This is an optimization exercise on Yosys and OpenROAD, whose aim is small area, a short achievable clock period and few clock cycles, not a production implementation.
Where RTL was checked, it was by simulation tests only, not by an equivalence proof against the original.
Some runs may be left out. An edit can pass the tests and still lose a function that they never use.
No functional check of the RTL was part of runs 2 to 7.
Treat power and IR drop as tool artefacts here; the default activity estimate runs too high for this design.

[design/flow/config.mk]
export PLATFORM = sky130hd
export DESIGN_NAME = booth_mul
export DESIGN_NICKNAME = booth_mul
export VERILOG_FILES = /design/flow/design.v
export SDC_FILE = /design/flow/constraint.sdc
export NUM_CORES = 4
export LEC_CHECK = 0
export CAP_MARGIN = 20
export CORE_MARGIN = 2
export CORE_UTILIZATION = 40
export PLACE_DENSITY = 0.6
export SLEW_MARGIN = 20
[design/flow/constraint.sdc]
create_clock -name core_clock -period 5.0 [get_ports {clk}]
set_input_delay 1.0000 -clock core_clock [delete_from_list [all_inputs] [get_ports {clk}]]
set_output_delay 1.0000 -clock core_clock [all_outputs]
set_load 0.01 [all_outputs]
[design/flow/design.v]
`timescale 1ns / 1ps
module ALU(out,in1,in2,add_sub);
input signed [32:0]in1;input signed [31:0]in2;input add_sub;output reg signed[32:0]out;
always @(*)begin 
if(add_sub) out<=in1+in2;
else out<=in1-in2;
end
endmodule
`timescale 1ns / 1ps
module COUNTER(count,eqz,Ld,dec,clk);
input clk,dec,Ld; output reg [5:0]count;output eqz;
assign eqz=~|count;
always @(posedge clk)begin 
if(Ld)count<=6'b100000;
else if(dec)count<=count-1;
end
endmodule
`timescale 1ns / 1ps
module D_FF(D,Q,clr,shift_en,clk);
input D,clk,clr,shift_en;output reg Q;
always @(posedge clk)begin 
if(clr)Q<=1'b0;
else if(shift_en)Q<=D;
end
endmodule
`timescale 1ns / 1ps
module PIPO(Ld,data_in,data_out,clk);
input Ld,clk;input signed[31:0]data_in; output  reg signed[31:0]data_out;
always @(posedge clk)begin 
if(Ld)data_out<=data_in;
end
endmodule
`timescale 1ns / 1ps
module shift_register(clr,Ld,shift_en,data_out,data_in,s_in,clk);
input clr,Ld,shift_en,s_in,clk;input signed[31:0]data_in;output reg signed[31:0]data_out;
always @(posedge clk)begin 
if(clr)data_out<=31'b0;
else if(Ld)data_out<=data_in;
else if(shift_en)data_out<={s_in,data_out[31:1]};
end
endmodule
`timescale 1ns / 1ps
module Data_path(LdA,LdQ,clrA,clrQ,LdM,add_sub,shift_en,A,Q,Q1,LdCNT,decCNT,eqz,data_in,clk);
input LdA,LdQ,clrA,clrQ,LdM,add_sub,shift_en,LdCNT,decCNT,clk; 
input signed[31:0]data_in; 
output signed[31:0]A,Q; 
output eqz,Q1;
wire signed [31:0]M;wire signed [32:0]Z;wire[5:0]count;
reg Ag;  
always @(posedge clk)begin 
if(clrA)Ag<=1'b0;
else if(LdA)Ag<=Z[32];
end
shift_register AR(clrA,LdA,shift_en,A,Z[31:0],Ag,clk);
shift_register QR(clrQ,LdQ,shift_en,Q,data_in,A[0],clk);
PIPO MR(LdM,data_in,M,clk);
ALU alu(Z,{Ag,A},M,add_sub);
COUNTER counter(count,eqz,LdCNT,decCNT,clk);
D_FF q_1(Q[0],Q1,LdQ,shift_en,clk);
endmodule
`timescale 1ns / 1ps
module Controller(Done,LdA,LdQ,LdM,clrA,clrQ,add_sub,shift_en,LdCNT,decCNT,Q1,Q0,eqz,Start,rst,clk);
input Start,rst,clk,eqz,Q1,Q0;
output reg Done,LdA,LdQ,LdM,clrA,clrQ,add_sub,shift_en,LdCNT,decCNT;
parameter S0=3'b000,S1=3'b001,S2=3'b010,S3=3'b011,S4=3'b100,S5=3'b101,S6=3'b110; 
reg [2:0]state,next;
always @(posedge clk)begin 
if(rst)state<=S0;
else state<=next;
end
always @(*)begin 
next=state;
Done=0;LdA=0;LdQ=0;LdM=0;clrA=0;clrQ=0;add_sub=0;shift_en=0;LdCNT=0;decCNT=0;
case(state)
S0:begin if(Start)next=S1;
end
S1:begin clrA=1;LdCNT=1;LdM=1;next=S2;
end
S2:begin LdQ=1;next=S5;
end
S5:begin if(eqz)next=S6;
         else if({Q0,Q1}==2'b01)begin LdA=1;add_sub=1;next=S3;end
         else if({Q0,Q1}==2'b10)begin LdA=1;add_sub=0;next=S3;end
         else begin shift_en=1;decCNT=1;end
end
S3:begin shift_en=1;decCNT=1;next=S5;
end
S6:begin Done=1;if(Start)next=S1;
end
default:begin next=S0;
end
endcase
end
endmodule
`timescale 1ns / 1ps
module booth_mul(clk,rst,start,data_in,done,product);
input clk,rst,start; input signed[31:0]data_in;
output done; output signed[63:0]product;
wire LdA,LdQ,LdM,clrA,clrQ,add_sub,shift_en,LdCNT,decCNT,Q1,eqz;
wire signed[31:0]A,Q;
Controller CNTRL(done,LdA,LdQ,LdM,clrA,clrQ,add_sub,shift_en,LdCNT,decCNT,Q1,Q[0],eqz,start,rst,clk);
Data_path DP(LdA,LdQ,clrA,clrQ,LdM,add_sub,shift_en,A,Q,Q1,LdCNT,decCNT,eqz,data_in,clk);
assign product={A,Q};
endmodule
[design/flow/run.sh]
#!/bin/bash
# synth_recipe.tcl (not shown) runs the flow's synth.tcl, then flattens the netlist and writes it again
# the make line also repeats each setting of config.mk as NAME=value (left out here)
make -C /OpenROAD-flow-scripts/flow DESIGN_CONFIG=/design/flow/config.mk WORK_HOME=/design/flow/orfs CLKGATE_MAP_FILE= SYNTH_SCRIPT=/design/flow/synth_recipe.tcl finish
### Supply network, run 1

Pins as bars on the die edge. Tap cells in grey.
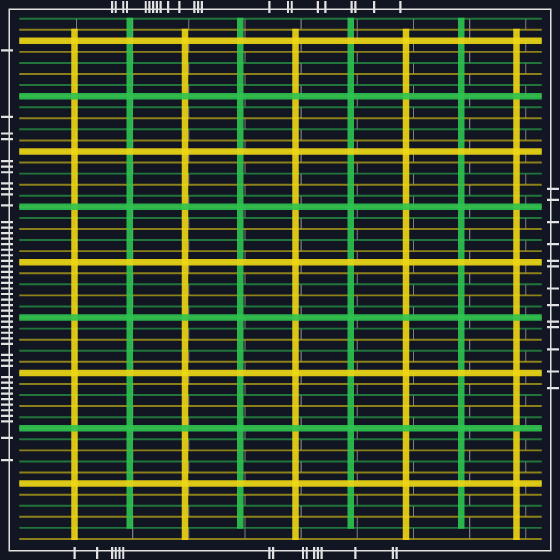
legend:
  yellow:
    net: VSS
  green:
    net: VDD
signal pins: 100
rows: 47
met1 rails: 48

### Placement by cell class, run 1

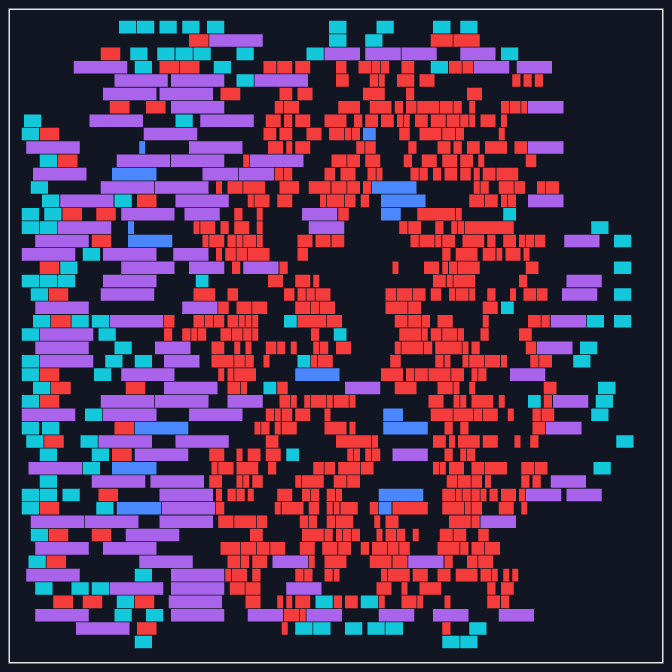
legend:
  blue:
    class: clock drivers and dummy loads
    cells: 16
  cyan:
    class: remaining buffers and delay cells
    cells: 108
  purple:
    class: registers
    cells: 107
  red:
    class: remaining logic cells
    cells: 528
sequential share of cell area: 0.342
core area: 16400 um^2
num rows: 47

### Clock network drawn from the DEF, run 1

Scale bar: 50 um.
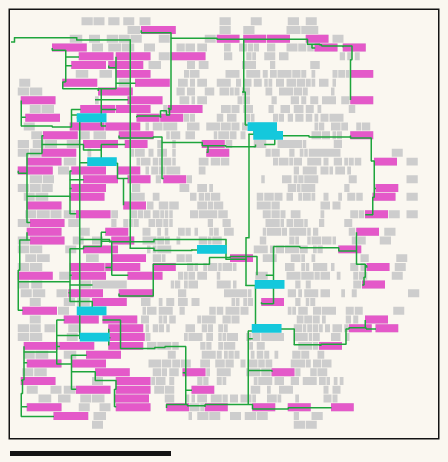
legend:
  magenta:
    item: flip-flops
    count: 107
  cyan:
    item: clock-net drivers
    count: 9
  green:
    item: clock wires
    length: 1440 um
routed clock nets: 10
clock latency (worst-skew pair): 0.35 ns
clock skew after layout: 0.0124 ns

### Metal layers overlaid, run 1

Only two layers are drawn.
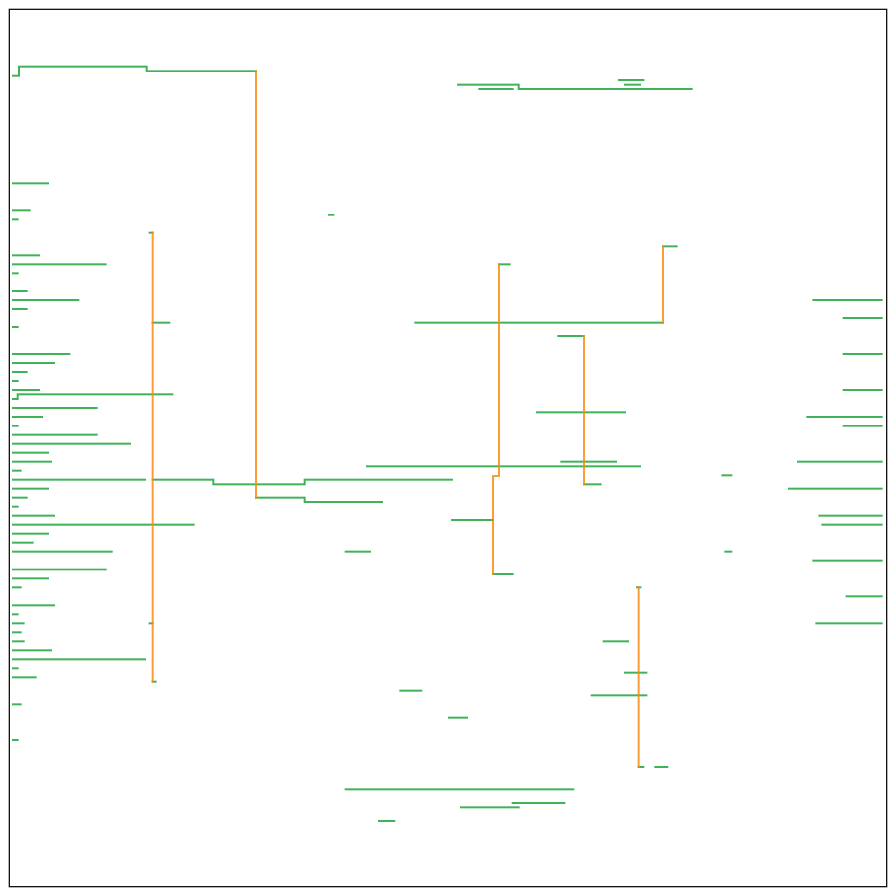
legend:
  green:
    layer: M3
    wire_length: 771 um
  orange:
    layer: M4
    wire_length: 242 um
WL/cell: 17.1 um
via count: 5334

==> impl_metrics.toml, run 1 <==
[status]
status = "timing/DRC/antenna clean"

[die]
die_width_um = 133
initial_utilization = 0.404
ioPinCount = 100
die_h_um = 133
dieArea_um2 = 17600

[global_routing]
grt_start_max_net_pins = 41
antenna_found_initial = 0
grt_overflow = 0
grtUsageTotal = 0.192
grt_pass1_wl_mm = 27.2
grt_pass1_vias = 5254

[synth]
synth_area_per_cell_um2 = 9.89
syn-cell-area_um2 = 6620
yosysSeqAreaShare = 0.420
synthTopCellsByArea = "edfxtp_1 (29%), dfxtp_1 (13%), ha_1 (7.4%), xnor2_1 (5.7%), mux2_2 (5.6%)"
synth_cells = 670
synth_top_cell_by_area = "edfxtp_1"
ys_ff_latch = 107
synth_ff_type = "edfxtp_1"
ys_warn_count = 7
synth.net_count = 745
synth-edff-count = 64
async_flop_share = 0
synth.distinct_cells = 69
synth_top_area_frac = 0.290

[critical_path]
worstPathMaxFanout = 7
critical_path_class = "register to register"
worstSetupStartpointType = "register"
cp-end-kind = "register"
cp.required_ns = 5.21
worst_ep_arrival_time_ns = 4.76

[timing]
worst_pin_slew_ns = 0.868
fin_crit_ns = 4.55
maxSlewHeadroom = 0.421
rsz0062_at_grt = "no"
clock.fmax_mhz = 220
finalHoldViolations = 0
finalCritPeriodShare = 0.909
finalSetupViolCount = 0
drv_slew = 0
tns_ns = 0
hold_ws_ns = 0.479

[cts]
cts-root-buf = "clkbuf_16"
postCtsHoldBufs = 0
post_cts_buffers = 0
htree_num_levels = 3
cts_resized = 0
clk_path_buf_depth = 2
cts_made_buffers = 9
clk_pin_slew_ns = 0.08
cts_tree = "done"
cts_sinks = 107

[place]
placed_cells = 962
place_area_um2 = 7820
dp_hpwl_mm = 12.5
numPortBuffers = 99
place.gp.congestion = 0.928

[finish]
multi_input_area_um2 = 3630
layout_commonest_cell = "clkdlybuf4s50_1"
fin_cells = 979
drive_gt1_frac = 0.100
final_core_util = 0.495
antenna-diode-count = 0
final_cell_area_um2 = 8130
final_cell_mix = "clkdlybuf4s50_1 (99), edfxtp_1 (64), a21oi_1 (59)"
ff_latch_area_um2 = 2780
area_growth_pct = 22.7
num-nets-final = 829
nFillCells = 1497

[routing]
detail-route-antenna-nets = 0
dr.pass1.iters = 5
drtIter0Drc = 390
vias_per_cell = 5.45
wl_mm = 16.7
drc_errors = 0

[worst_hold_path]
hold_class = "register to register"

[run]
max_cap_viol_count = 0
Testbench counts for the RTL of run 1, summed over its fixed seeds: cycles 79,223.
-- run 1: per-layer routing --
metal	wire [um]	vias to the layer above	global-route usage
li1	-	2667	-
met2	7420	127	0.298
met5	0	-	0
met1	8290	2524	0.277
met4	241	0	0.0544
met3	771	16	0.0326
-- run 1: logic make-up (layout without fill, tap and decap cells) --
| family | after synthesis | in the layout | share of synthesized area |
|---|---|---|---|
| AOI/OAI and AO/OA | 194 | 194 | 0.202 |
| xor gates and xnor gates | 61 | 61 | 0.0807 |
| adders and majority gates | 40 | 40 | 0.0767 |
| buffers and inverters | 56 | 145 | 0.0331 |
| DFF | 107 | 107 | 0.420 |
| muxes | 34 | 34 | 0.0576 |
| and+or+nand+nor | 178 | 178 | 0.130 |
-- run 1: final timing paths --
check / start / endpoint / slack, ns / cells after the start
worst max-delay path: DP.MR.data_out[6]$_DFFE_PN_ / DP.AR.data_out[29]$_SDFFE_PN0P_ / 0.45 / 16
worst min-delay path: DP.Ag$_SDFFE_PN0P_ / DP.Ag$_SDFFE_PN0P_ / 0.48 / 1
worst max register to register: DP.MR.data_out[6]$_DFFE_PN_ / DP.AR.data_out[29]$_SDFFE_PN0P_ / 0.45 / 16
worst min register to register: DP.Ag$_SDFFE_PN0P_ / DP.Ag$_SDFFE_PN0P_ / 0.48 / 1
-- run 1: stage by stage --
stage | worst slack [ns]
2_1_floorplan | 0.859
3_3_place_gp | 0.599
3_5_place_dp | 0.446
4_1_cts | 0.436
5_1_grt | 0.0971
6_report | 0.453
-- run 1: critical path, stage by stage, from the launching register on --
cell	delay, ns
edfxtp_1	0.44
or4_4	0.57
or4_1	0.48
nor2_1	0.21
nand2_1	0.15
o41ai_1	0.36
xnor2_1	0.18
ha_1	0.32
and3_1	0.24
nand2_1	0.16
nor2_1	0.06
a211oi_1	0.30
a21o_1	0.20
o41ai_4	0.11
a221oi_2	0.32
xor2_1	0.21
o22ai_2	0.10
-- run 1: registers in the layout, summed over array words and instances, names as in the netlist --
| signal | flops |
|---|---|
| DP.Ag | 1 |
| DP.QR.data_out | 32 |
| CNTRL.state | 3 |
| DP.counter.count | 6 |
| DP.AR.data_out | 32 |
| DP.MR.data_out | 32 |
| DP.q_1.Q | 1 |
-- run 1: layout make-up --
class / count / area share
Sequential cell: 107 / 0.342
Multi-Input combinational cell: 507 / 0.447
Inverter: 21 / 0.00970
Tap cell: 220 / 0.0339
Clock buffer: 9 / 0.0277
Clock inverter: 7 / 0.00924
Timing Repair Buffer: 108 / 0.130
-- run 1: synth_stat cells (3+ instances only) --
cell      count
o41ai_1       4
o21ai_0      18
xnor2_1      43
edfxtp_1     64
a21oi_1      59
inv_1        19
a211oi_1      4
nor4_1        7
and3_1        9
o31ai_1       8
nand3_1      15
ha_1         39
a311oi_1      4
xor2_1       18
nor3_1       11
nor2_1       49
o21bai_1      4
dfxtp_1      43
a22oi_1      21
o22ai_1       7
nor2b_1       3
nand4_1       4
clkbuf_1     31
a31oi_1       7
or4_1         4
o21ai_1       8
a21o_1       21
o21a_1        4
nand2b_1      9
o211ai_1      3
mux2_2       33
nand2_1      54
==> run 2: a larger rewrite; changed files in full <==
==> design/flow/design.v <==
module booth_mul(clk, rst, start, data_in, done, product);
  input clk, rst, start;
  input [31:0] data_in;
  output done;
  output [63:0] product;
  reg [31:0] M;             
  reg [31:0] Q;             
  reg        qm1;           
  reg [32:0] AS, AC;        
  reg        c;             
  reg        s_lm, s_lq, s_it, s_fin, s_dn;
  reg [3:0] cnt;
  assign done = s_dn;
  assign product = {AS[31:0], Q};
  wire idle = ~(s_lm | s_lq | s_it | s_fin);
  wire [3:0] x = s_lq ? data_in[3:0] : Q[3:0];
  wire xm1 = s_lq ? 1'b0 : qm1;
  wire [31:0] qin = s_lq ? data_in : Q;
  wire b0_2 = x[1], b0_1 = x[0], b0_0 = xm1;
  wire one0 = b0_1 ^ b0_0;
  wire two0 = (b0_2 & ~b0_1 & ~b0_0) | (~b0_2 & b0_1 & b0_0);
  wire ng0 = b0_2;
  wire [33:0] pp0;
  wire [32:0] mg0 = ({33{one0}} & {M[31], M}) | ({33{two0}} & {M, 1'b0});
  assign pp0[32:0] = mg0 ^ {33{ng0}};
  assign pp0[33] = ~pp0[32];
  wire b1_2 = x[3], b1_1 = x[2], b1_0 = x[1];
  wire one1 = b1_1 ^ b1_0;
  wire two1 = (b1_2 & ~b1_1 & ~b1_0) | (~b1_2 & b1_1 & b1_0);
  wire ng1 = b1_2;
  wire [33:0] pp1;
  wire [32:0] mg1 = ({33{one1}} & {M[31], M}) | ({33{two1}} & {M, 1'b0});
  assign pp1[32:0] = mg1 ^ {33{ng1}};
  assign pp1[33] = ~pp1[32];
  wire s1, k2, s3, k4, s5, k6, s7, k8, s9, k10, s11, k12, s13, k14, s15, k16, s17, k18, s19, k20, s21, k22, s23, k24, s25, k26, s27, k28, s29, k30, s31, k32, s33, k34, s35, k36, s37, k38, s39, k40, s41, k42, s43, k44, s45, k46, s47, k48, s49, k50, s51, k52, s53, k54, s55, k56, s57, k58, s59, k60, s61, k62, s63, k64, s65, k66, s67, k68, s69, k70, s71, k72, s73, k74, s75, k76, s77, k78, s79, k80, s81, k82, s83, k84, s85, k86, s87, k88, s89, k90, s91, k92, s93, k94, s95, k96, s97, k98, s99, k100, s101, k102, s103, k104, s105, k106, s107, k108, s109, k110, s111, k112, s113, k114, s115, k116, s117, k118, s119, k120, s121, k122, s123, k124, s125, k126, s127, k128, s129, k130, s131, k132, s133, k134, s135, k136, s137, k138, s139, k140, s141, k142, s143, k144, s145, k146, s147, k148, s149, k150, s151, k152, s153, k154, s155, k156, s157, k158, s159, k160, s161, k162, s163, k164, s165, k166, s167, k168, s169, k170, s171, k172, s173, k174, s175, k176, s177, k178, s179, k180, s181, k182, s183, k184, s185, k186, s187, k188, s189, k190, s191, k192, s193, k194;
  assign s1 = AS[0] ^ AC[0];
  assign k2 = AS[0] & AC[0];
  assign s3 = AS[2] ^ AC[2];
  assign k4 = AS[2] & AC[2];
  assign s5 = AS[3] ^ AC[3];
  assign k6 = AS[3] & AC[3];
  assign s7 = AS[4] ^ AC[4];
  assign k8 = AS[4] & AC[4];
  assign s9 = AS[5] ^ AC[5];
  assign k10 = AS[5] & AC[5];
  assign s11 = AS[6] ^ AC[6];
  assign k12 = AS[6] & AC[6];
  assign s13 = AS[7] ^ AC[7];
  assign k14 = AS[7] & AC[7];
  assign s15 = AS[8] ^ AC[8];
  assign k16 = AS[8] & AC[8];
  assign s17 = AS[9] ^ AC[9];
  assign k18 = AS[9] & AC[9];
  assign s19 = AS[10] ^ AC[10];
  assign k20 = AS[10] & AC[10];
  assign s21 = AS[11] ^ AC[11];
  assign k22 = AS[11] & AC[11];
  assign s23 = AS[12] ^ AC[12];
  assign k24 = AS[12] & AC[12];
  assign s25 = AS[13] ^ AC[13];
  assign k26 = AS[13] & AC[13];
  assign s27 = AS[14] ^ AC[14];
  assign k28 = AS[14] & AC[14];
  assign s29 = AS[15] ^ AC[15];
  assign k30 = AS[15] & AC[15];
  assign s31 = AS[16] ^ AC[16];
  assign k32 = AS[16] & AC[16];
  assign s33 = AS[17] ^ AC[17];
  assign k34 = AS[17] & AC[17];
  assign s35 = AS[18] ^ AC[18];
  assign k36 = AS[18] & AC[18];
  assign s37 = AS[19] ^ AC[19];
  assign k38 = AS[19] & AC[19];
  assign s39 = AS[20] ^ AC[20];
  assign k40 = AS[20] & AC[20];
  assign s41 = AS[21] ^ AC[21];
  assign k42 = AS[21] & AC[21];
  assign s43 = AS[22] ^ AC[22];
  assign k44 = AS[22] & AC[22];
  assign s45 = AS[23] ^ AC[23];
  assign k46 = AS[23] & AC[23];
  assign s47 = AS[24] ^ AC[24];
  assign k48 = AS[24] & AC[24];
  assign s49 = AS[25] ^ AC[25];
  assign k50 = AS[25] & AC[25];
  assign s51 = AS[26] ^ AC[26];
  assign k52 = AS[26] & AC[26];
  assign s53 = AS[27] ^ AC[27];
  assign k54 = AS[27] & AC[27];
  assign s55 = AS[28] ^ AC[28];
  assign k56 = AS[28] & AC[28];
  assign s57 = AS[29] ^ AC[29];
  assign k58 = AS[29] & AC[29];
  assign s59 = AS[30] ^ AC[30];
  assign k60 = AS[30] & AC[30];
  assign s61 = c ^ pp0[0];
  assign k62 = c & pp0[0];
  assign s63 = AS[1] ^ AC[1] ^ pp0[1];
  assign k64 = (AS[1] & AC[1]) | (AS[1] & pp0[1]) | (AC[1] & pp0[1]);
  assign s65 = pp0[2] ^ pp1[0] ^ ng1;
  assign k66 = (pp0[2] & pp1[0]) | (pp0[2] & ng1) | (pp1[0] & ng1);
  assign s67 = pp0[3] ^ pp1[1] ^ s5;
  assign k68 = (pp0[3] & pp1[1]) | (pp0[3] & s5) | (pp1[1] & s5);
  assign s69 = pp0[4] ^ pp1[2] ^ s7;
  assign k70 = (pp0[4] & pp1[2]) | (pp0[4] & s7) | (pp1[2] & s7);
  assign s71 = pp0[5] ^ pp1[3] ^ s9;
  assign k72 = (pp0[5] & pp1[3]) | (pp0[5] & s9) | (pp1[3] & s9);
  assign s73 = pp0[6] ^ pp1[4] ^ s11;
  assign k74 = (pp0[6] & pp1[4]) | (pp0[6] & s11) | (pp1[4] & s11);
  assign s75 = pp0[7] ^ pp1[5] ^ s13;
  assign k76 = (pp0[7] & pp1[5]) | (pp0[7] & s13) | (pp1[5] & s13);
  assign s77 = pp0[8] ^ pp1[6] ^ s15;
  assign k78 = (pp0[8] & pp1[6]) | (pp0[8] & s15) | (pp1[6] & s15);
  assign s79 = pp0[9] ^ pp1[7] ^ s17;
  assign k80 = (pp0[9] & pp1[7]) | (pp0[9] & s17) | (pp1[7] & s17);
  assign s81 = pp0[10] ^ pp1[8] ^ s19;
  assign k82 = (pp0[10] & pp1[8]) | (pp0[10] & s19) | (pp1[8] & s19);
  assign s83 = pp0[11] ^ pp1[9] ^ s21;
  assign k84 = (pp0[11] & pp1[9]) | (pp0[11] & s21) | (pp1[9] & s21);
  assign s85 = pp0[12] ^ pp1[10] ^ s23;
  assign k86 = (pp0[12] & pp1[10]) | (pp0[12] & s23) | (pp1[10] & s23);
  assign s87 = pp0[13] ^ pp1[11] ^ s25;
  assign k88 = (pp0[13] & pp1[11]) | (pp0[13] & s25) | (pp1[11] & s25);
  assign s89 = pp0[14] ^ pp1[12] ^ s27;
  assign k90 = (pp0[14] & pp1[12]) | (pp0[14] & s27) | (pp1[12] & s27);
  assign s91 = pp0[15] ^ pp1[13] ^ s29;
  assign k92 = (pp0[15] & pp1[13]) | (pp0[15] & s29) | (pp1[13] & s29);
  assign s93 = pp0[16] ^ pp1[14] ^ s31;
  assign k94 = (pp0[16] & pp1[14]) | (pp0[16] & s31) | (pp1[14] & s31);
  assign s95 = pp0[17] ^ pp1[15] ^ s33;
  assign k96 = (pp0[17] & pp1[15]) | (pp0[17] & s33) | (pp1[15] & s33);
  assign s97 = pp0[18] ^ pp1[16] ^ s35;
  assign k98 = (pp0[18] & pp1[16]) | (pp0[18] & s35) | (pp1[16] & s35);
  assign s99 = pp0[19] ^ pp1[17] ^ s37;
  assign k100 = (pp0[19] & pp1[17]) | (pp0[19] & s37) | (pp1[17] & s37);
  assign s101 = pp0[20] ^ pp1[18] ^ s39;
  assign k102 = (pp0[20] & pp1[18]) | (pp0[20] & s39) | (pp1[18] & s39);
  assign s103 = pp0[21] ^ pp1[19] ^ s41;
  assign k104 = (pp0[21] & pp1[19]) | (pp0[21] & s41) | (pp1[19] & s41);
  assign s105 = pp0[22] ^ pp1[20] ^ s43;
  assign k106 = (pp0[22] & pp1[20]) | (pp0[22] & s43) | (pp1[20] & s43);
  assign s107 = pp0[23] ^ pp1[21] ^ s45;
  assign k108 = (pp0[23] & pp1[21]) | (pp0[23] & s45) | (pp1[21] & s45);
  assign s109 = pp0[24] ^ pp1[22] ^ s47;
  assign k110 = (pp0[24] & pp1[22]) | (pp0[24] & s47) | (pp1[22] & s47);
  assign s111 = pp0[25] ^ pp1[23] ^ s49;
  assign k112 = (pp0[25] & pp1[23]) | (pp0[25] & s49) | (pp1[23] & s49);
  assign s113 = pp0[26] ^ pp1[24] ^ s51;
  assign k114 = (pp0[26] & pp1[24]) | (pp0[26] & s51) | (pp1[24] & s51);
  assign s115 = pp0[27] ^ pp1[25] ^ s53;
  assign k116 = (pp0[27] & pp1[25]) | (pp0[27] & s53) | (pp1[25] & s53);
  assign s117 = pp0[28] ^ pp1[26] ^ s55;
  assign k118 = (pp0[28] & pp1[26]) | (pp0[28] & s55) | (pp1[26] & s55);
  assign s119 = pp0[29] ^ pp1[27] ^ s57;
  assign k120 = (pp0[29] & pp1[27]) | (pp0[29] & s57) | (pp1[27] & s57);
  assign s121 = pp0[30] ^ pp1[28] ^ s59;
  assign k122 = (pp0[30] & pp1[28]) | (pp0[30] & s59) | (pp1[28] & s59);
  assign s123 = AS[31] ^ pp0[31] ^ pp1[29];
  assign k124 = (AS[31] & pp0[31]) | (AS[31] & pp1[29]) | (pp0[31] & pp1[29]);
  assign s125 = AS[32] ^ pp0[32];
  assign k126 = AS[32] & pp0[32];
  assign s127 = ng0 ^ s1;
  assign k128 = ng0 & s1;
  assign s129 = k2 ^ s63 ^ k62;
  assign k130 = (k2 & s63) | (k2 & k62) | (s63 & k62);
  assign s131 = s3 ^ s65 ^ k64;
  assign k132 = (s3 & s65) | (s3 & k64) | (s65 & k64);
  assign s133 = k4 ^ s67 ^ k66;
  assign k134 = (k4 & s67) | (k4 & k66) | (s67 & k66);
  assign s135 = k6 ^ s69 ^ k68;
  assign k136 = (k6 & s69) | (k6 & k68) | (s69 & k68);
  assign s137 = k8 ^ s71 ^ k70;
  assign k138 = (k8 & s71) | (k8 & k70) | (s71 & k70);
  assign s139 = k10 ^ s73 ^ k72;
  assign k140 = (k10 & s73) | (k10 & k72) | (s73 & k72);
  assign s141 = k12 ^ s75 ^ k74;
  assign k142 = (k12 & s75) | (k12 & k74) | (s75 & k74);
  assign s143 = k14 ^ s77 ^ k76;
  assign k144 = (k14 & s77) | (k14 & k76) | (s77 & k76);
  assign s145 = k16 ^ s79 ^ k78;
  assign k146 = (k16 & s79) | (k16 & k78) | (s79 & k78);
  assign s147 = k18 ^ s81 ^ k80;
  assign k148 = (k18 & s81) | (k18 & k80) | (s81 & k80);
  assign s149 = k20 ^ s83 ^ k82;
  assign k150 = (k20 & s83) | (k20 & k82) | (s83 & k82);
  assign s151 = k22 ^ s85 ^ k84;
  assign k152 = (k22 & s85) | (k22 & k84) | (s85 & k84);
  assign s153 = k24 ^ s87 ^ k86;
  assign k154 = (k24 & s87) | (k24 & k86) | (s87 & k86);
  assign s155 = k26 ^ s89 ^ k88;
  assign k156 = (k26 & s89) | (k26 & k88) | (s89 & k88);
  assign s157 = k28 ^ s91 ^ k90;
  assign k158 = (k28 & s91) | (k28 & k90) | (s91 & k90);
  assign s159 = k30 ^ s93 ^ k92;
  assign k160 = (k30 & s93) | (k30 & k92) | (s93 & k92);
  assign s161 = k32 ^ s95 ^ k94;
  assign k162 = (k32 & s95) | (k32 & k94) | (s95 & k94);
  assign s163 = k34 ^ s97 ^ k96;
  assign k164 = (k34 & s97) | (k34 & k96) | (s97 & k96);
  assign s165 = k36 ^ s99 ^ k98;
  assign k166 = (k36 & s99) | (k36 & k98) | (s99 & k98);
  assign s167 = k38 ^ s101 ^ k100;
  assign k168 = (k38 & s101) | (k38 & k100) | (s101 & k100);
  assign s169 = k40 ^ s103 ^ k102;
  assign k170 = (k40 & s103) | (k40 & k102) | (s103 & k102);
  assign s171 = k42 ^ s105 ^ k104;
  assign k172 = (k42 & s105) | (k42 & k104) | (s105 & k104);
  assign s173 = k44 ^ s107 ^ k106;
  assign k174 = (k44 & s107) | (k44 & k106) | (s107 & k106);
  assign s175 = k46 ^ s109 ^ k108;
  assign k176 = (k46 & s109) | (k46 & k108) | (s109 & k108);
  assign s177 = k48 ^ s111 ^ k110;
  assign k178 = (k48 & s111) | (k48 & k110) | (s111 & k110);
  assign s179 = k50 ^ s113 ^ k112;
  assign k180 = (k50 & s113) | (k50 & k112) | (s113 & k112);
  assign s181 = k52 ^ s115 ^ k114;
  assign k182 = (k52 & s115) | (k52 & k114) | (s115 & k114);
  assign s183 = k54 ^ s117 ^ k116;
  assign k184 = (k54 & s117) | (k54 & k116) | (s117 & k116);
  assign s185 = k56 ^ s119 ^ k118;
  assign k186 = (k56 & s119) | (k56 & k118) | (s119 & k118);
  assign s187 = k58 ^ s121 ^ k120;
  assign k188 = (k58 & s121) | (k58 & k120) | (s121 & k120);
  assign s189 = k60 ^ s123 ^ k122;
  assign k190 = (k60 & s123) | (k60 & k122) | (s123 & k122);
  assign s191 = pp1[30] ^ s125 ^ k124;
  assign k192 = (pp1[30] & s125) | (pp1[30] & k124) | (s125 & k124);
  assign s193 = pp0[33] ^ pp1[31] ^ k126;
  assign k194 = (pp0[33] & pp1[31]) | (pp0[33] & k126) | (pp1[31] & k126);
  wire [3:0] lr1 = {s133, s131, s129, s61};
  wire [3:0] lr2 = {k132, k130, k128, s127};
  wire [4:0] lo = lr1 + lr2;
  wire [32:0] nas = {1'b0, pp1[33], pp1[32], s193, s191, s189, s187, s185, s183, s181, s179, s177, s175, s173, s171, s169, s167, s165, s163, s161, s159, s157, s155, s153, s151, s149, s147, s145, s143, s141, s139, s137, s135};
  wire [32:0] nac = {1'b0, 1'b0, k194, k192, k190, k188, k186, k184, k182, k180, k178, k176, k174, k172, k170, k168, k166, k164, k162, k160, k158, k156, k154, k152, k150, k148, k146, k144, k142, k140, k138, k136, k134};
  localparam [31:0] KOFF = 32'h55555556;
  wire [31:0] fs = AS[31:0] ^ AC[31:0] ^ KOFF;
  wire [31:0] fc = (AS[31:0] & AC[31:0]) | (AS[31:0] & KOFF) | (AC[31:0] & KOFF);
  wire [31:0] phi = fs + {fc[30:0], 1'b0} + {31'd0, c};
  always @(posedge clk) begin
    if (rst) begin
      s_lm <= 1'b0; s_lq <= 1'b0; s_it <= 1'b0; s_fin <= 1'b0; s_dn <= 1'b0;
    end else begin
      s_lm <= idle & start;
      s_lq <= s_lm;
      s_it <= s_lq | (s_it & (cnt != 4'd7));
      s_fin <= s_it & (cnt == 4'd7);
      if (idle & start) s_dn <= 1'b0;
      else if (s_fin) s_dn <= 1'b1;
    end
  end
  always @(posedge clk) begin
    if (s_lq) cnt <= 4'd1;
    else if (s_it) cnt <= cnt + 4'd1;
  end
  always @(posedge clk) begin
    if (s_lm) M <= data_in;
  end
  always @(posedge clk) begin
    if (s_lq | s_it) begin
      Q <= {lo[3:0], qin[31:4]};
      qm1 <= x[3];
    end
  end
  always @(posedge clk) begin
    if (s_lm) begin
      AS <= 33'd0; AC <= 33'd0; c <= 1'b0;
    end else if (s_lq | s_it) begin
      AS <= nas; AC <= nac; c <= lo[4];
    end else if (s_fin) begin
      AS <= {1'b0, phi};
    end
  end
endmodule
### Placement by cell class, run 2

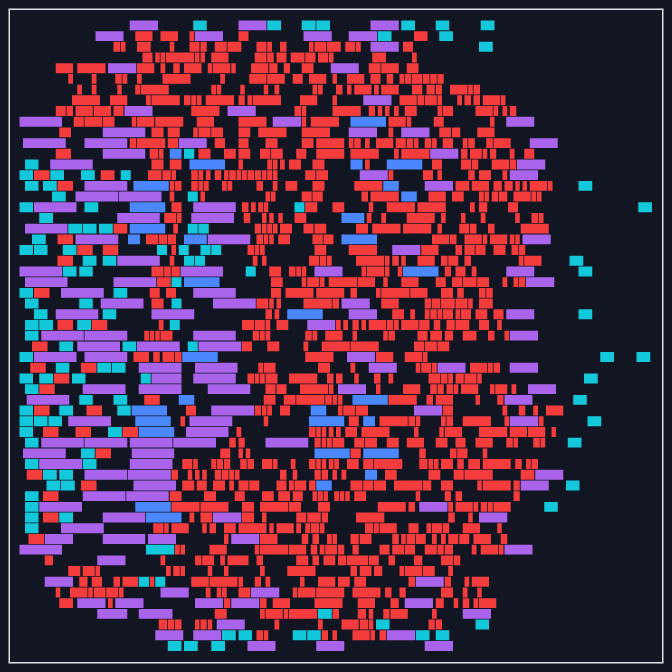
legend:
  purple:
    class: registers
    cells: 138
  red:
    class: remaining logic cells
    cells: 920
  blue:
    class: clock drivers and dummy loads
    cells: 32
  cyan:
    class: remaining buffers and delay cells
    cells: 120
Core Util, Final: 0.482
sequential share of cell area: 0.275
core area: 25800 um^2

### Metal layers overlaid, run 2

Only two layers are drawn.
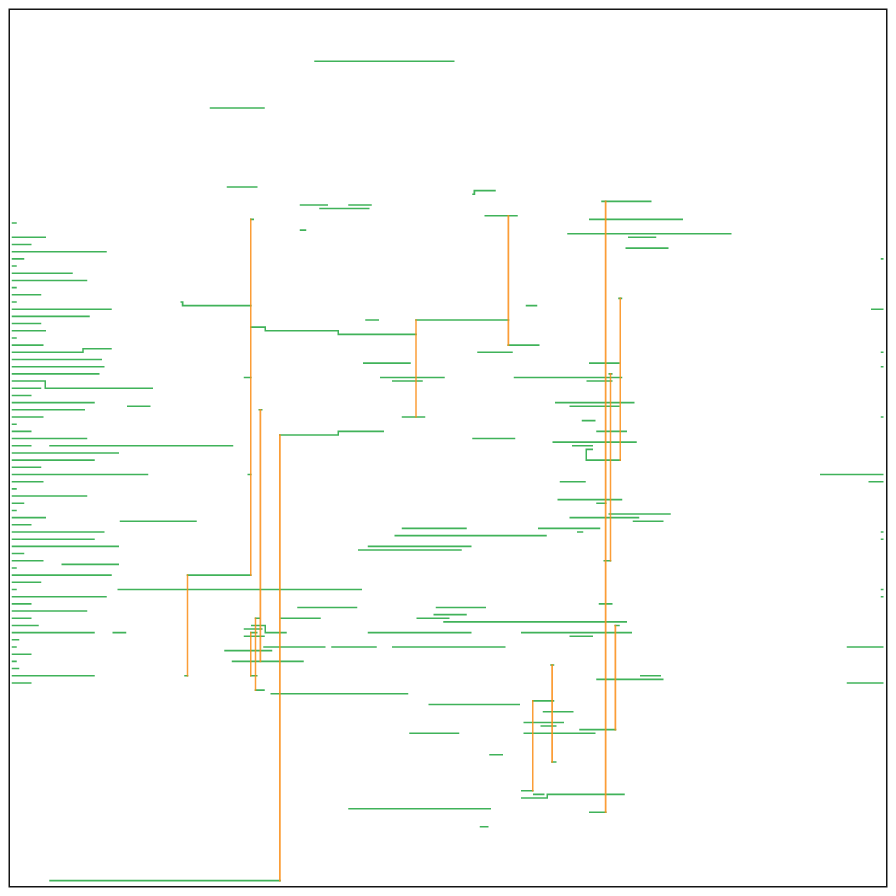
legend:
  green:
    layer: M3
    wire_length: 1630 um
  orange:
    layer: M4
    wire_length: 520 um
WL/cell: 17.9 um
total wirelength of the detailed-routed design: 27.7 mm
GRT Total Usage: 0.200
via count: 8386

### IR drop map, run 2

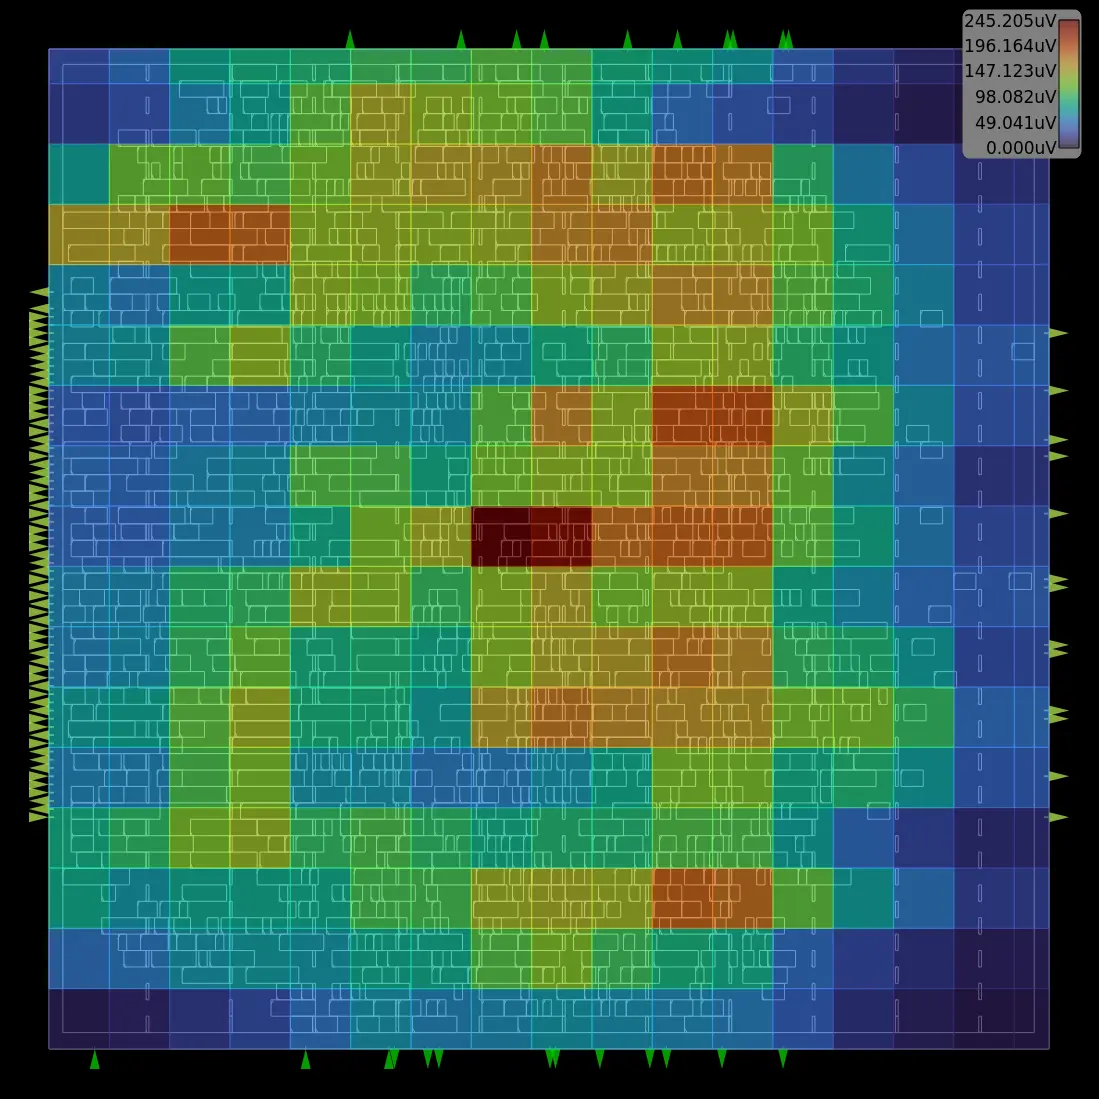

==> impl_metrics.toml, run 2 <==
[worst_hold_path]
worstHoldPathCells = 2
hold_class = "register to register"
hold_start = "AC[1]$_SDFFE_PP0N_"
hold_end = "AC[1]$_SDFFE_PP0N_"

[critical_path]
r2r_start = "AS[0]$_SDFFE_PP0P_"
crit_chain = "clkdlybuf4s50_1 > mux2i_1 > or2_2 > o21ai_0 > nor2_1 > nor2_1 > a221oi_1 > fa_1 > fa_1 > ha_1 > a211oi_1 > nor3_1"
critical_path_class = "input port to register"
r2r_cells = 13
worstPathMaxFanout = 14
cp.required_ns = 5.29

[synth]
synthTopCellsByArea = "edfxtp_1 (19%), dfxtp_1 (14%), fa_1 (12%), ha_1 (10%), nor2_1 (4.9%)"
syn-cell-area_um2 = 10500
async_flop_share = 0
synth.net_count = 1307
synth_xor_area_frac = 0.0586
ys_ff_latch = 138
synth_top_cell_by_area = "edfxtp_1"
synthTopCellsByCount = "nor2_1 (136), nand2_1 (95), ha_1 (85), inv_1 (85), a21oi_1 (81)"
yosysSeqAreaShare = 0.326
synth_compound_area_frac = 0.181

[die]
rows = 59
dieArea_um2 = 27500
ioPinCount = 100
initial_utilization = 0.405
die_h_um = 166

[cts]
post_cts_buffers = 0
clock_latency_ns = 0.43
cts_tree = "done"
postCtsHoldBufs = 0

[global_routing]
grt_pass1_wl_mm = 44.1
grt_start_max_net_pins = 78

[status]
status = "timing/DRC/antenna clean"

[finish]
final_cell_area_um2 = 12500
reg_top3 = "AS x32, M x32, Q x32"
nFillCells = 2474
area_growth_pct = 19.0

[timing]
finalHoldViolations = 0
worst_slack_ns = 0.855
drv_slew = 0
finalSetupViolCount = 0

[run]
max_cap_viol_count = 0

[place]
place_area_um2 = 11800
place_ws_ns = 0.436
dp_hpwl_mm = 20.6
place.gp.congestion = 0.905

[routing]
drtIter0Drc = 631
==> run 2: cell families after synthesis <==
family / count (synthesis)
AOI/OAI and AO/OA: 294
xor gates and xnor gates: 70
adders and majority gates: 149
buffers and inverters: 151
DFF: 138
muxes: 44
and+or+nand+nor: 277
==> run 2: worst max-delay path by stage <==
stage	to	depth (start not counted)	startpoint
floorplan	c$_SDFFE_PP0N_	13	data_in[1]
CTS	c$_SDFFE_PP0N_	12	data_in[2]
global placement	c$_SDFFE_PP0N_	12	data_in[2]
detailed placement	c$_SDFFE_PP0N_	12	data_in[2]
global route	c$_SDFFE_PP0N_	12	data_in[2]
finish	c$_SDFFE_PP0N_	12	data_in[2]
==> run 2: routing by layer <==
layer  track usage  share of wire
met1         0.304           0.51
met2         0.290           0.42
met3        0.0331          0.059
met4        0.0612          0.019
met5             0              0
==> run 2: area by class of cell <==
cell class                      instances  area (um^2)  area share
Clock buffer                           20          500      0.0402
Clock inverter                         12          133      0.0107
Inverter                               86          323      0.0259
Multi-Input combinational cell        834         6500       0.522
Sequential cell                       138         3420       0.275
Tap cell                              335          419      0.0337
Timing Repair Buffer                  120         1160      0.0932
==> run 2: stage by stage <==
stage                     hold slack [ns]  utilization
after global placement              0.440        0.457
after CTS                           0.454        0.482
final                               0.453        0.482
after detailed placement            0.444        0.457
after floorplan                     0.431            -
after global routing                0.468        0.482
==> run 2: worst register-to-register path: cells and delay by family (launching register included) <==
kind | cells | cell delay [ns]
flip-flops | 1 | 0.33
adder cells (fa/ha/maj) | 3 | 0.97
AO/OA/AOI/OAI | 7 | 2.11
XOR/XNOR | 1 | 0.18
AND/OR/NAND/NOR | 1 | 0.19
buffers and inverters | 1 | 0.06
==> run 3: a larger rewrite; changed files in full <==
==> design/flow/design.v <==
module booth_mul(clk, rst, start, data_in, done, product);
  input clk, rst, start;
  input [31:0] data_in;
  output done;
  output [63:0] product;
  reg [31:0] M;              
  reg [31:0] Q;              
  reg [32:0] AS, AC;         
  reg [3:0] L1, L2;          
  reg [1:0] ONE, TWO, NEG;   
  reg [1:0] NG;              
  reg [1:0]  c;              
  reg        s_lm, s_lq, s_st, s_fin, s_dn;
  reg [2:0] cnt;
  assign done = s_dn;
  assign product = {AS[31:0], Q};
  wire idle = ~(s_lm | s_lq | s_st | s_fin);
  wire [4:0] nx = s_lq ? {data_in[3:0], 1'b0} : Q[7:3];
  wire nb0_2 = nx[2], nb0_1 = nx[1], nb0_0 = nx[0];
  wire nb1_2 = nx[4], nb1_1 = nx[3], nb1_0 = nx[2];
  wire [1:0] n_one = {nb1_1 ^ nb1_0, nb0_1 ^ nb0_0};
  wire [1:0] n_two = {(nb1_2 & ~nb1_1 & ~nb1_0) | (~nb1_2 & nb1_1 & nb1_0), (nb0_2 & ~nb0_1 & ~nb0_0) | (~nb0_2 & nb0_1 & nb0_0)};
  wire [1:0] n_neg = {nb1_2 & ~(nb1_1 & nb1_0), nb0_2 & ~(nb0_1 & nb0_0)};
  wire [32:0] x0 = {M[31], M} ^ {33{NEG[0]}};
  wire [33:0] pp0;
  assign pp0[32:0] = ({33{ONE[0]}} & x0) | ({33{TWO[0]}} & {x0[31:0], NEG[0]});
  assign pp0[33] = ~pp0[32];
  wire [32:0] x1 = {M[31], M} ^ {33{NEG[1]}};
  wire [33:0] pp1;
  assign pp1[32:0] = ({33{ONE[1]}} & x1) | ({33{TWO[1]}} & {x1[31:0], NEG[1]});
  assign pp1[33] = ~pp1[32];
  wire s1, k2, s3, k4, s5, k6, s7, k8, s9, k10, s11, k12, s13, k14, s15, k16, s17, k18, s19, k20, s21, k22, s23, k24, s25, k26, s27, k28, s29, k30, s31, k32, s33, k34, s35, k36, s37, k38, s39, k40, s41, k42, s43, k44, s45, k46, s47, k48, s49, k50, s51, k52, s53, k54, s55, k56, s57, k58, s59, k60, s61, k62, s63, k64, s65, k66, s67, k68, s69, k70, s71, k72, s73, k74, s75, k76, s77, k78, s79, k80, s81, k82, s83, k84, s85, k86, s87, k88, s89, k90, s91, k92, s93, k94, s95, k96, s97, k98, s99, k100, s101, k102, s103, k104, s105, k106, s107, k108, s109, k110, s111, k112, s113, k114, s115, k116, s117, k118, s119, k120, s121, k122, s123, k124, s125, k126, s127, k128, s129, k130;
  assign s1 = AS[2] ^ AC[2];
  assign k2 = AS[2] & AC[2];
  assign s3 = AS[3] ^ AC[3] ^ pp0[3];
  assign k4 = (AS[3] & AC[3]) | (AS[3] & pp0[3]) | (AC[3] & pp0[3]);
  assign s5 = AS[4] ^ AC[4] ^ pp0[4];
  assign k6 = (AS[4] & AC[4]) | (AS[4] & pp0[4]) | (AC[4] & pp0[4]);
  assign s7 = AS[5] ^ AC[5] ^ pp0[5];
  assign k8 = (AS[5] & AC[5]) | (AS[5] & pp0[5]) | (AC[5] & pp0[5]);
  assign s9 = AS[6] ^ AC[6] ^ pp0[6];
  assign k10 = (AS[6] & AC[6]) | (AS[6] & pp0[6]) | (AC[6] & pp0[6]);
  assign s11 = AS[7] ^ AC[7] ^ pp0[7];
  assign k12 = (AS[7] & AC[7]) | (AS[7] & pp0[7]) | (AC[7] & pp0[7]);
  assign s13 = AS[8] ^ AC[8] ^ pp0[8];
  assign k14 = (AS[8] & AC[8]) | (AS[8] & pp0[8]) | (AC[8] & pp0[8]);
  assign s15 = AS[9] ^ AC[9] ^ pp0[9];
  assign k16 = (AS[9] & AC[9]) | (AS[9] & pp0[9]) | (AC[9] & pp0[9]);
  assign s17 = AS[10] ^ AC[10] ^ pp0[10];
  assign k18 = (AS[10] & AC[10]) | (AS[10] & pp0[10]) | (AC[10] & pp0[10]);
  assign s19 = AS[11] ^ AC[11] ^ pp0[11];
  assign k20 = (AS[11] & AC[11]) | (AS[11] & pp0[11]) | (AC[11] & pp0[11]);
  assign s21 = AS[12] ^ AC[12] ^ pp0[12];
  assign k22 = (AS[12] & AC[12]) | (AS[12] & pp0[12]) | (AC[12] & pp0[12]);
  assign s23 = AS[13] ^ AC[13] ^ pp0[13];
  assign k24 = (AS[13] & AC[13]) | (AS[13] & pp0[13]) | (AC[13] & pp0[13]);
  assign s25 = AS[14] ^ AC[14] ^ pp0[14];
  assign k26 = (AS[14] & AC[14]) | (AS[14] & pp0[14]) | (AC[14] & pp0[14]);
  assign s27 = AS[15] ^ AC[15] ^ pp0[15];
  assign k28 = (AS[15] & AC[15]) | (AS[15] & pp0[15]) | (AC[15] & pp0[15]);
  assign s29 = AS[16] ^ AC[16] ^ pp0[16];
  assign k30 = (AS[16] & AC[16]) | (AS[16] & pp0[16]) | (AC[16] & pp0[16]);
  assign s31 = AS[17] ^ AC[17] ^ pp0[17];
  assign k32 = (AS[17] & AC[17]) | (AS[17] & pp0[17]) | (AC[17] & pp0[17]);
  assign s33 = AS[18] ^ AC[18] ^ pp0[18];
  assign k34 = (AS[18] & AC[18]) | (AS[18] & pp0[18]) | (AC[18] & pp0[18]);
  assign s35 = AS[19] ^ AC[19] ^ pp0[19];
  assign k36 = (AS[19] & AC[19]) | (AS[19] & pp0[19]) | (AC[19] & pp0[19]);
  assign s37 = AS[20] ^ AC[20] ^ pp0[20];
  assign k38 = (AS[20] & AC[20]) | (AS[20] & pp0[20]) | (AC[20] & pp0[20]);
  assign s39 = AS[21] ^ AC[21] ^ pp0[21];
  assign k40 = (AS[21] & AC[21]) | (AS[21] & pp0[21]) | (AC[21] & pp0[21]);
  assign s41 = AS[22] ^ AC[22] ^ pp0[22];
  assign k42 = (AS[22] & AC[22]) | (AS[22] & pp0[22]) | (AC[22] & pp0[22]);
  assign s43 = AS[23] ^ AC[23] ^ pp0[23];
  assign k44 = (AS[23] & AC[23]) | (AS[23] & pp0[23]) | (AC[23] & pp0[23]);
  assign s45 = AS[24] ^ AC[24] ^ pp0[24];
  assign k46 = (AS[24] & AC[24]) | (AS[24] & pp0[24]) | (AC[24] & pp0[24]);
  assign s47 = AS[25] ^ AC[25] ^ pp0[25];
  assign k48 = (AS[25] & AC[25]) | (AS[25] & pp0[25]) | (AC[25] & pp0[25]);
  assign s49 = AS[26] ^ AC[26] ^ pp0[26];
  assign k50 = (AS[26] & AC[26]) | (AS[26] & pp0[26]) | (AC[26] & pp0[26]);
  assign s51 = AS[27] ^ AC[27] ^ pp0[27];
  assign k52 = (AS[27] & AC[27]) | (AS[27] & pp0[27]) | (AC[27] & pp0[27]);
  assign s53 = AS[28] ^ AC[28] ^ pp0[28];
  assign k54 = (AS[28] & AC[28]) | (AS[28] & pp0[28]) | (AC[28] & pp0[28]);
  assign s55 = AS[29] ^ AC[29] ^ pp0[29];
  assign k56 = (AS[29] & AC[29]) | (AS[29] & pp0[29]) | (AC[29] & pp0[29]);
  assign s57 = AS[30] ^ AC[30] ^ pp0[30];
  assign k58 = (AS[30] & AC[30]) | (AS[30] & pp0[30]) | (AC[30] & pp0[30]);
  assign s59 = AS[31] ^ pp0[31];
  assign k60 = AS[31] & pp0[31];
  assign s61 = AS[32] ^ pp0[32];
  assign k62 = AS[32] & pp0[32];
  assign s63 = AS[0] ^ AC[0];
  assign k64 = AS[0] & AC[0];
  assign s65 = AS[1] ^ AC[1] ^ pp0[1];
  assign k66 = (AS[1] & AC[1]) | (AS[1] & pp0[1]) | (AC[1] & pp0[1]);
  assign s67 = pp0[2] ^ pp1[0] ^ s1;
  assign k68 = (pp0[2] & pp1[0]) | (pp0[2] & s1) | (pp1[0] & s1);
  assign s69 = pp1[1] ^ s3 ^ k2;
  assign k70 = (pp1[1] & s3) | (pp1[1] & k2) | (s3 & k2);
  assign s71 = pp1[2] ^ s5 ^ k4;
  assign k72 = (pp1[2] & s5) | (pp1[2] & k4) | (s5 & k4);
  assign s73 = pp1[3] ^ s7 ^ k6;
  assign k74 = (pp1[3] & s7) | (pp1[3] & k6) | (s7 & k6);
  assign s75 = pp1[4] ^ s9 ^ k8;
  assign k76 = (pp1[4] & s9) | (pp1[4] & k8) | (s9 & k8);
  assign s77 = pp1[5] ^ s11 ^ k10;
  assign k78 = (pp1[5] & s11) | (pp1[5] & k10) | (s11 & k10);
  assign s79 = pp1[6] ^ s13 ^ k12;
  assign k80 = (pp1[6] & s13) | (pp1[6] & k12) | (s13 & k12);
  assign s81 = pp1[7] ^ s15 ^ k14;
  assign k82 = (pp1[7] & s15) | (pp1[7] & k14) | (s15 & k14);
  assign s83 = pp1[8] ^ s17 ^ k16;
  assign k84 = (pp1[8] & s17) | (pp1[8] & k16) | (s17 & k16);
  assign s85 = pp1[9] ^ s19 ^ k18;
  assign k86 = (pp1[9] & s19) | (pp1[9] & k18) | (s19 & k18);
  assign s87 = pp1[10] ^ s21 ^ k20;
  assign k88 = (pp1[10] & s21) | (pp1[10] & k20) | (s21 & k20);
  assign s89 = pp1[11] ^ s23 ^ k22;
  assign k90 = (pp1[11] & s23) | (pp1[11] & k22) | (s23 & k22);
  assign s91 = pp1[12] ^ s25 ^ k24;
  assign k92 = (pp1[12] & s25) | (pp1[12] & k24) | (s25 & k24);
  assign s93 = pp1[13] ^ s27 ^ k26;
  assign k94 = (pp1[13] & s27) | (pp1[13] & k26) | (s27 & k26);
  assign s95 = pp1[14] ^ s29 ^ k28;
  assign k96 = (pp1[14] & s29) | (pp1[14] & k28) | (s29 & k28);
  assign s97 = pp1[15] ^ s31 ^ k30;
  assign k98 = (pp1[15] & s31) | (pp1[15] & k30) | (s31 & k30);
  assign s99 = pp1[16] ^ s33 ^ k32;
  assign k100 = (pp1[16] & s33) | (pp1[16] & k32) | (s33 & k32);
  assign s101 = pp1[17] ^ s35 ^ k34;
  assign k102 = (pp1[17] & s35) | (pp1[17] & k34) | (s35 & k34);
  assign s103 = pp1[18] ^ s37 ^ k36;
  assign k104 = (pp1[18] & s37) | (pp1[18] & k36) | (s37 & k36);
  assign s105 = pp1[19] ^ s39 ^ k38;
  assign k106 = (pp1[19] & s39) | (pp1[19] & k38) | (s39 & k38);
  assign s107 = pp1[20] ^ s41 ^ k40;
  assign k108 = (pp1[20] & s41) | (pp1[20] & k40) | (s41 & k40);
  assign s109 = pp1[21] ^ s43 ^ k42;
  assign k110 = (pp1[21] & s43) | (pp1[21] & k42) | (s43 & k42);
  assign s111 = pp1[22] ^ s45 ^ k44;
  assign k112 = (pp1[22] & s45) | (pp1[22] & k44) | (s45 & k44);
  assign s113 = pp1[23] ^ s47 ^ k46;
  assign k114 = (pp1[23] & s47) | (pp1[23] & k46) | (s47 & k46);
  assign s115 = pp1[24] ^ s49 ^ k48;
  assign k116 = (pp1[24] & s49) | (pp1[24] & k48) | (s49 & k48);
  assign s117 = pp1[25] ^ s51 ^ k50;
  assign k118 = (pp1[25] & s51) | (pp1[25] & k50) | (s51 & k50);
  assign s119 = pp1[26] ^ s53 ^ k52;
  assign k120 = (pp1[26] & s53) | (pp1[26] & k52) | (s53 & k52);
  assign s121 = pp1[27] ^ s55 ^ k54;
  assign k122 = (pp1[27] & s55) | (pp1[27] & k54) | (s55 & k54);
  assign s123 = pp1[28] ^ s57 ^ k56;
  assign k124 = (pp1[28] & s57) | (pp1[28] & k56) | (s57 & k56);
  assign s125 = pp1[29] ^ s59 ^ k58;
  assign k126 = (pp1[29] & s59) | (pp1[29] & k58) | (s59 & k58);
  assign s127 = pp1[30] ^ s61 ^ k60;
  assign k128 = (pp1[30] & s61) | (pp1[30] & k60) | (s61 & k60);
  assign s129 = pp0[33] ^ pp1[31] ^ k62;
  assign k130 = (pp0[33] & pp1[31]) | (pp0[33] & k62) | (pp1[31] & k62);
  wire [3:0] t_l1 = {s69, s67, s65, pp0[0]};
  wire [3:0] t_l2 = {k68, k66, k64, s63};
  wire [32:0] t_h1 = {1'b0, pp1[33], pp1[32], s129, s127, s125, s123, s121, s119, s117, s115, s113, s111, s109, s107, s105, s103, s101, s99, s97, s95, s93, s91, s89, s87, s85, s83, s81, s79, s77, s75, s73, s71};
  wire [32:0] t_h2 = {1'b0, 1'b0, k130, k128, k126, k124, k122, k120, k118, k116, k114, k112, k110, k108, k106, k104, k102, k100, k98, k96, k94, k92, k90, k88, k86, k84, k82, k80, k78, k76, k74, k72, k70};
  wire [3:0] ngp = {1'b0, NG[1], c[1], NG[0]};
  wire [5:0] lo = L1 + L2 + ngp + {5'd0, c[0]};
  localparam [31:0] KOFF = 32'h55555556;
  wire [35:0] fa_a = {AS[31:0], L1};
  wire [35:0] fa_b = {AC[31:0], L2};
  wire [35:0] fa_k = {KOFF, ngp};
  wire [35:0] f_s = fa_a ^ fa_b ^ fa_k;
  wire [35:0] f_c = (fa_a & fa_b) | (fa_a & fa_k) | (fa_b & fa_k);
  wire [35:0] fin = f_s + {f_c[34:0], 1'b0} + {35'd0, c[0]};
  always @(posedge clk) begin
    if (rst) begin
      s_lm <= 1'b0; s_lq <= 1'b0; s_st <= 1'b0; s_fin <= 1'b0; s_dn <= 1'b0;
    end else begin
      s_lm <= idle & start;
      s_lq <= s_lm;
      s_st <= s_lq | (s_st & (cnt != 3'd7));
      s_fin <= s_st & (cnt == 3'd7);
      if (idle & start) s_dn <= 1'b0;
      else if (s_fin) s_dn <= 1'b1;
    end
  end
  always @(posedge clk) begin
    if (s_lq) cnt <= 3'd0;
    else if (s_st) cnt <= cnt + 3'd1;
  end
  always @(posedge clk) begin
    if (s_lm) M <= data_in;
  end
  always @(posedge clk) begin
    ONE <= n_one; TWO <= n_two; NEG <= n_neg;
    NG <= s_st ? NEG : 2'd0;
    L1 <= s_st ? t_l1 : 4'd0;
    L2 <= s_st ? t_l2 : 4'd0;
    AC <= s_st ? t_h2 : 33'd0;
    c <= s_st ? lo[5:4] : 2'd0;
  end
  always @(posedge clk) begin
    if (s_lq) Q <= data_in;
    else if (s_st | s_fin) Q <= {lo[3:0], Q[31:4]};
  end
  always @(posedge clk) begin
    if (s_lq) AS <= 33'd0;
    else if (s_st) AS <= t_h1;
    else if (s_fin) AS <= {1'b0, fin[35:4]};
  end
endmodule
### IR drop map, run 3

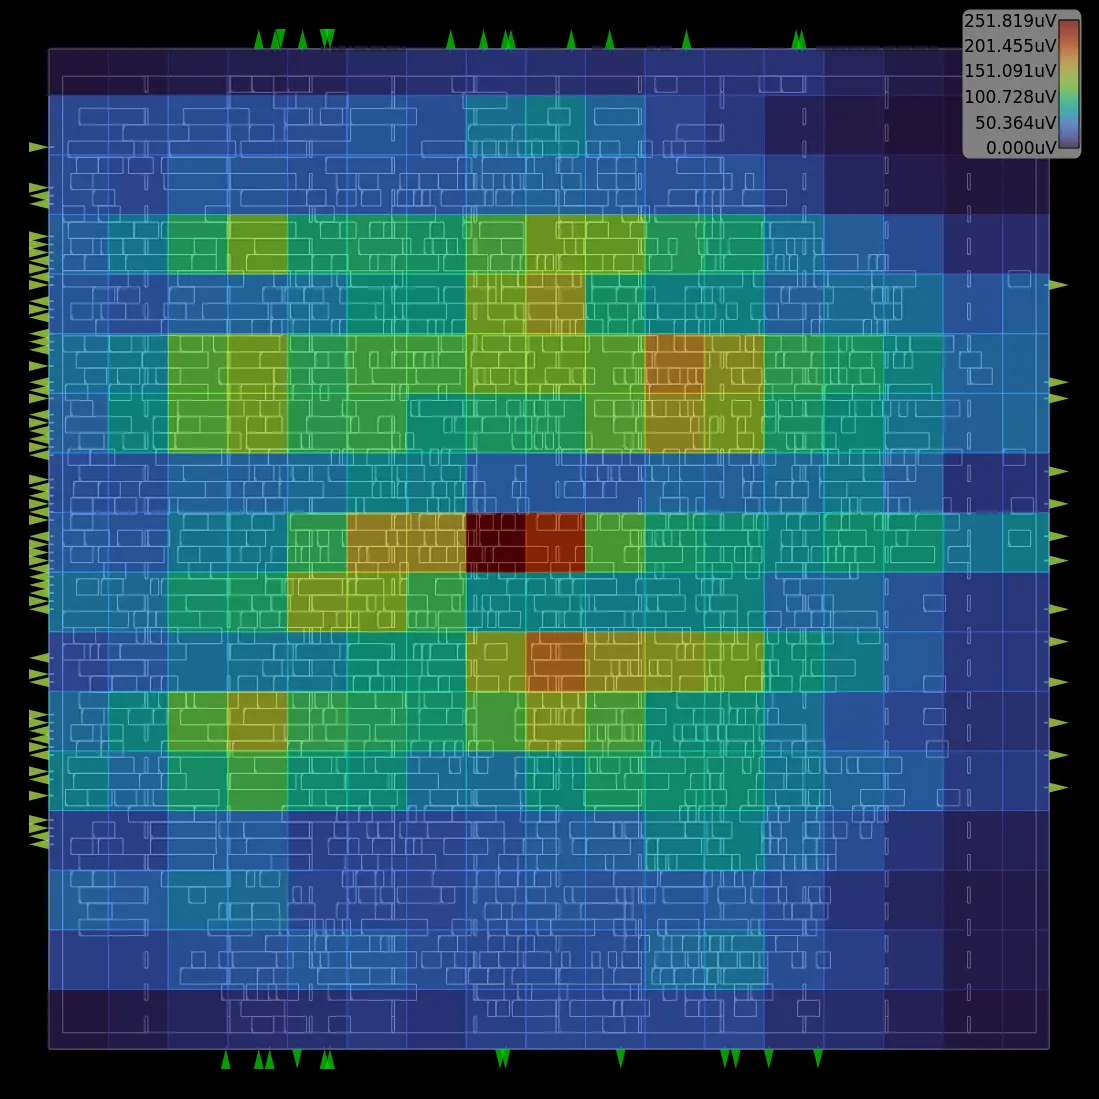

### Clock network drawn from the DEF, run 3

Scale bar: 50 um.
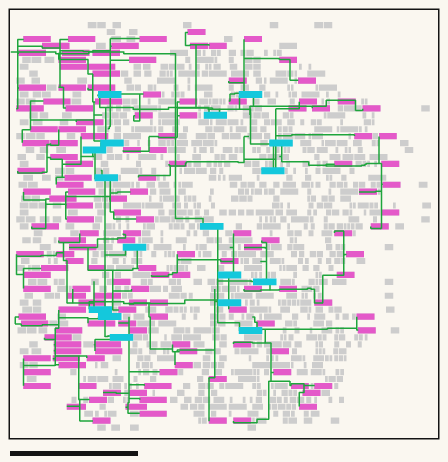
legend:
  magenta:
    item: flip-flops
    count: 153
  green:
    item: clock wires
    length: 2410 um
  cyan:
    item: clock-net drivers
    count: 17
flops lie: spread over the die
routed clock nets: 18

### Placement by cell class, run 3

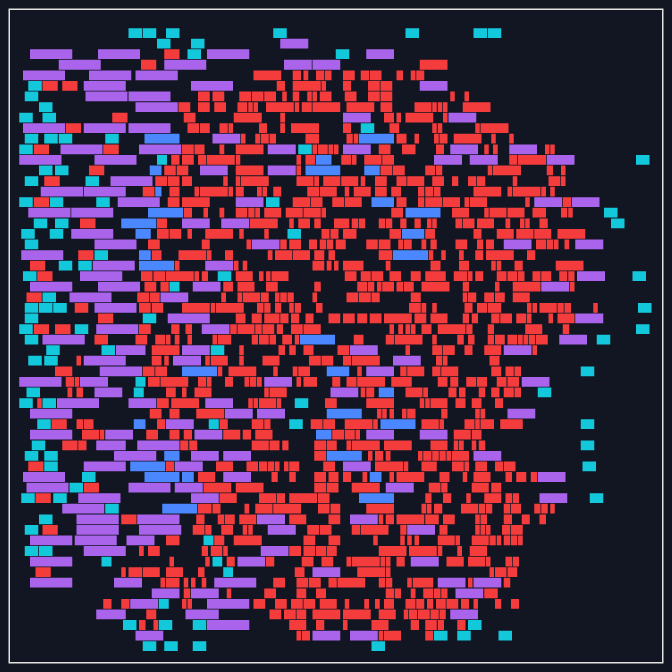
legend:
  cyan:
    class: remaining buffers and delay cells
    cells: 109
  purple:
    class: registers
    cells: 153
  blue:
    class: clock drivers and dummy loads
    cells: 32
  red:
    class: remaining logic cells
    cells: 868

==> impl_metrics.toml, run 3 <==
[status]
status = "timing/DRC/antenna clean"

[run]
max_cap_viol_count = 0

[routing]
drtIter0Drc = 430
vias_per_cell = 5.22
drc_errors = 0
wl_mm = 26.7
detail-route-antenna-nets = 0
routed-via-count = 7810
wl_per_cell_um = 17.9

[critical_path]
cp.required_ns = 5.33
worst_ep_arrival_time_ns = 3.66
critical_path_class = "register to register"
worstSetupStartpointType = "register"
worstPathMaxFanout = 5
cp-end-kind = "register"

[cts]
postCtsHoldBufs = 0
cts-root-buf = "clkbuf_16"
clk_path_buf_depth = 2
clk_pin_slew_ns = 0.08
cts_resized = 0
clock_latency_ns = 0.44
post_cts_buffers = 0
cts_tree = "done"
htree_num_levels = 4
cts_sinks = 153

[place]
dp_hpwl_mm = 20.0
place.gp.congestion = 0.835
numPortBuffers = 99
placed_cells = 1465

[die]
core_um2 = 26200
dieArea_um2 = 28100
initial_utilization = 0.409
die_h_um = 168
die_width_um = 168
rows = 59
ioPinCount = 100

[finish]
antenna-diode-count = 0
final_cell_mix = "inv_1 (171), clkdlybuf4s50_1 (99), dfxtp_1 (85)"
num-nets-final = 1326
area_growth_pct = 17.4
reg_top3 = "AS x32, M x32, Q x32"
drive_gt1_frac = 0.0740
ff_latch_area_um2 = 3710
fin_cells = 1497
nFillCells = 2428
layout_commonest_cell = "inv_1"
multi_input_area_um2 = 6160

[synth]
synth_ff_type = "dfxtp_1"
ys_warn_count = 1
synth.distinct_cells = 64
synth.net_count = 1253
synthTopCellsByArea = "edfxtp_1 (18%), dfxtp_1 (17%), fa_1 (12%), ha_1 (9.0%), inv_1 (6.0%)"
async_flop_share = 0
synth_top_cell_by_area = "edfxtp_1"
synth_top_area_frac = 0.179
synth_cells = 1076
ys_ff_latch = 153
synth_area_per_cell_um2 = 9.97
yosysSeqAreaShare = 0.345
syn-cell-area_um2 = 10700
synthTopCellsByCount = "inv_1 (171), dfxtp_1 (89), ha_1 (77)"
synth-edff-count = 64

[global_routing]
grt_pass1_wl_mm = 43.0
antenna_found_initial = 0
grt_pass1_vias = 8123
grtUsageTotal = 0.195
grt_overflow = 0
grt_start_max_net_pins = 61

[timing]
drv_slew = 0
finalSetupViolCount = 0
maxSlewHeadroom = 0.310
clock.fmax_mhz = 301
worst_pin_slew_ns = 1.04
rsz0062_at_grt = "no"
finalHoldViolations = 0
fin_worst_skew_ns = 0.0161
finalCritPeriodShare = 0.665
hold_ws_ns = 0.491

[worst_hold_path]
hold_class = "register to register"
-- run 3: cell types whose count changed after synthesis, sizes merged, moves of 32 or more --
cell   delta
nor2    -104
nand2    -68
and2     +37
xnor2    -45
o21ai    -50
xor2     +56
inv      +85
a22o     +32
-- run 3: per-layer routing --
metal  global-route usage  vias up  wire length (um)
li1                     -     3820                 -
met1                0.274     3801             13200
met2                0.315      172             12200
met3               0.0364       17              1120
met4               0.0401        0               193
met5                    0        -                 0
-- run 3: critical path: stages, from the launching register on --
cell      delay (ns)
dfxtp_1         0.32
fa_1            0.51
ha_1            0.32
a21oi_1         0.24
a21oi_1         0.17
a211oi_2        0.41
a211oi_1        0.26
o311ai_2        0.43
nand3_1         0.11
nor3b_1         0.15
o31a_1          0.31
-- run 3: worst paths after layout --
path	depth (start not counted)	end	slack, ns	start
worst min register to register	2	s_dn$_SDFFE_PP0P_	0.49	s_dn$_SDFFE_PP0P_
worst max-delay path	10	AS[27]$_SDFFE_PP0P_	1.67	L1[2]$_SDFF_PN0_
worst max register to register	10	AS[27]$_SDFFE_PP0P_	1.67	L1[2]$_SDFF_PN0_
worst min-delay path	2	s_dn$_SDFFE_PP0P_	0.49	s_dn$_SDFFE_PP0P_
-- run 3: through the flow --
step	util	setup slack (ns)	instance area, um^2
floorplan	-	1.96	10700
global placement	0.458	1.77	12000
detailed placement	0.458	1.70	12000
CTS	0.481	1.67	12600
global route	0.481	1.45	12600
finish	0.481	1.67	12600
-- run 3: kinds of logic after synthesis --
kind of cell               count (synthesis)  synth area share
and+or+nand+nor                          212             0.108
muxes                                     38            0.0386
adders and majority gates                142             0.211
xor gates and xnor gates                  81            0.0661
AOI/OAI and AO/OA                        224             0.151
DFF                                      153             0.345
buffers and inverters                    226            0.0801
-- run 3: final cells by class --
type | instances | share of cell area
tap | 335 | 0.0333
timing repair buffer | 109 | 0.0846
sequential | 153 | 0.295
clock inverter | 15 | 0.0131
inverter | 171 | 0.0510
clock buffer | 17 | 0.0338
multi-input combinational | 697 | 0.490
--- run 4 (diff from run 3) ---
--- a/design/flow/config.mk
+++ b/design/flow/config.mk
@@ -7,6 +7,7 @@
 export LEC_CHECK = 0
 export CAP_MARGIN = 20
 export CORE_MARGIN = 2
-export CORE_UTILIZATION = 40
-export PLACE_DENSITY = 0.6
+export CORE_UTILIZATION = 60
+export PLACE_DENSITY = 0.75
+export SETUP_SLACK_MARGIN = 2.0
 export SLEW_MARGIN = 20
### Placement by cell class, run 4

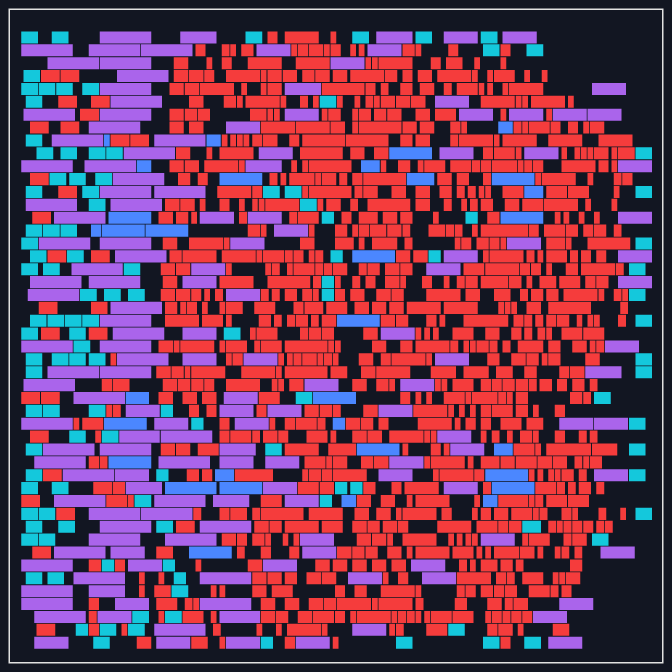
legend:
  cyan:
    class: remaining buffers and delay cells
    cells: 117
  red:
    class: remaining logic cells
    cells: 868
  purple:
    class: registers
    cells: 153
  blue:
    class: clock drivers and dummy loads
    cells: 32

### Metal layers overlaid, run 4

Only two layers are drawn.
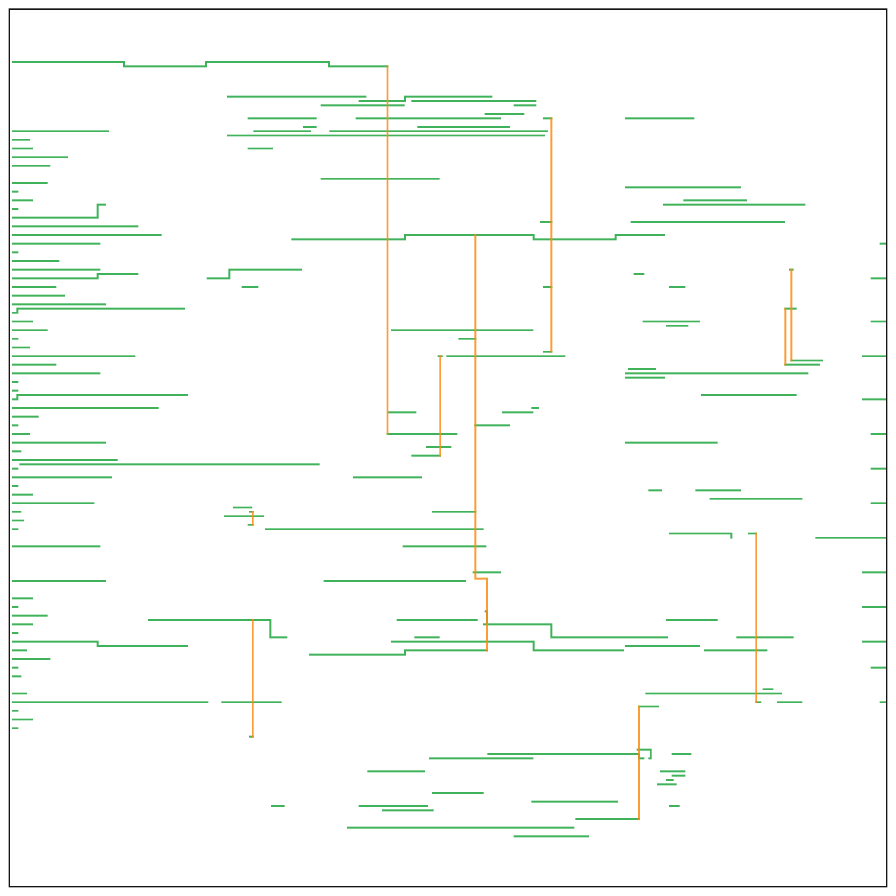
legend:
  orange:
    layer: M4
    wire_length: 265 um
  green:
    layer: M3
    wire_length: 1760 um

### Clock network drawn from the DEF, run 4

Scale bar: 50 um.
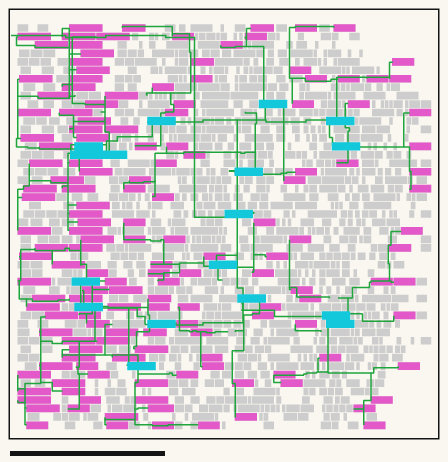
legend:
  green:
    item: clock wires
    length: 2030 um
  magenta:
    item: flip-flops
    count: 153
  cyan:
    item: clock-net drivers
    count: 17
routed clock nets: 18
flops lie: spread over the die

==> impl_metrics.toml, run 4 <==
[synth]
synth.distinct_cells = 64
synth_ff_type = "dfxtp_1"
ys_warn_count = 1
synthAdderAreaFrac = 0.211
synth_top_area_frac = 0.179
synthTopCellsByArea = "edfxtp_1 (18%), dfxtp_1 (17%), fa_1 (12%), ha_1 (9.0%), inv_1 (6.0%)"
yosysSeqAreaShare = 0.345
synth_cells = 1076
synthTopCellsByCount = "inv_1 (171), dfxtp_1 (89), ha_1 (77)"
synth_top_family_by_area = "adder cells"
synth.net_count = 1253
synth_compound_area_frac = 0.151

[finish]
layout_commonest_cell = "inv_1"
ff_latch_area_um2 = 3720
antenna-diode-count = 0
num-nets-final = 1334
final_core_util = 0.739
drive_gt1_frac = 0.128
multi_input_area_um2 = 6500

[routing]
detail-route-antenna-nets = 0
wl_per_cell_um = 18.7
vias_per_cell = 5.81
drc_errors = 0
drtIter0Drc = 474
wl_mm = 26.1

[die]
die_width_um = 138
rows = 48
die_h_um = 138
ioPinCount = 100
core_um2 = 17400

[cts]
clk_pin_slew_ns = 0.07
cts_tree = "done"
cts_sinks = 153
clock_latency_ns = 0.43
postCtsHoldBufs = 0
clk_path_buf_depth = 2

[critical_path]
cp.required_ns = 5.35
cp-end-kind = "register"
r2r_start = "c[1]$_SDFF_PN0_"
worstPathMaxFanout = 3
worst_ep_arrival_time_ns = 3.40
critical_path_class = "register to register"
crit_start = "c[1]$_SDFF_PN0_"

[timing]
clock.fmax_mhz = 327
rsz0062_at_grt = "yes"
finalSetupViolCount = 0
worst_pin_slew_ns = 1.03

[worst_hold_path]
hold_class = "register to register"

[global_routing]
grt_pass1_wl_mm = 41.5
antenna_found_initial = 0
grt_start_max_net_pins = 67
grt_pass1_vias = 8165

[status]
status = "timing/DRC/antenna clean"

[run]
max_cap_viol_count = 0
## run 4: routing by layer
metal,GRT usage,share of wire
met1,0.390,0.45
met2,0.467,0.48
met3,0.0736,0.068
met4,0.0612,0.010
met5,0,0
## run 4: what timing repair did
item / 4_1_cts / 5_1_grt
pin swaps: 22 / 23
buffers inserted: 5 / 4
gates cloned: 0 / 0
gates resized for setup: 24 / 45
setup endpoints to repair: 13 / 26
## run 4: final cells by class
class                   instances  area share
well taps                     225      0.0219
multi-input cells             697       0.505
inverters                     171      0.0499
clock inverters                13      0.0116
flip-flops and latches        153       0.289
clock buffers                  19      0.0344
repair buffers                117      0.0878
## run 4: worst max-delay path: stages (launching register included)
cell	delay [ns]
dfxtp_1	0.32
fa_1	0.50
ha_1	0.30
nand4_1	0.12
a21o_1	0.22
a21o_1	0.20
and3b_2	0.25
a2111oi_4	0.42
nor3_1	0.09
or3_1	0.35
a221oi_2	0.21
## run 4: path summary, 6_finish.rpt
check | endpoint | slack [ns] | depth (start not counted)
setup / recovery | AS[21]$_SDFFE_PP0P_ | 1.94 | 10
setup reg to reg | AS[21]$_SDFFE_PP0P_ | 1.94 | 10
hold reg to reg | s_dn$_SDFFE_PP0P_ | 0.51 | 2
hold / removal | s_dn$_SDFFE_PP0P_ | 0.51 | 2
## run 4: cells by family after synthesis
logic type      count (synthesis)
mux                            38
flops                         153
fa+ha+maj                     142
buf+inv                       226
compound gates                224
xor+xnor                       81
simple gates                  212
## run 4: through the flow
stage | hold slack [ns] | std cells | cell area [um^2] | setup WS [ns]
CTS | 0.511 | 1391 | 12600 | 1.90
finish | 0.514 | 1395 | 12900 | 1.94
global route | 0.545 | 1395 | 12900 | 1.83
global placement | 0.483 | 1354 | 11900 | 1.81
floorplan | 0.465 | 1076 | 10700 | 2.03
detailed placement | 0.497 | 1354 | 11900 | 1.70
==> run 5: too many edits to list; what changed since run 4 <==
design/flow/design.v: 212 -> 417 lines; modules unchanged: 0
  booth_mul: edited, 212 -> 417 lines
--- a/design/flow/config.mk
+++ b/design/flow/config.mk
@@ -8,6 +8,5 @@
 export CAP_MARGIN = 20
 export CORE_MARGIN = 2
-export CORE_UTILIZATION = 60
-export PLACE_DENSITY = 0.75
-export SETUP_SLACK_MARGIN = 2.0
+export CORE_UTILIZATION = 40
+export PLACE_DENSITY = 0.6
 export SLEW_MARGIN = 20
### Placement by cell class, run 5

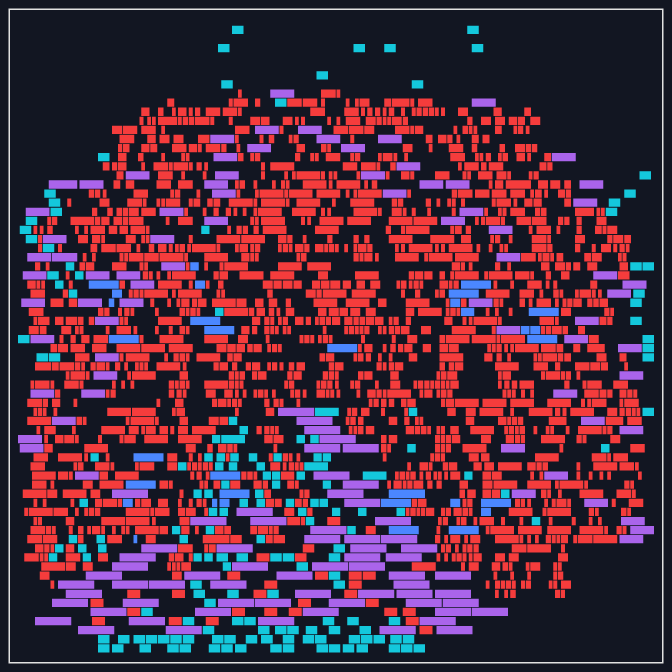
num rows: 69
core area: 35700 um^2
sequential share of cell area: 0.202

### Clock routing, run 5

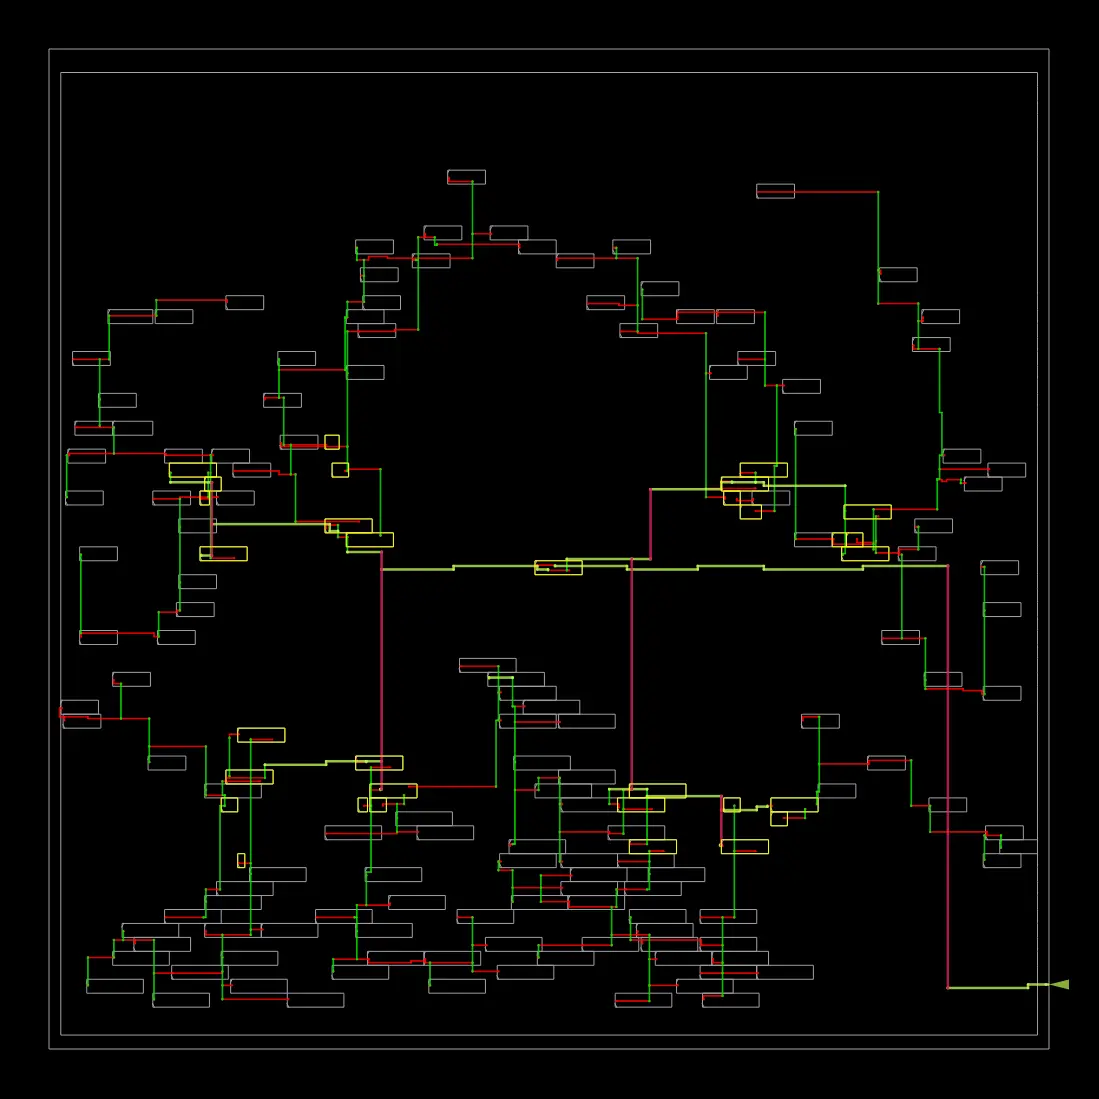
number of flip-flops and latches: 137
clk_buf instances: 17
CTS buffer count: 17
clock skew after layout: 0.0155 ns

### IR drop map, run 5

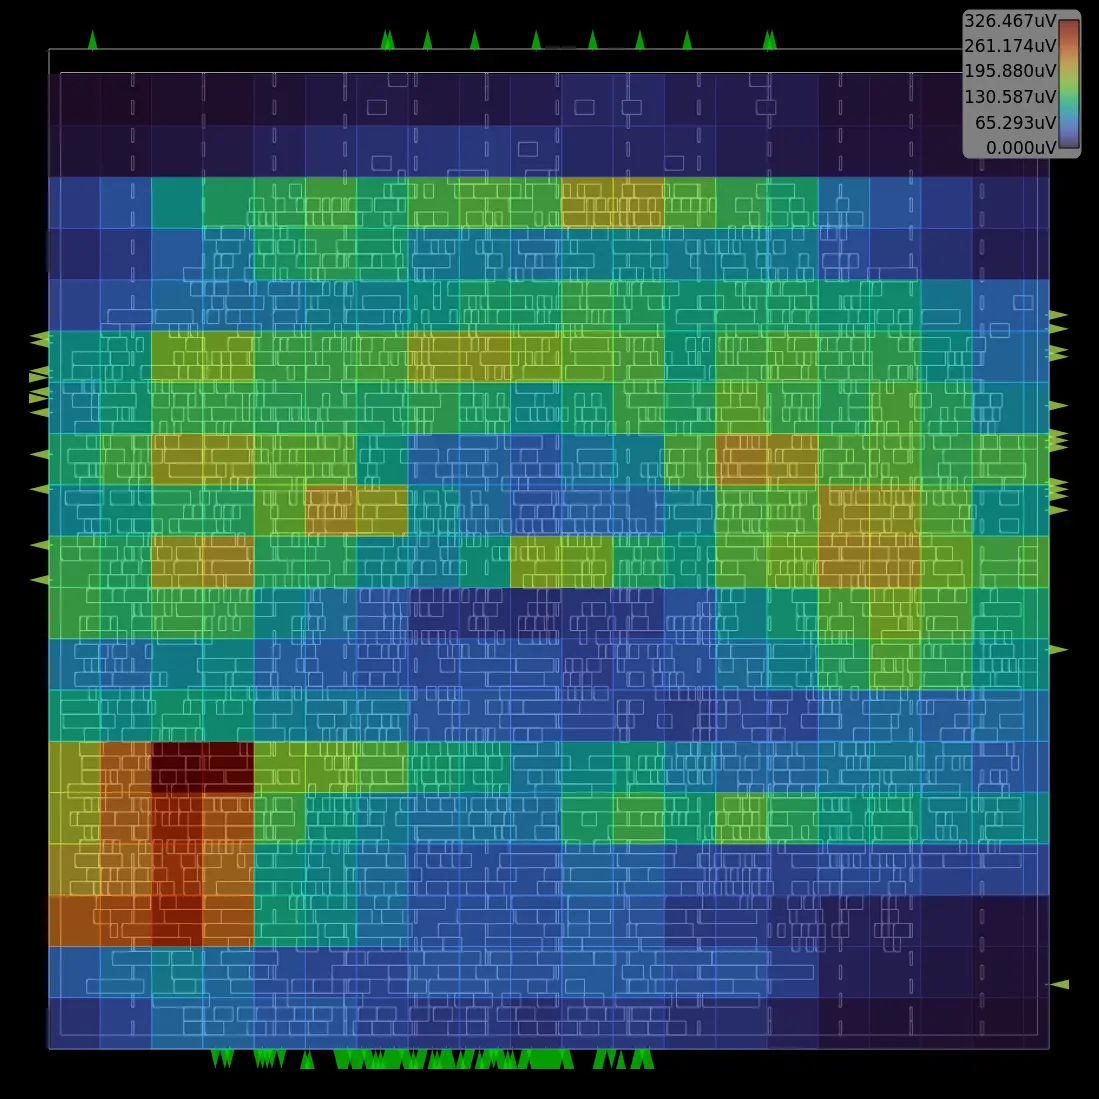

==> impl_metrics.toml, run 5 <==
[finish]
antenna-diode-count = 0
final_cell_mix = "nand2_1 (284), inv_1 (238), a21oi_1 (189)"
drive_gt1_frac = 0.0904
final_core_util = 0.471
area_growth_pct = 15.5
nFillCells = 3493
num-nets-final = 2100
reg_top3 = "AS x32, M x32, Q x32"
fin_cells = 2308
layout_commonest_cell = "nand2_1"

[timing]
drv_slew = 0
finalSetupViolCount = 0
worst_pin_slew_ns = 0.970
rsz0062_at_grt = "no"
maxSlewHeadroom = 0.354
clock.fmax_mhz = 213
finalHoldViolations = 0

[critical_path]
crit_start = "data_in[2]"
worstPathMaxFanout = 4
slowest_delay_ns = 0.59
endpoint = "c$_SDFFE_PP0N_"
rrSetupSlack_ns = 0.57
r2r_start = "s_lq$_SDFF_PP0_"
cp-end-kind = "register"
r2r_end = "AS[26]$_SDFFE_PP0P_"
critPathTopFamily = "adder cells"
worst_ep_arrival_time_ns = 5.01
path_depth = 17
r2r_cells = 14
critical_path_class = "input port to register"
crit_chain = "clkdlybuf4s50_1 > mux2i_1 > buf_4 > nor2_2 > buf_4 > nand2_1 > a21oi_1 > nor2_1 > a221oi_1 > fa_1 > fa_1 > fa_1 > ha_1 > o21ai_0 > nand2b_1 > a211oi_1 > nor3_1"
worstSetupStartpointType = "input port"
crit_top_cell = "fa_1"
cp_slowest_cell = "fa_1"
path_buf_inv = 3
cp.required_ns = 5.32

[global_routing]
grt_start_max_net_pins = 73
antenna_found_initial = 0
grt_overflow = 0
grt_pass1_vias = 12702
grt_pass1_wl_mm = 71.8
grtUsageTotal = 0.241

[synth]
syn-cell-area_um2 = 14600
synth_compound_area_frac = 0.217
synth.distinct_cells = 66
synth.net_count = 2046
synth_top_area_frac = 0.172
synthTopCellsByCount = "nand2_1 (284), inv_1 (239), a21oi_1 (189)"
synthAdderAreaFrac = 0.262
synth_top_family_by_area = "adder cells"
synth_cells = 1780
synth_xor_area_frac = 0.0432
async_flop_share = 0
synth_area_per_cell_um2 = 8.20
synthTopCellsByArea = "fa_1 (17%), edfxtp_1 (13%), dfxtp_1 (9.9%), ha_1 (9.1%), nand2_1 (7.3%)"
muxShareOfSynthArea = 0.0284
ys_warn_count = 1
synthSimpleGateAreaFrac = 0.120
yosysSeqAreaShare = 0.233
synth-edff-count = 65
yosysMostFrequentCell = "nand2_1"
synth_ff_type = "dfxtp_1"

[die]
ioPinCount = 100
die_width_um = 195
initial_utilization = 0.408
die_h_um = 195

[place]
placed_cells = 2276
numPortBuffers = 99
place.gp.congestion = 0.883

[routing]
drc_errors = 0
dr.pass1.iters = 5
wl_per_cell_um = 19.5
vias_per_cell = 5.54
detail-route-antenna-nets = 0
drtIter0Drc = 1008
wl_mm = 44.9
routed-via-count = 12783

[status]
status = "timing/DRC/antenna clean"

[cts]
clock_latency_ns = 0.45
cts_tree = "done"
cts_sinks = 137
postCtsHoldBufs = 0
htree_num_levels = 4
post_cts_buffers = 0
clk_pin_slew_ns = 0.06
clk_path_buf_depth = 2
cts_resized = 0
cts-root-buf = "clkbuf_16"

[worst_hold_path]
hold_class = "register to register"

[run]
max_cap_viol_count = 0
run 5: tightest hold or removal path, delay by kind of cell, from the launching register on:
kind / cells / cell delay [ns]
DFF: 1 / 0.31
and+or+nand+nor: 1 / 0.05
AOI/OAI and AO/OA: 1 / 0.05
run 5: logic make-up (layout without fill, tap and decap cells):
kind of cell               Yosys count  count (layout)
DFF                                137             137
buffers and inverters              376             443
and+or+nand+nor                    425             425
muxes                               38              38
xor gates and xnor gates            72              72
AOI/OAI and AO/OA                  501             501
adders and majority gates          231             231
run 5: final cells by class:
| cell class | instances | area, um^2 | area share |
|---|---|---|---|
| clock buffer | 17 | 425 | 0.0253 |
| clock inverter | 15 | 140 | 0.00832 |
| inverter | 242 | 910 | 0.0540 |
| multi-input combinational | 1267 | 9830 | 0.583 |
| sequential | 137 | 3400 | 0.202 |
| tap | 461 | 577 | 0.0342 |
| timing repair buffer | 169 | 1570 | 0.0930 |
run 5: metal layers:
metal	vias up	wire length, um	GRT usage
met5	-	0	0
met4	0	1020	0.0727
met3	65	2110	0.0307
met2	420	21800	0.405
met1	6241	20000	0.324
li1	6057	-	-
run 5: through the flow:
step	setup slack, ns	hold WS [ns]	cell area (um^2)	setup TNS, ns
global placement	-0.0197	0.439	16300	-0.0197
finish	0.309	0.455	16800	0
floorplan	0.284	0.432	14600	0
detailed placement	-0.102	0.450	16300	-0.154
CTS	0.326	0.457	16800	0
global route	0.0253	0.477	16800	0
run 5: how the worst min path moves through the flow:
stage	start	to	slack, ns	cells after the start
4_1_cts	AC[4]$_SDFFE_PP0N_	AC[4]$_SDFFE_PP0N_	0.46	2
3_5_place_dp	AC[4]$_SDFFE_PP0N_	AC[4]$_SDFFE_PP0N_	0.45	2
5_1_grt	AC[4]$_SDFFE_PP0N_	AC[4]$_SDFFE_PP0N_	0.48	2
6_report	AC[4]$_SDFFE_PP0N_	AC[4]$_SDFFE_PP0N_	0.46	2
3_3_place_gp	AC[4]$_SDFFE_PP0N_	AC[4]$_SDFFE_PP0N_	0.44	2
2_1_floorplan	AC[4]$_SDFFE_PP0N_	AC[4]$_SDFFE_PP0N_	0.43	2
==> run 6: too many edits to list; what changed since run 5 <==
design/flow/design.v: 417 -> 350 lines; modules unchanged: 0
  booth_mul: edited, 417 -> 350 lines
### Clock routing, run 6

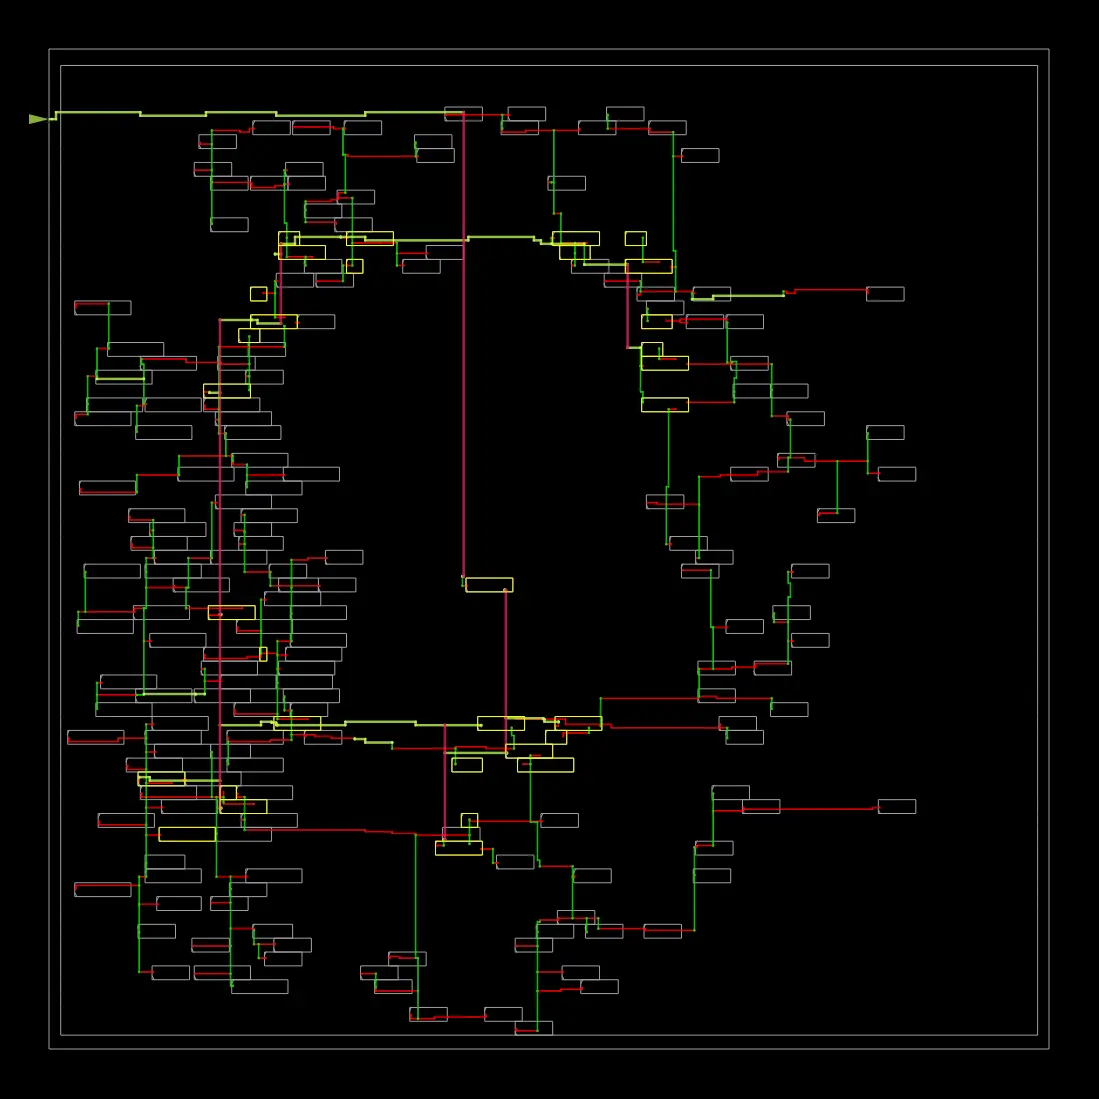
number of flip-flops and latches: 168
clk sink count: 168
clock latency (worst-skew pair): 0.45 ns
clock skew after layout: 0.0158 ns

### Metal layers overlaid, run 6

Only two layers are drawn.
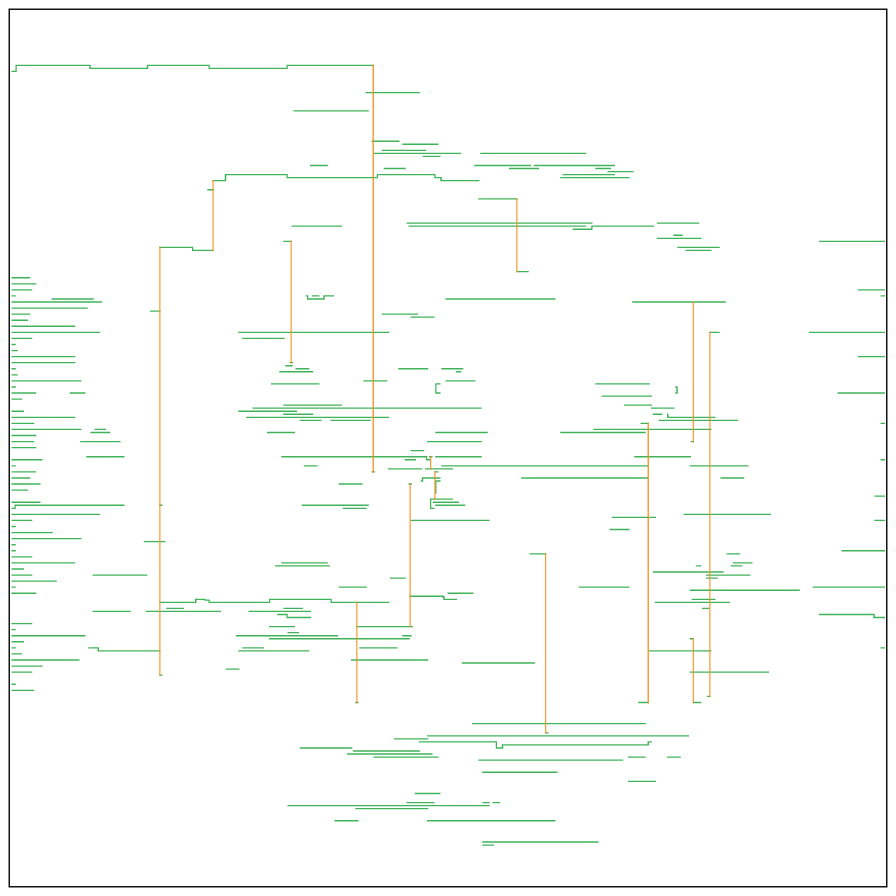
legend:
  orange:
    layer: M4
    wire_length: 539 um
  green:
    layer: M3
    wire_length: 2640 um

### Clock network drawn from the DEF, run 6

Scale bar: 50 um.
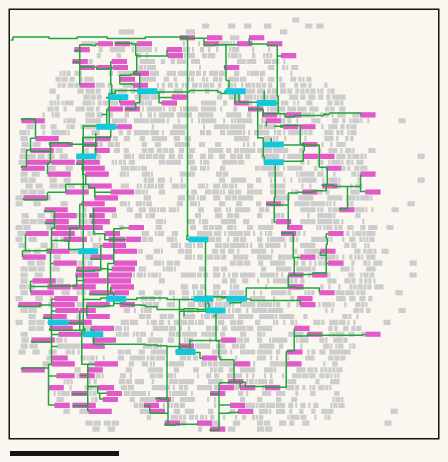

==> impl_metrics.toml, run 6 <==
[worst_hold_path]
hold_class = "register to register"

[routing]
drtIter0Drc = 1185
drc_errors = 0
dr.pass1.iters = 7
routed-via-count = 11732
wl_per_cell_um = 20.9

[timing]
hold_ws_ns = 0.503
worst_pin_slew_ns = 1.09
finalSetupViolCount = 0
clock.fmax_mhz = 261
tns_ns = 0
rsz0062_at_grt = "no"

[global_routing]
grt_overflow = 0
grt_pass1_wl_mm = 67.6
grt_pass1_vias = 11545
use_met1 = 0.335
antenna_found_initial = 0
grt_start_max_net_pins = 67

[synth]
synth_cells = 1557
syn-cell-area_um2 = 14800
synthAdderAreaFrac = 0.249
synth_xor_area_frac = 0.0592
synthSimpleGateAreaFrac = 0.0943
synthTopCellsByArea = "fa_1 (17%), dfxtp_1 (14%), edfxtp_1 (13%), ha_1 (7.7%), inv_1 (5.4%)"
synth.distinct_cells = 73
yosysSeqAreaShare = 0.271
synthTopCellsByCount = "inv_1 (212), fa_1 (127), dfxtp_1 (104)"
yosysMostFrequentCell = "inv_1"
async_flop_share = 0
muxShareOfSynthArea = 0.0288
synth.net_count = 1810

[finish]
multi_input_area_um2 = 9440
reg_top3 = "AS x32, M x32, Q x32"
drive_gt1_frac = 0.0575
num-nets-final = 1805
layout_commonest_cell = "inv_1"

[die]
initial_utilization = 0.405
die_width_um = 196
die_h_um = 196

[critical_path]
worstSetupStartpointType = "register"
critical_path_class = "register to register"

[cts]
cts_resized = 0
clk_pin_slew_ns = 0.08
cts-root-buf = "clkbuf_16"
cts_made_buffers = 17
clk_path_buf_depth = 2
post_cts_buffers = 0

[place]
place.gp.congestion = 0.881

[status]
status = "timing/DRC/antenna clean"
## run 6: cell count changes after synthesis, sizes merged, moves of 44 or more
cell and delta:
a22oi -44, a221o +54, and2 +44, nand2 -184, xor2 +71, o221ai +52
o21ai -69, a21oi -130
## run 6: logic make-up (layout without fill, tap and decap cells)
logic type      after synthesis  after routing
buf+inv                     351            359
compound gates              394            394
simple gates                286            286
mux                          40             40
fa+ha+maj                   218            218
xor+xnor                    100            100
flops                       168            168
## run 6: per-stage QoR
step	util	std cells	cell area (um^2)	setup WS (ns)
after floorplan	-	1557	14800	1.65
after global placement	0.436	2001	15900	1.26
after detailed placement	0.436	2001	15900	1.25
after CTS	0.454	2033	16600	1.26
after global routing	0.454	2033	16600	0.997
final	0.454	2033	16600	1.17
## run 6: worst paths after layout
kind	from	end	slack (ns)	depth (start not counted)
max reg2reg	ONE[1]$_DFF_P_	AS[9]$_SDFFE_PP0P_	1.17	10
min reg2reg	cnt[1]$_SDFFE_PP0P_	cnt[1]$_SDFFE_PP0P_	0.50	2
max	ONE[1]$_DFF_P_	AS[9]$_SDFFE_PP0P_	1.17	10
min	cnt[1]$_SDFFE_PP0P_	cnt[1]$_SDFFE_PP0P_	0.50	2
## run 6: layer usage
layer / wire, um / vias up
li1: - / 5435
met3: 2640 / 35
met1: 20400 / 5812
met2: 19000 / 450
met5: 0 / -
met4: 539 / 0
## run 6: critical path, cell delays in order, from the launching register on
cell	delay, ns
dfxtp_1	0.31
buf_4	0.34
inv_1	0.57
o221ai_1	0.36
nand2_1	0.15
fa_1	0.56
fa_1	0.53
inv_1	0.06
fa_1	0.44
a221oi_1	0.29
nor2_1	0.06
## run 6: layout make-up
class,count,area share
well taps,468,0.0353
flip-flops and latches,168,0.242
inverters,213,0.0482
clock buffers,17,0.0257
multi-input cells,1038,0.569
clock inverters,15,0.0123
repair buffers,114,0.0666
==> run 7: too many edits to list; what changed since run 6 <==
design/flow/design.v: 350 -> 366 lines; modules unchanged: 0
  booth_mul: edited, 350 -> 366 lines
### IR drop map, run 7

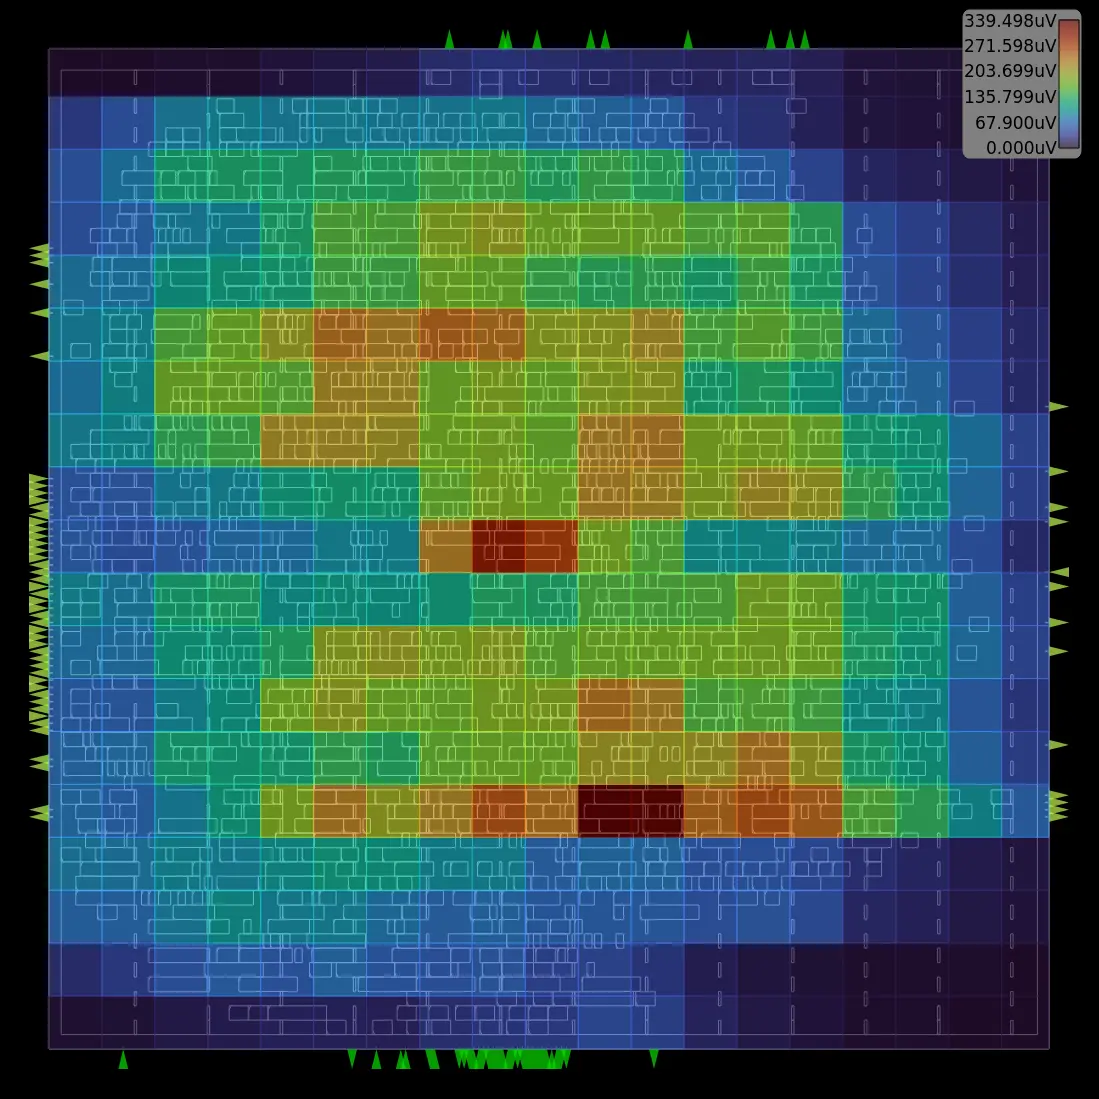

### Clock routing, run 7

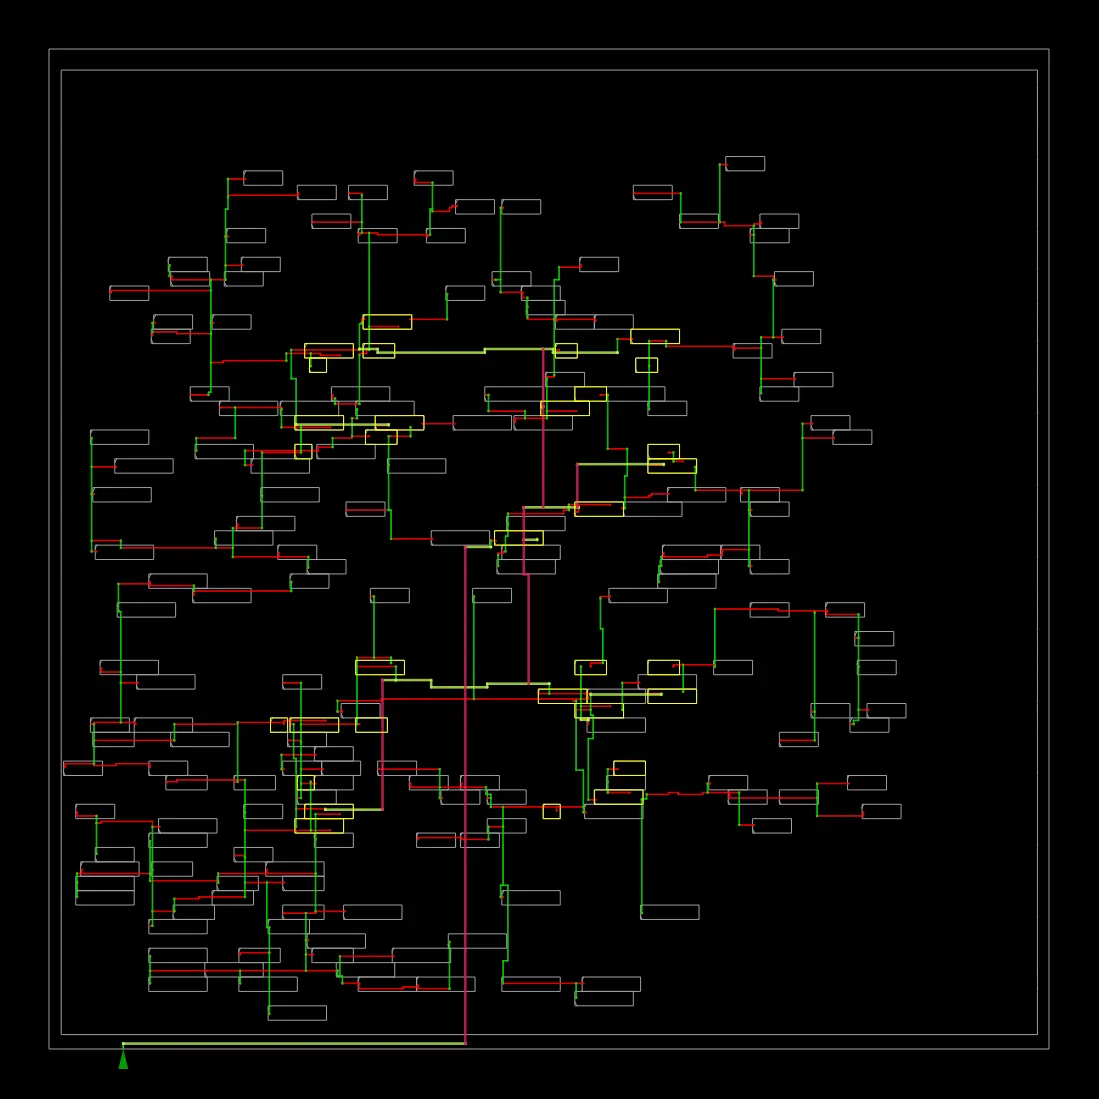
number of flip-flops and latches: 166
clock latency (worst-skew pair): 0.44 ns

### Supply network, run 7

Pins as bars on the die edge. Tap cells in grey.
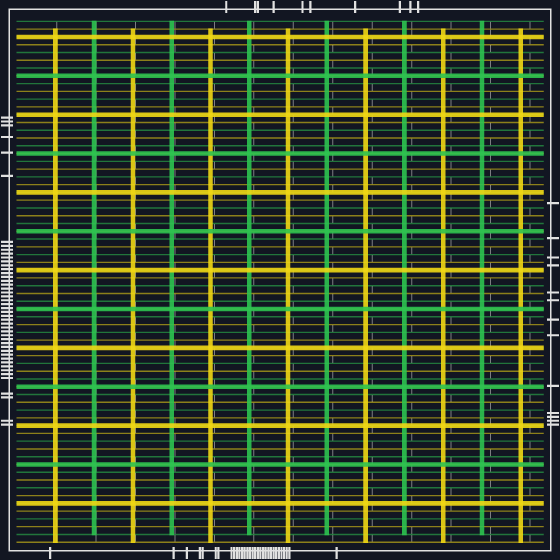
legend:
  green:
    net: VDD
  yellow:
    net: VSS
met5 straps: 13
met1 rails: 68
signal pins: 100
Die W: 189 um
core area: 33600 um^2
Die H: 189 um

==> impl_metrics.toml, run 7 <==
[synth]
async_flop_share = 0
yosysMostFrequentCell = "xor2_1"
synth_area_per_cell_um2 = 10.2
synth_top_cell_by_area = "fa_1"
synthTopCellsByCount = "xor2_1 (141), fa_1 (132), inv_1 (131)"
synth_ff_type = "dfxtp_1"
syn-cell-area_um2 = 13700
synthSimpleGateAreaFrac = 0.0879
yosysSeqAreaShare = 0.290
synth_compound_area_frac = 0.152
ys_warn_count = 1
synthTopCellsByArea = "fa_1 (19%), dfxtp_1 (15%), edfxtp_1 (14%), ha_1 (9.4%), xor2_1 (9.0%)"
synth_top_area_frac = 0.193
synth.distinct_cells = 68
synth-edff-count = 64
synth.net_count = 1610
muxShareOfSynthArea = 0.0254
ys_ff_latch = 166
synthAdderAreaFrac = 0.287
synth_cells = 1340
synth_top_family_by_area = "adder cells"
synth_xor_area_frac = 0.0999

[finish]
final_cell_mix = "xor2_1 (141), fa_1 (132), inv_1 (131)"
area_growth_pct = 14.6
final_cell_area_um2 = 15700
num-nets-final = 1666
layout_commonest_cell = "xor2_1"
final_core_util = 0.466
drive_gt1_frac = 0.0667
reg_top3 = "AC x32, M x32, Q x32"
antenna-diode-count = 0

[timing]
finalSetupViolCount = 0
worst_pin_slew_ns = 1.14
clock.fmax_mhz = 256
finalCritPeriodShare = 0.783
fin_worst_skew_ns = 0.0164
hold_ws_ns = 0.497
drv_slew = 0
fin_crit_ns = 3.91
rsz0062_at_grt = "no"
finalHoldViolations = 0
maxSlewHeadroom = 0.237
tns_ns = 0

[cts]
post_cts_buffers = 0
cts-root-buf = "clkbuf_16"
clk_path_buf_depth = 2
cts_resized = 0
postCtsHoldBufs = 0
clk_pin_slew_ns = 0.08
cts_tree = "done"
cts_sinks = 166
cts_made_buffers = 17
htree_num_levels = 4

[critical_path]
critPathTopFamily = "simple AND/OR/NAND/NOR gates"
slowest_delay_ns = 0.49
crit_top_cell = "nand2_1"
worstPathMaxFanout = 61
path_buf_inv = 3
cp.required_ns = 5.17
cp_slowest_cell = "buf_4"
cp-end-kind = "register"
critical_path_class = "register to register"
worstSetupStartpointType = "register"
crit_chain = "inv_2 > buf_4 > nand2_1 > fa_1 > inv_1 > ha_1 > nor2b_1 > o21a_1 > o2111a_1 > or3_4 > and4_4 > or4_1 > nand2_1 > o21ai_1"
worst_ep_arrival_time_ns = 4.09

[global_routing]
grt_start_max_net_pins = 62
grtUsageTotal = 0.230
grt_pass1_vias = 10826
grt_overflow = 0
grt_pass1_wl_mm = 63.0
antenna_found_initial = 0

[place]
dp_hpwl_mm = 30.9
numPortBuffers = 99
place_area_um2 = 15100
place.gp.congestion = 0.875

[routing]
wl_per_cell_um = 21.8
vias_per_cell = 5.56
detail-route-antenna-nets = 0
drtIter0Drc = 824
dr.pass1.iters = 6
wl_mm = 40.5
routed-via-count = 10330
drc_errors = 0

[run]
max_cap_viol_count = 0

[status]
status = "timing/DRC/antenna clean"

[die]
dieArea_um2 = 35700
rows = 67
initial_utilization = 0.407
ioPinCount = 100

[worst_hold_path]
hold_class = "register to register"
## run 7: cell count changes after synthesis, sizes merged, moves of 20 or more
cell    delta
inv       -80
xor2      +64
o221ai    -54
a22oi     +53
a221o     -50
and2      -46
a21oi     -33
clkbuf    -33
buf       -31
nor2      -22
nand2     +20
## run 7: worst paths after layout
path,from,endpoint,slack [ns],depth (start not counted)
worst max-delay path,s_f1$_SDFF_PP0_,M[23]$_DFFE_PP_,1.09,14
worst max register to register,s_f1$_SDFF_PP0_,M[23]$_DFFE_PP_,1.09,14
worst min-delay path,s_dn$_SDFFE_PP0P_,s_dn$_SDFFE_PP0P_,0.50,2
worst min register to register,s_dn$_SDFFE_PP0P_,s_dn$_SDFFE_PP0P_,0.50,2
## run 7: final cells by class
class,instances,area (um^2)
fillers,3127,17900
clock buffers,17,425
well taps,448,561
clock inverters,15,196
flip-flops and latches,166,3980
inverters,133,499
repair buffers,111,1080
multi-input cells,967,8930
## run 7: worst min-delay path, cell delays in order, from the launching register on
cell	delay, ns
dfxtp_1	0.32
nor2_1	0.09
nor3_1	0.05
## run 7: metrics by stage
step	worst slack, ns	cells
after global routing	0.820	1857
after global placement	1.15	1825
final	1.09	1857
after floorplan	1.22	1340
after detailed placement	1.11	1825
after CTS	1.07	1857
## run 7: layer usage
layer,global-route usage,part of all wire,wire (um),vias up
li1,-,-,-,4725
met1,0.322,0.46,18600,5170
met2,0.358,0.45,18100,380
met3,0.0432,0.062,2500,55
met4,0.0772,0.030,1210,0
met5,0,0,0,-
## run 7: cell families after synthesis
group	count (synthesis)
compound gates	292
simple gates	252
fa+ha+maj	235
buf+inv	207
flops	166
xor+xnor	156
mux	32

## Gallery

Clock network drawn from the DEF.
Scale bar: 50 um.
image #1
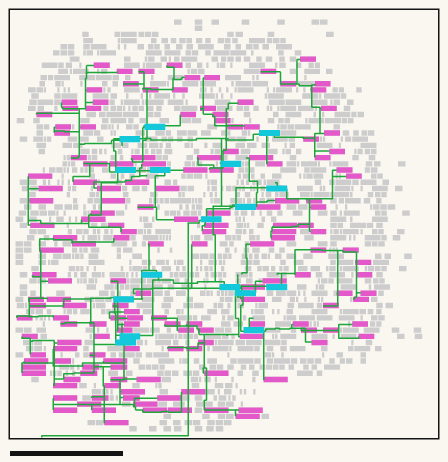
image #2
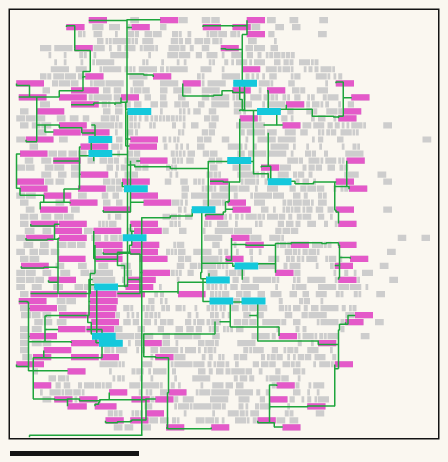
image #3
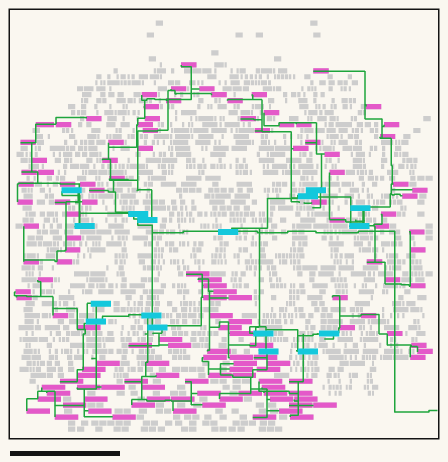
- most sequential cells: image #1
- smallest die: image #2
Image #1 comes from run 7.
Image #2 comes from run 2.
Image #3 comes from run 5.

Key to image #3:
legend:
  green:
    item: clock wires
    length: 2390 um
  magenta:
    item: flip-flops
    count: 137
  cyan:
    item: clock-net drivers
    count: 17
routed clock nets: 18


==> gallery <==
IR drop map.
shot_01.png
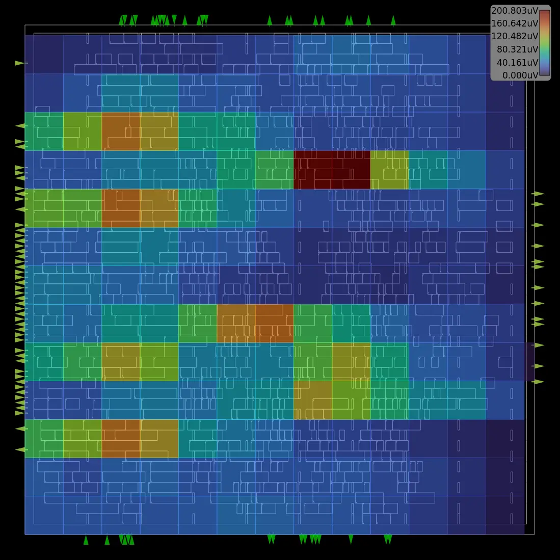
shot_02.png
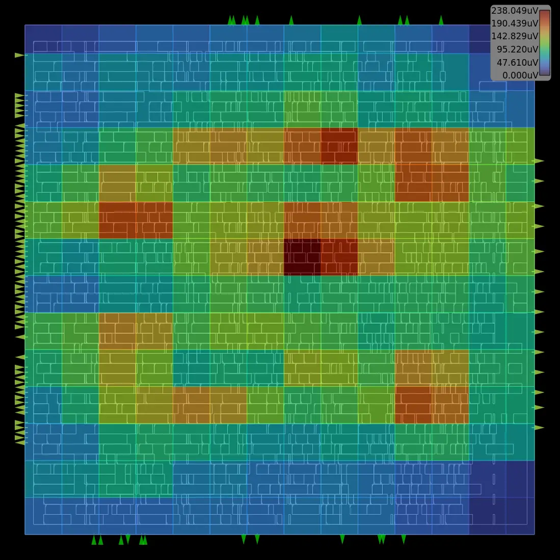
shot_03.png
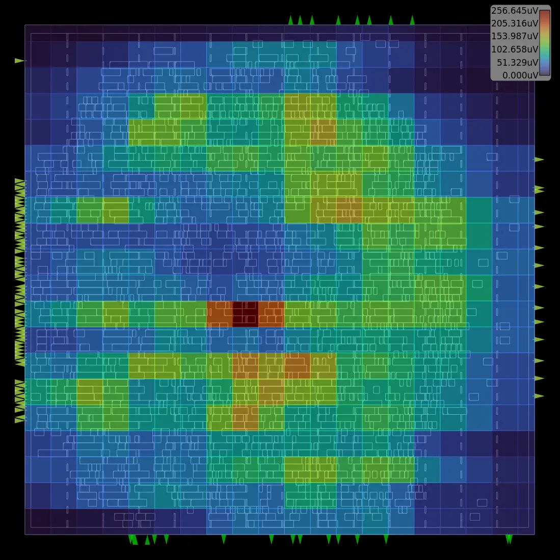
shot_02.png -> run 4
shot_03.png -> run 6
shot_01.png -> run 1

## what the ideal ports hide
Ports are ideal in the flow. The routed layouts listed here were re-timed in OpenROAD. Step 1, drivers: a clkbuf_16 drives clk and a buf_2 each remaining input, both assumed. Step 2 also shifts input and output timing later by t, the mid clock arrival at the registers, as if the neighbouring blocks saw the same clock. a / b / c = no drivers / after step 1 / after step 2; a / b = the first two.
run | shift t [ns] | slack for setup (ns) | cell pins on the clock port's net
run 1 | 0.390 | 0.453 / 0.453 / 0.453 | 1
run 2 | 0.469 | 0.855 / 0.867 / 0.398 | 1
run 3 | 0.481 | 1.673 / 1.673 / 1.673 | 1
run 4 | 0.475 | 1.943 / 1.943 / 1.943 | 1
run 5 | 0.493 | 0.309 / 0.317 / -0.176 | 1
run 6 | 0.496 | 1.175 / 1.175 / 1.175 | 1
run 7 | 0.484 | 1.087 / 1.087 / 1.087 | 1
Met with ideal ports but missed after step 2: setup timing in run 5. The setup slack of run 5, which loses most, moves by +0.008 ns with the drivers and by -0.485 ns with both steps.
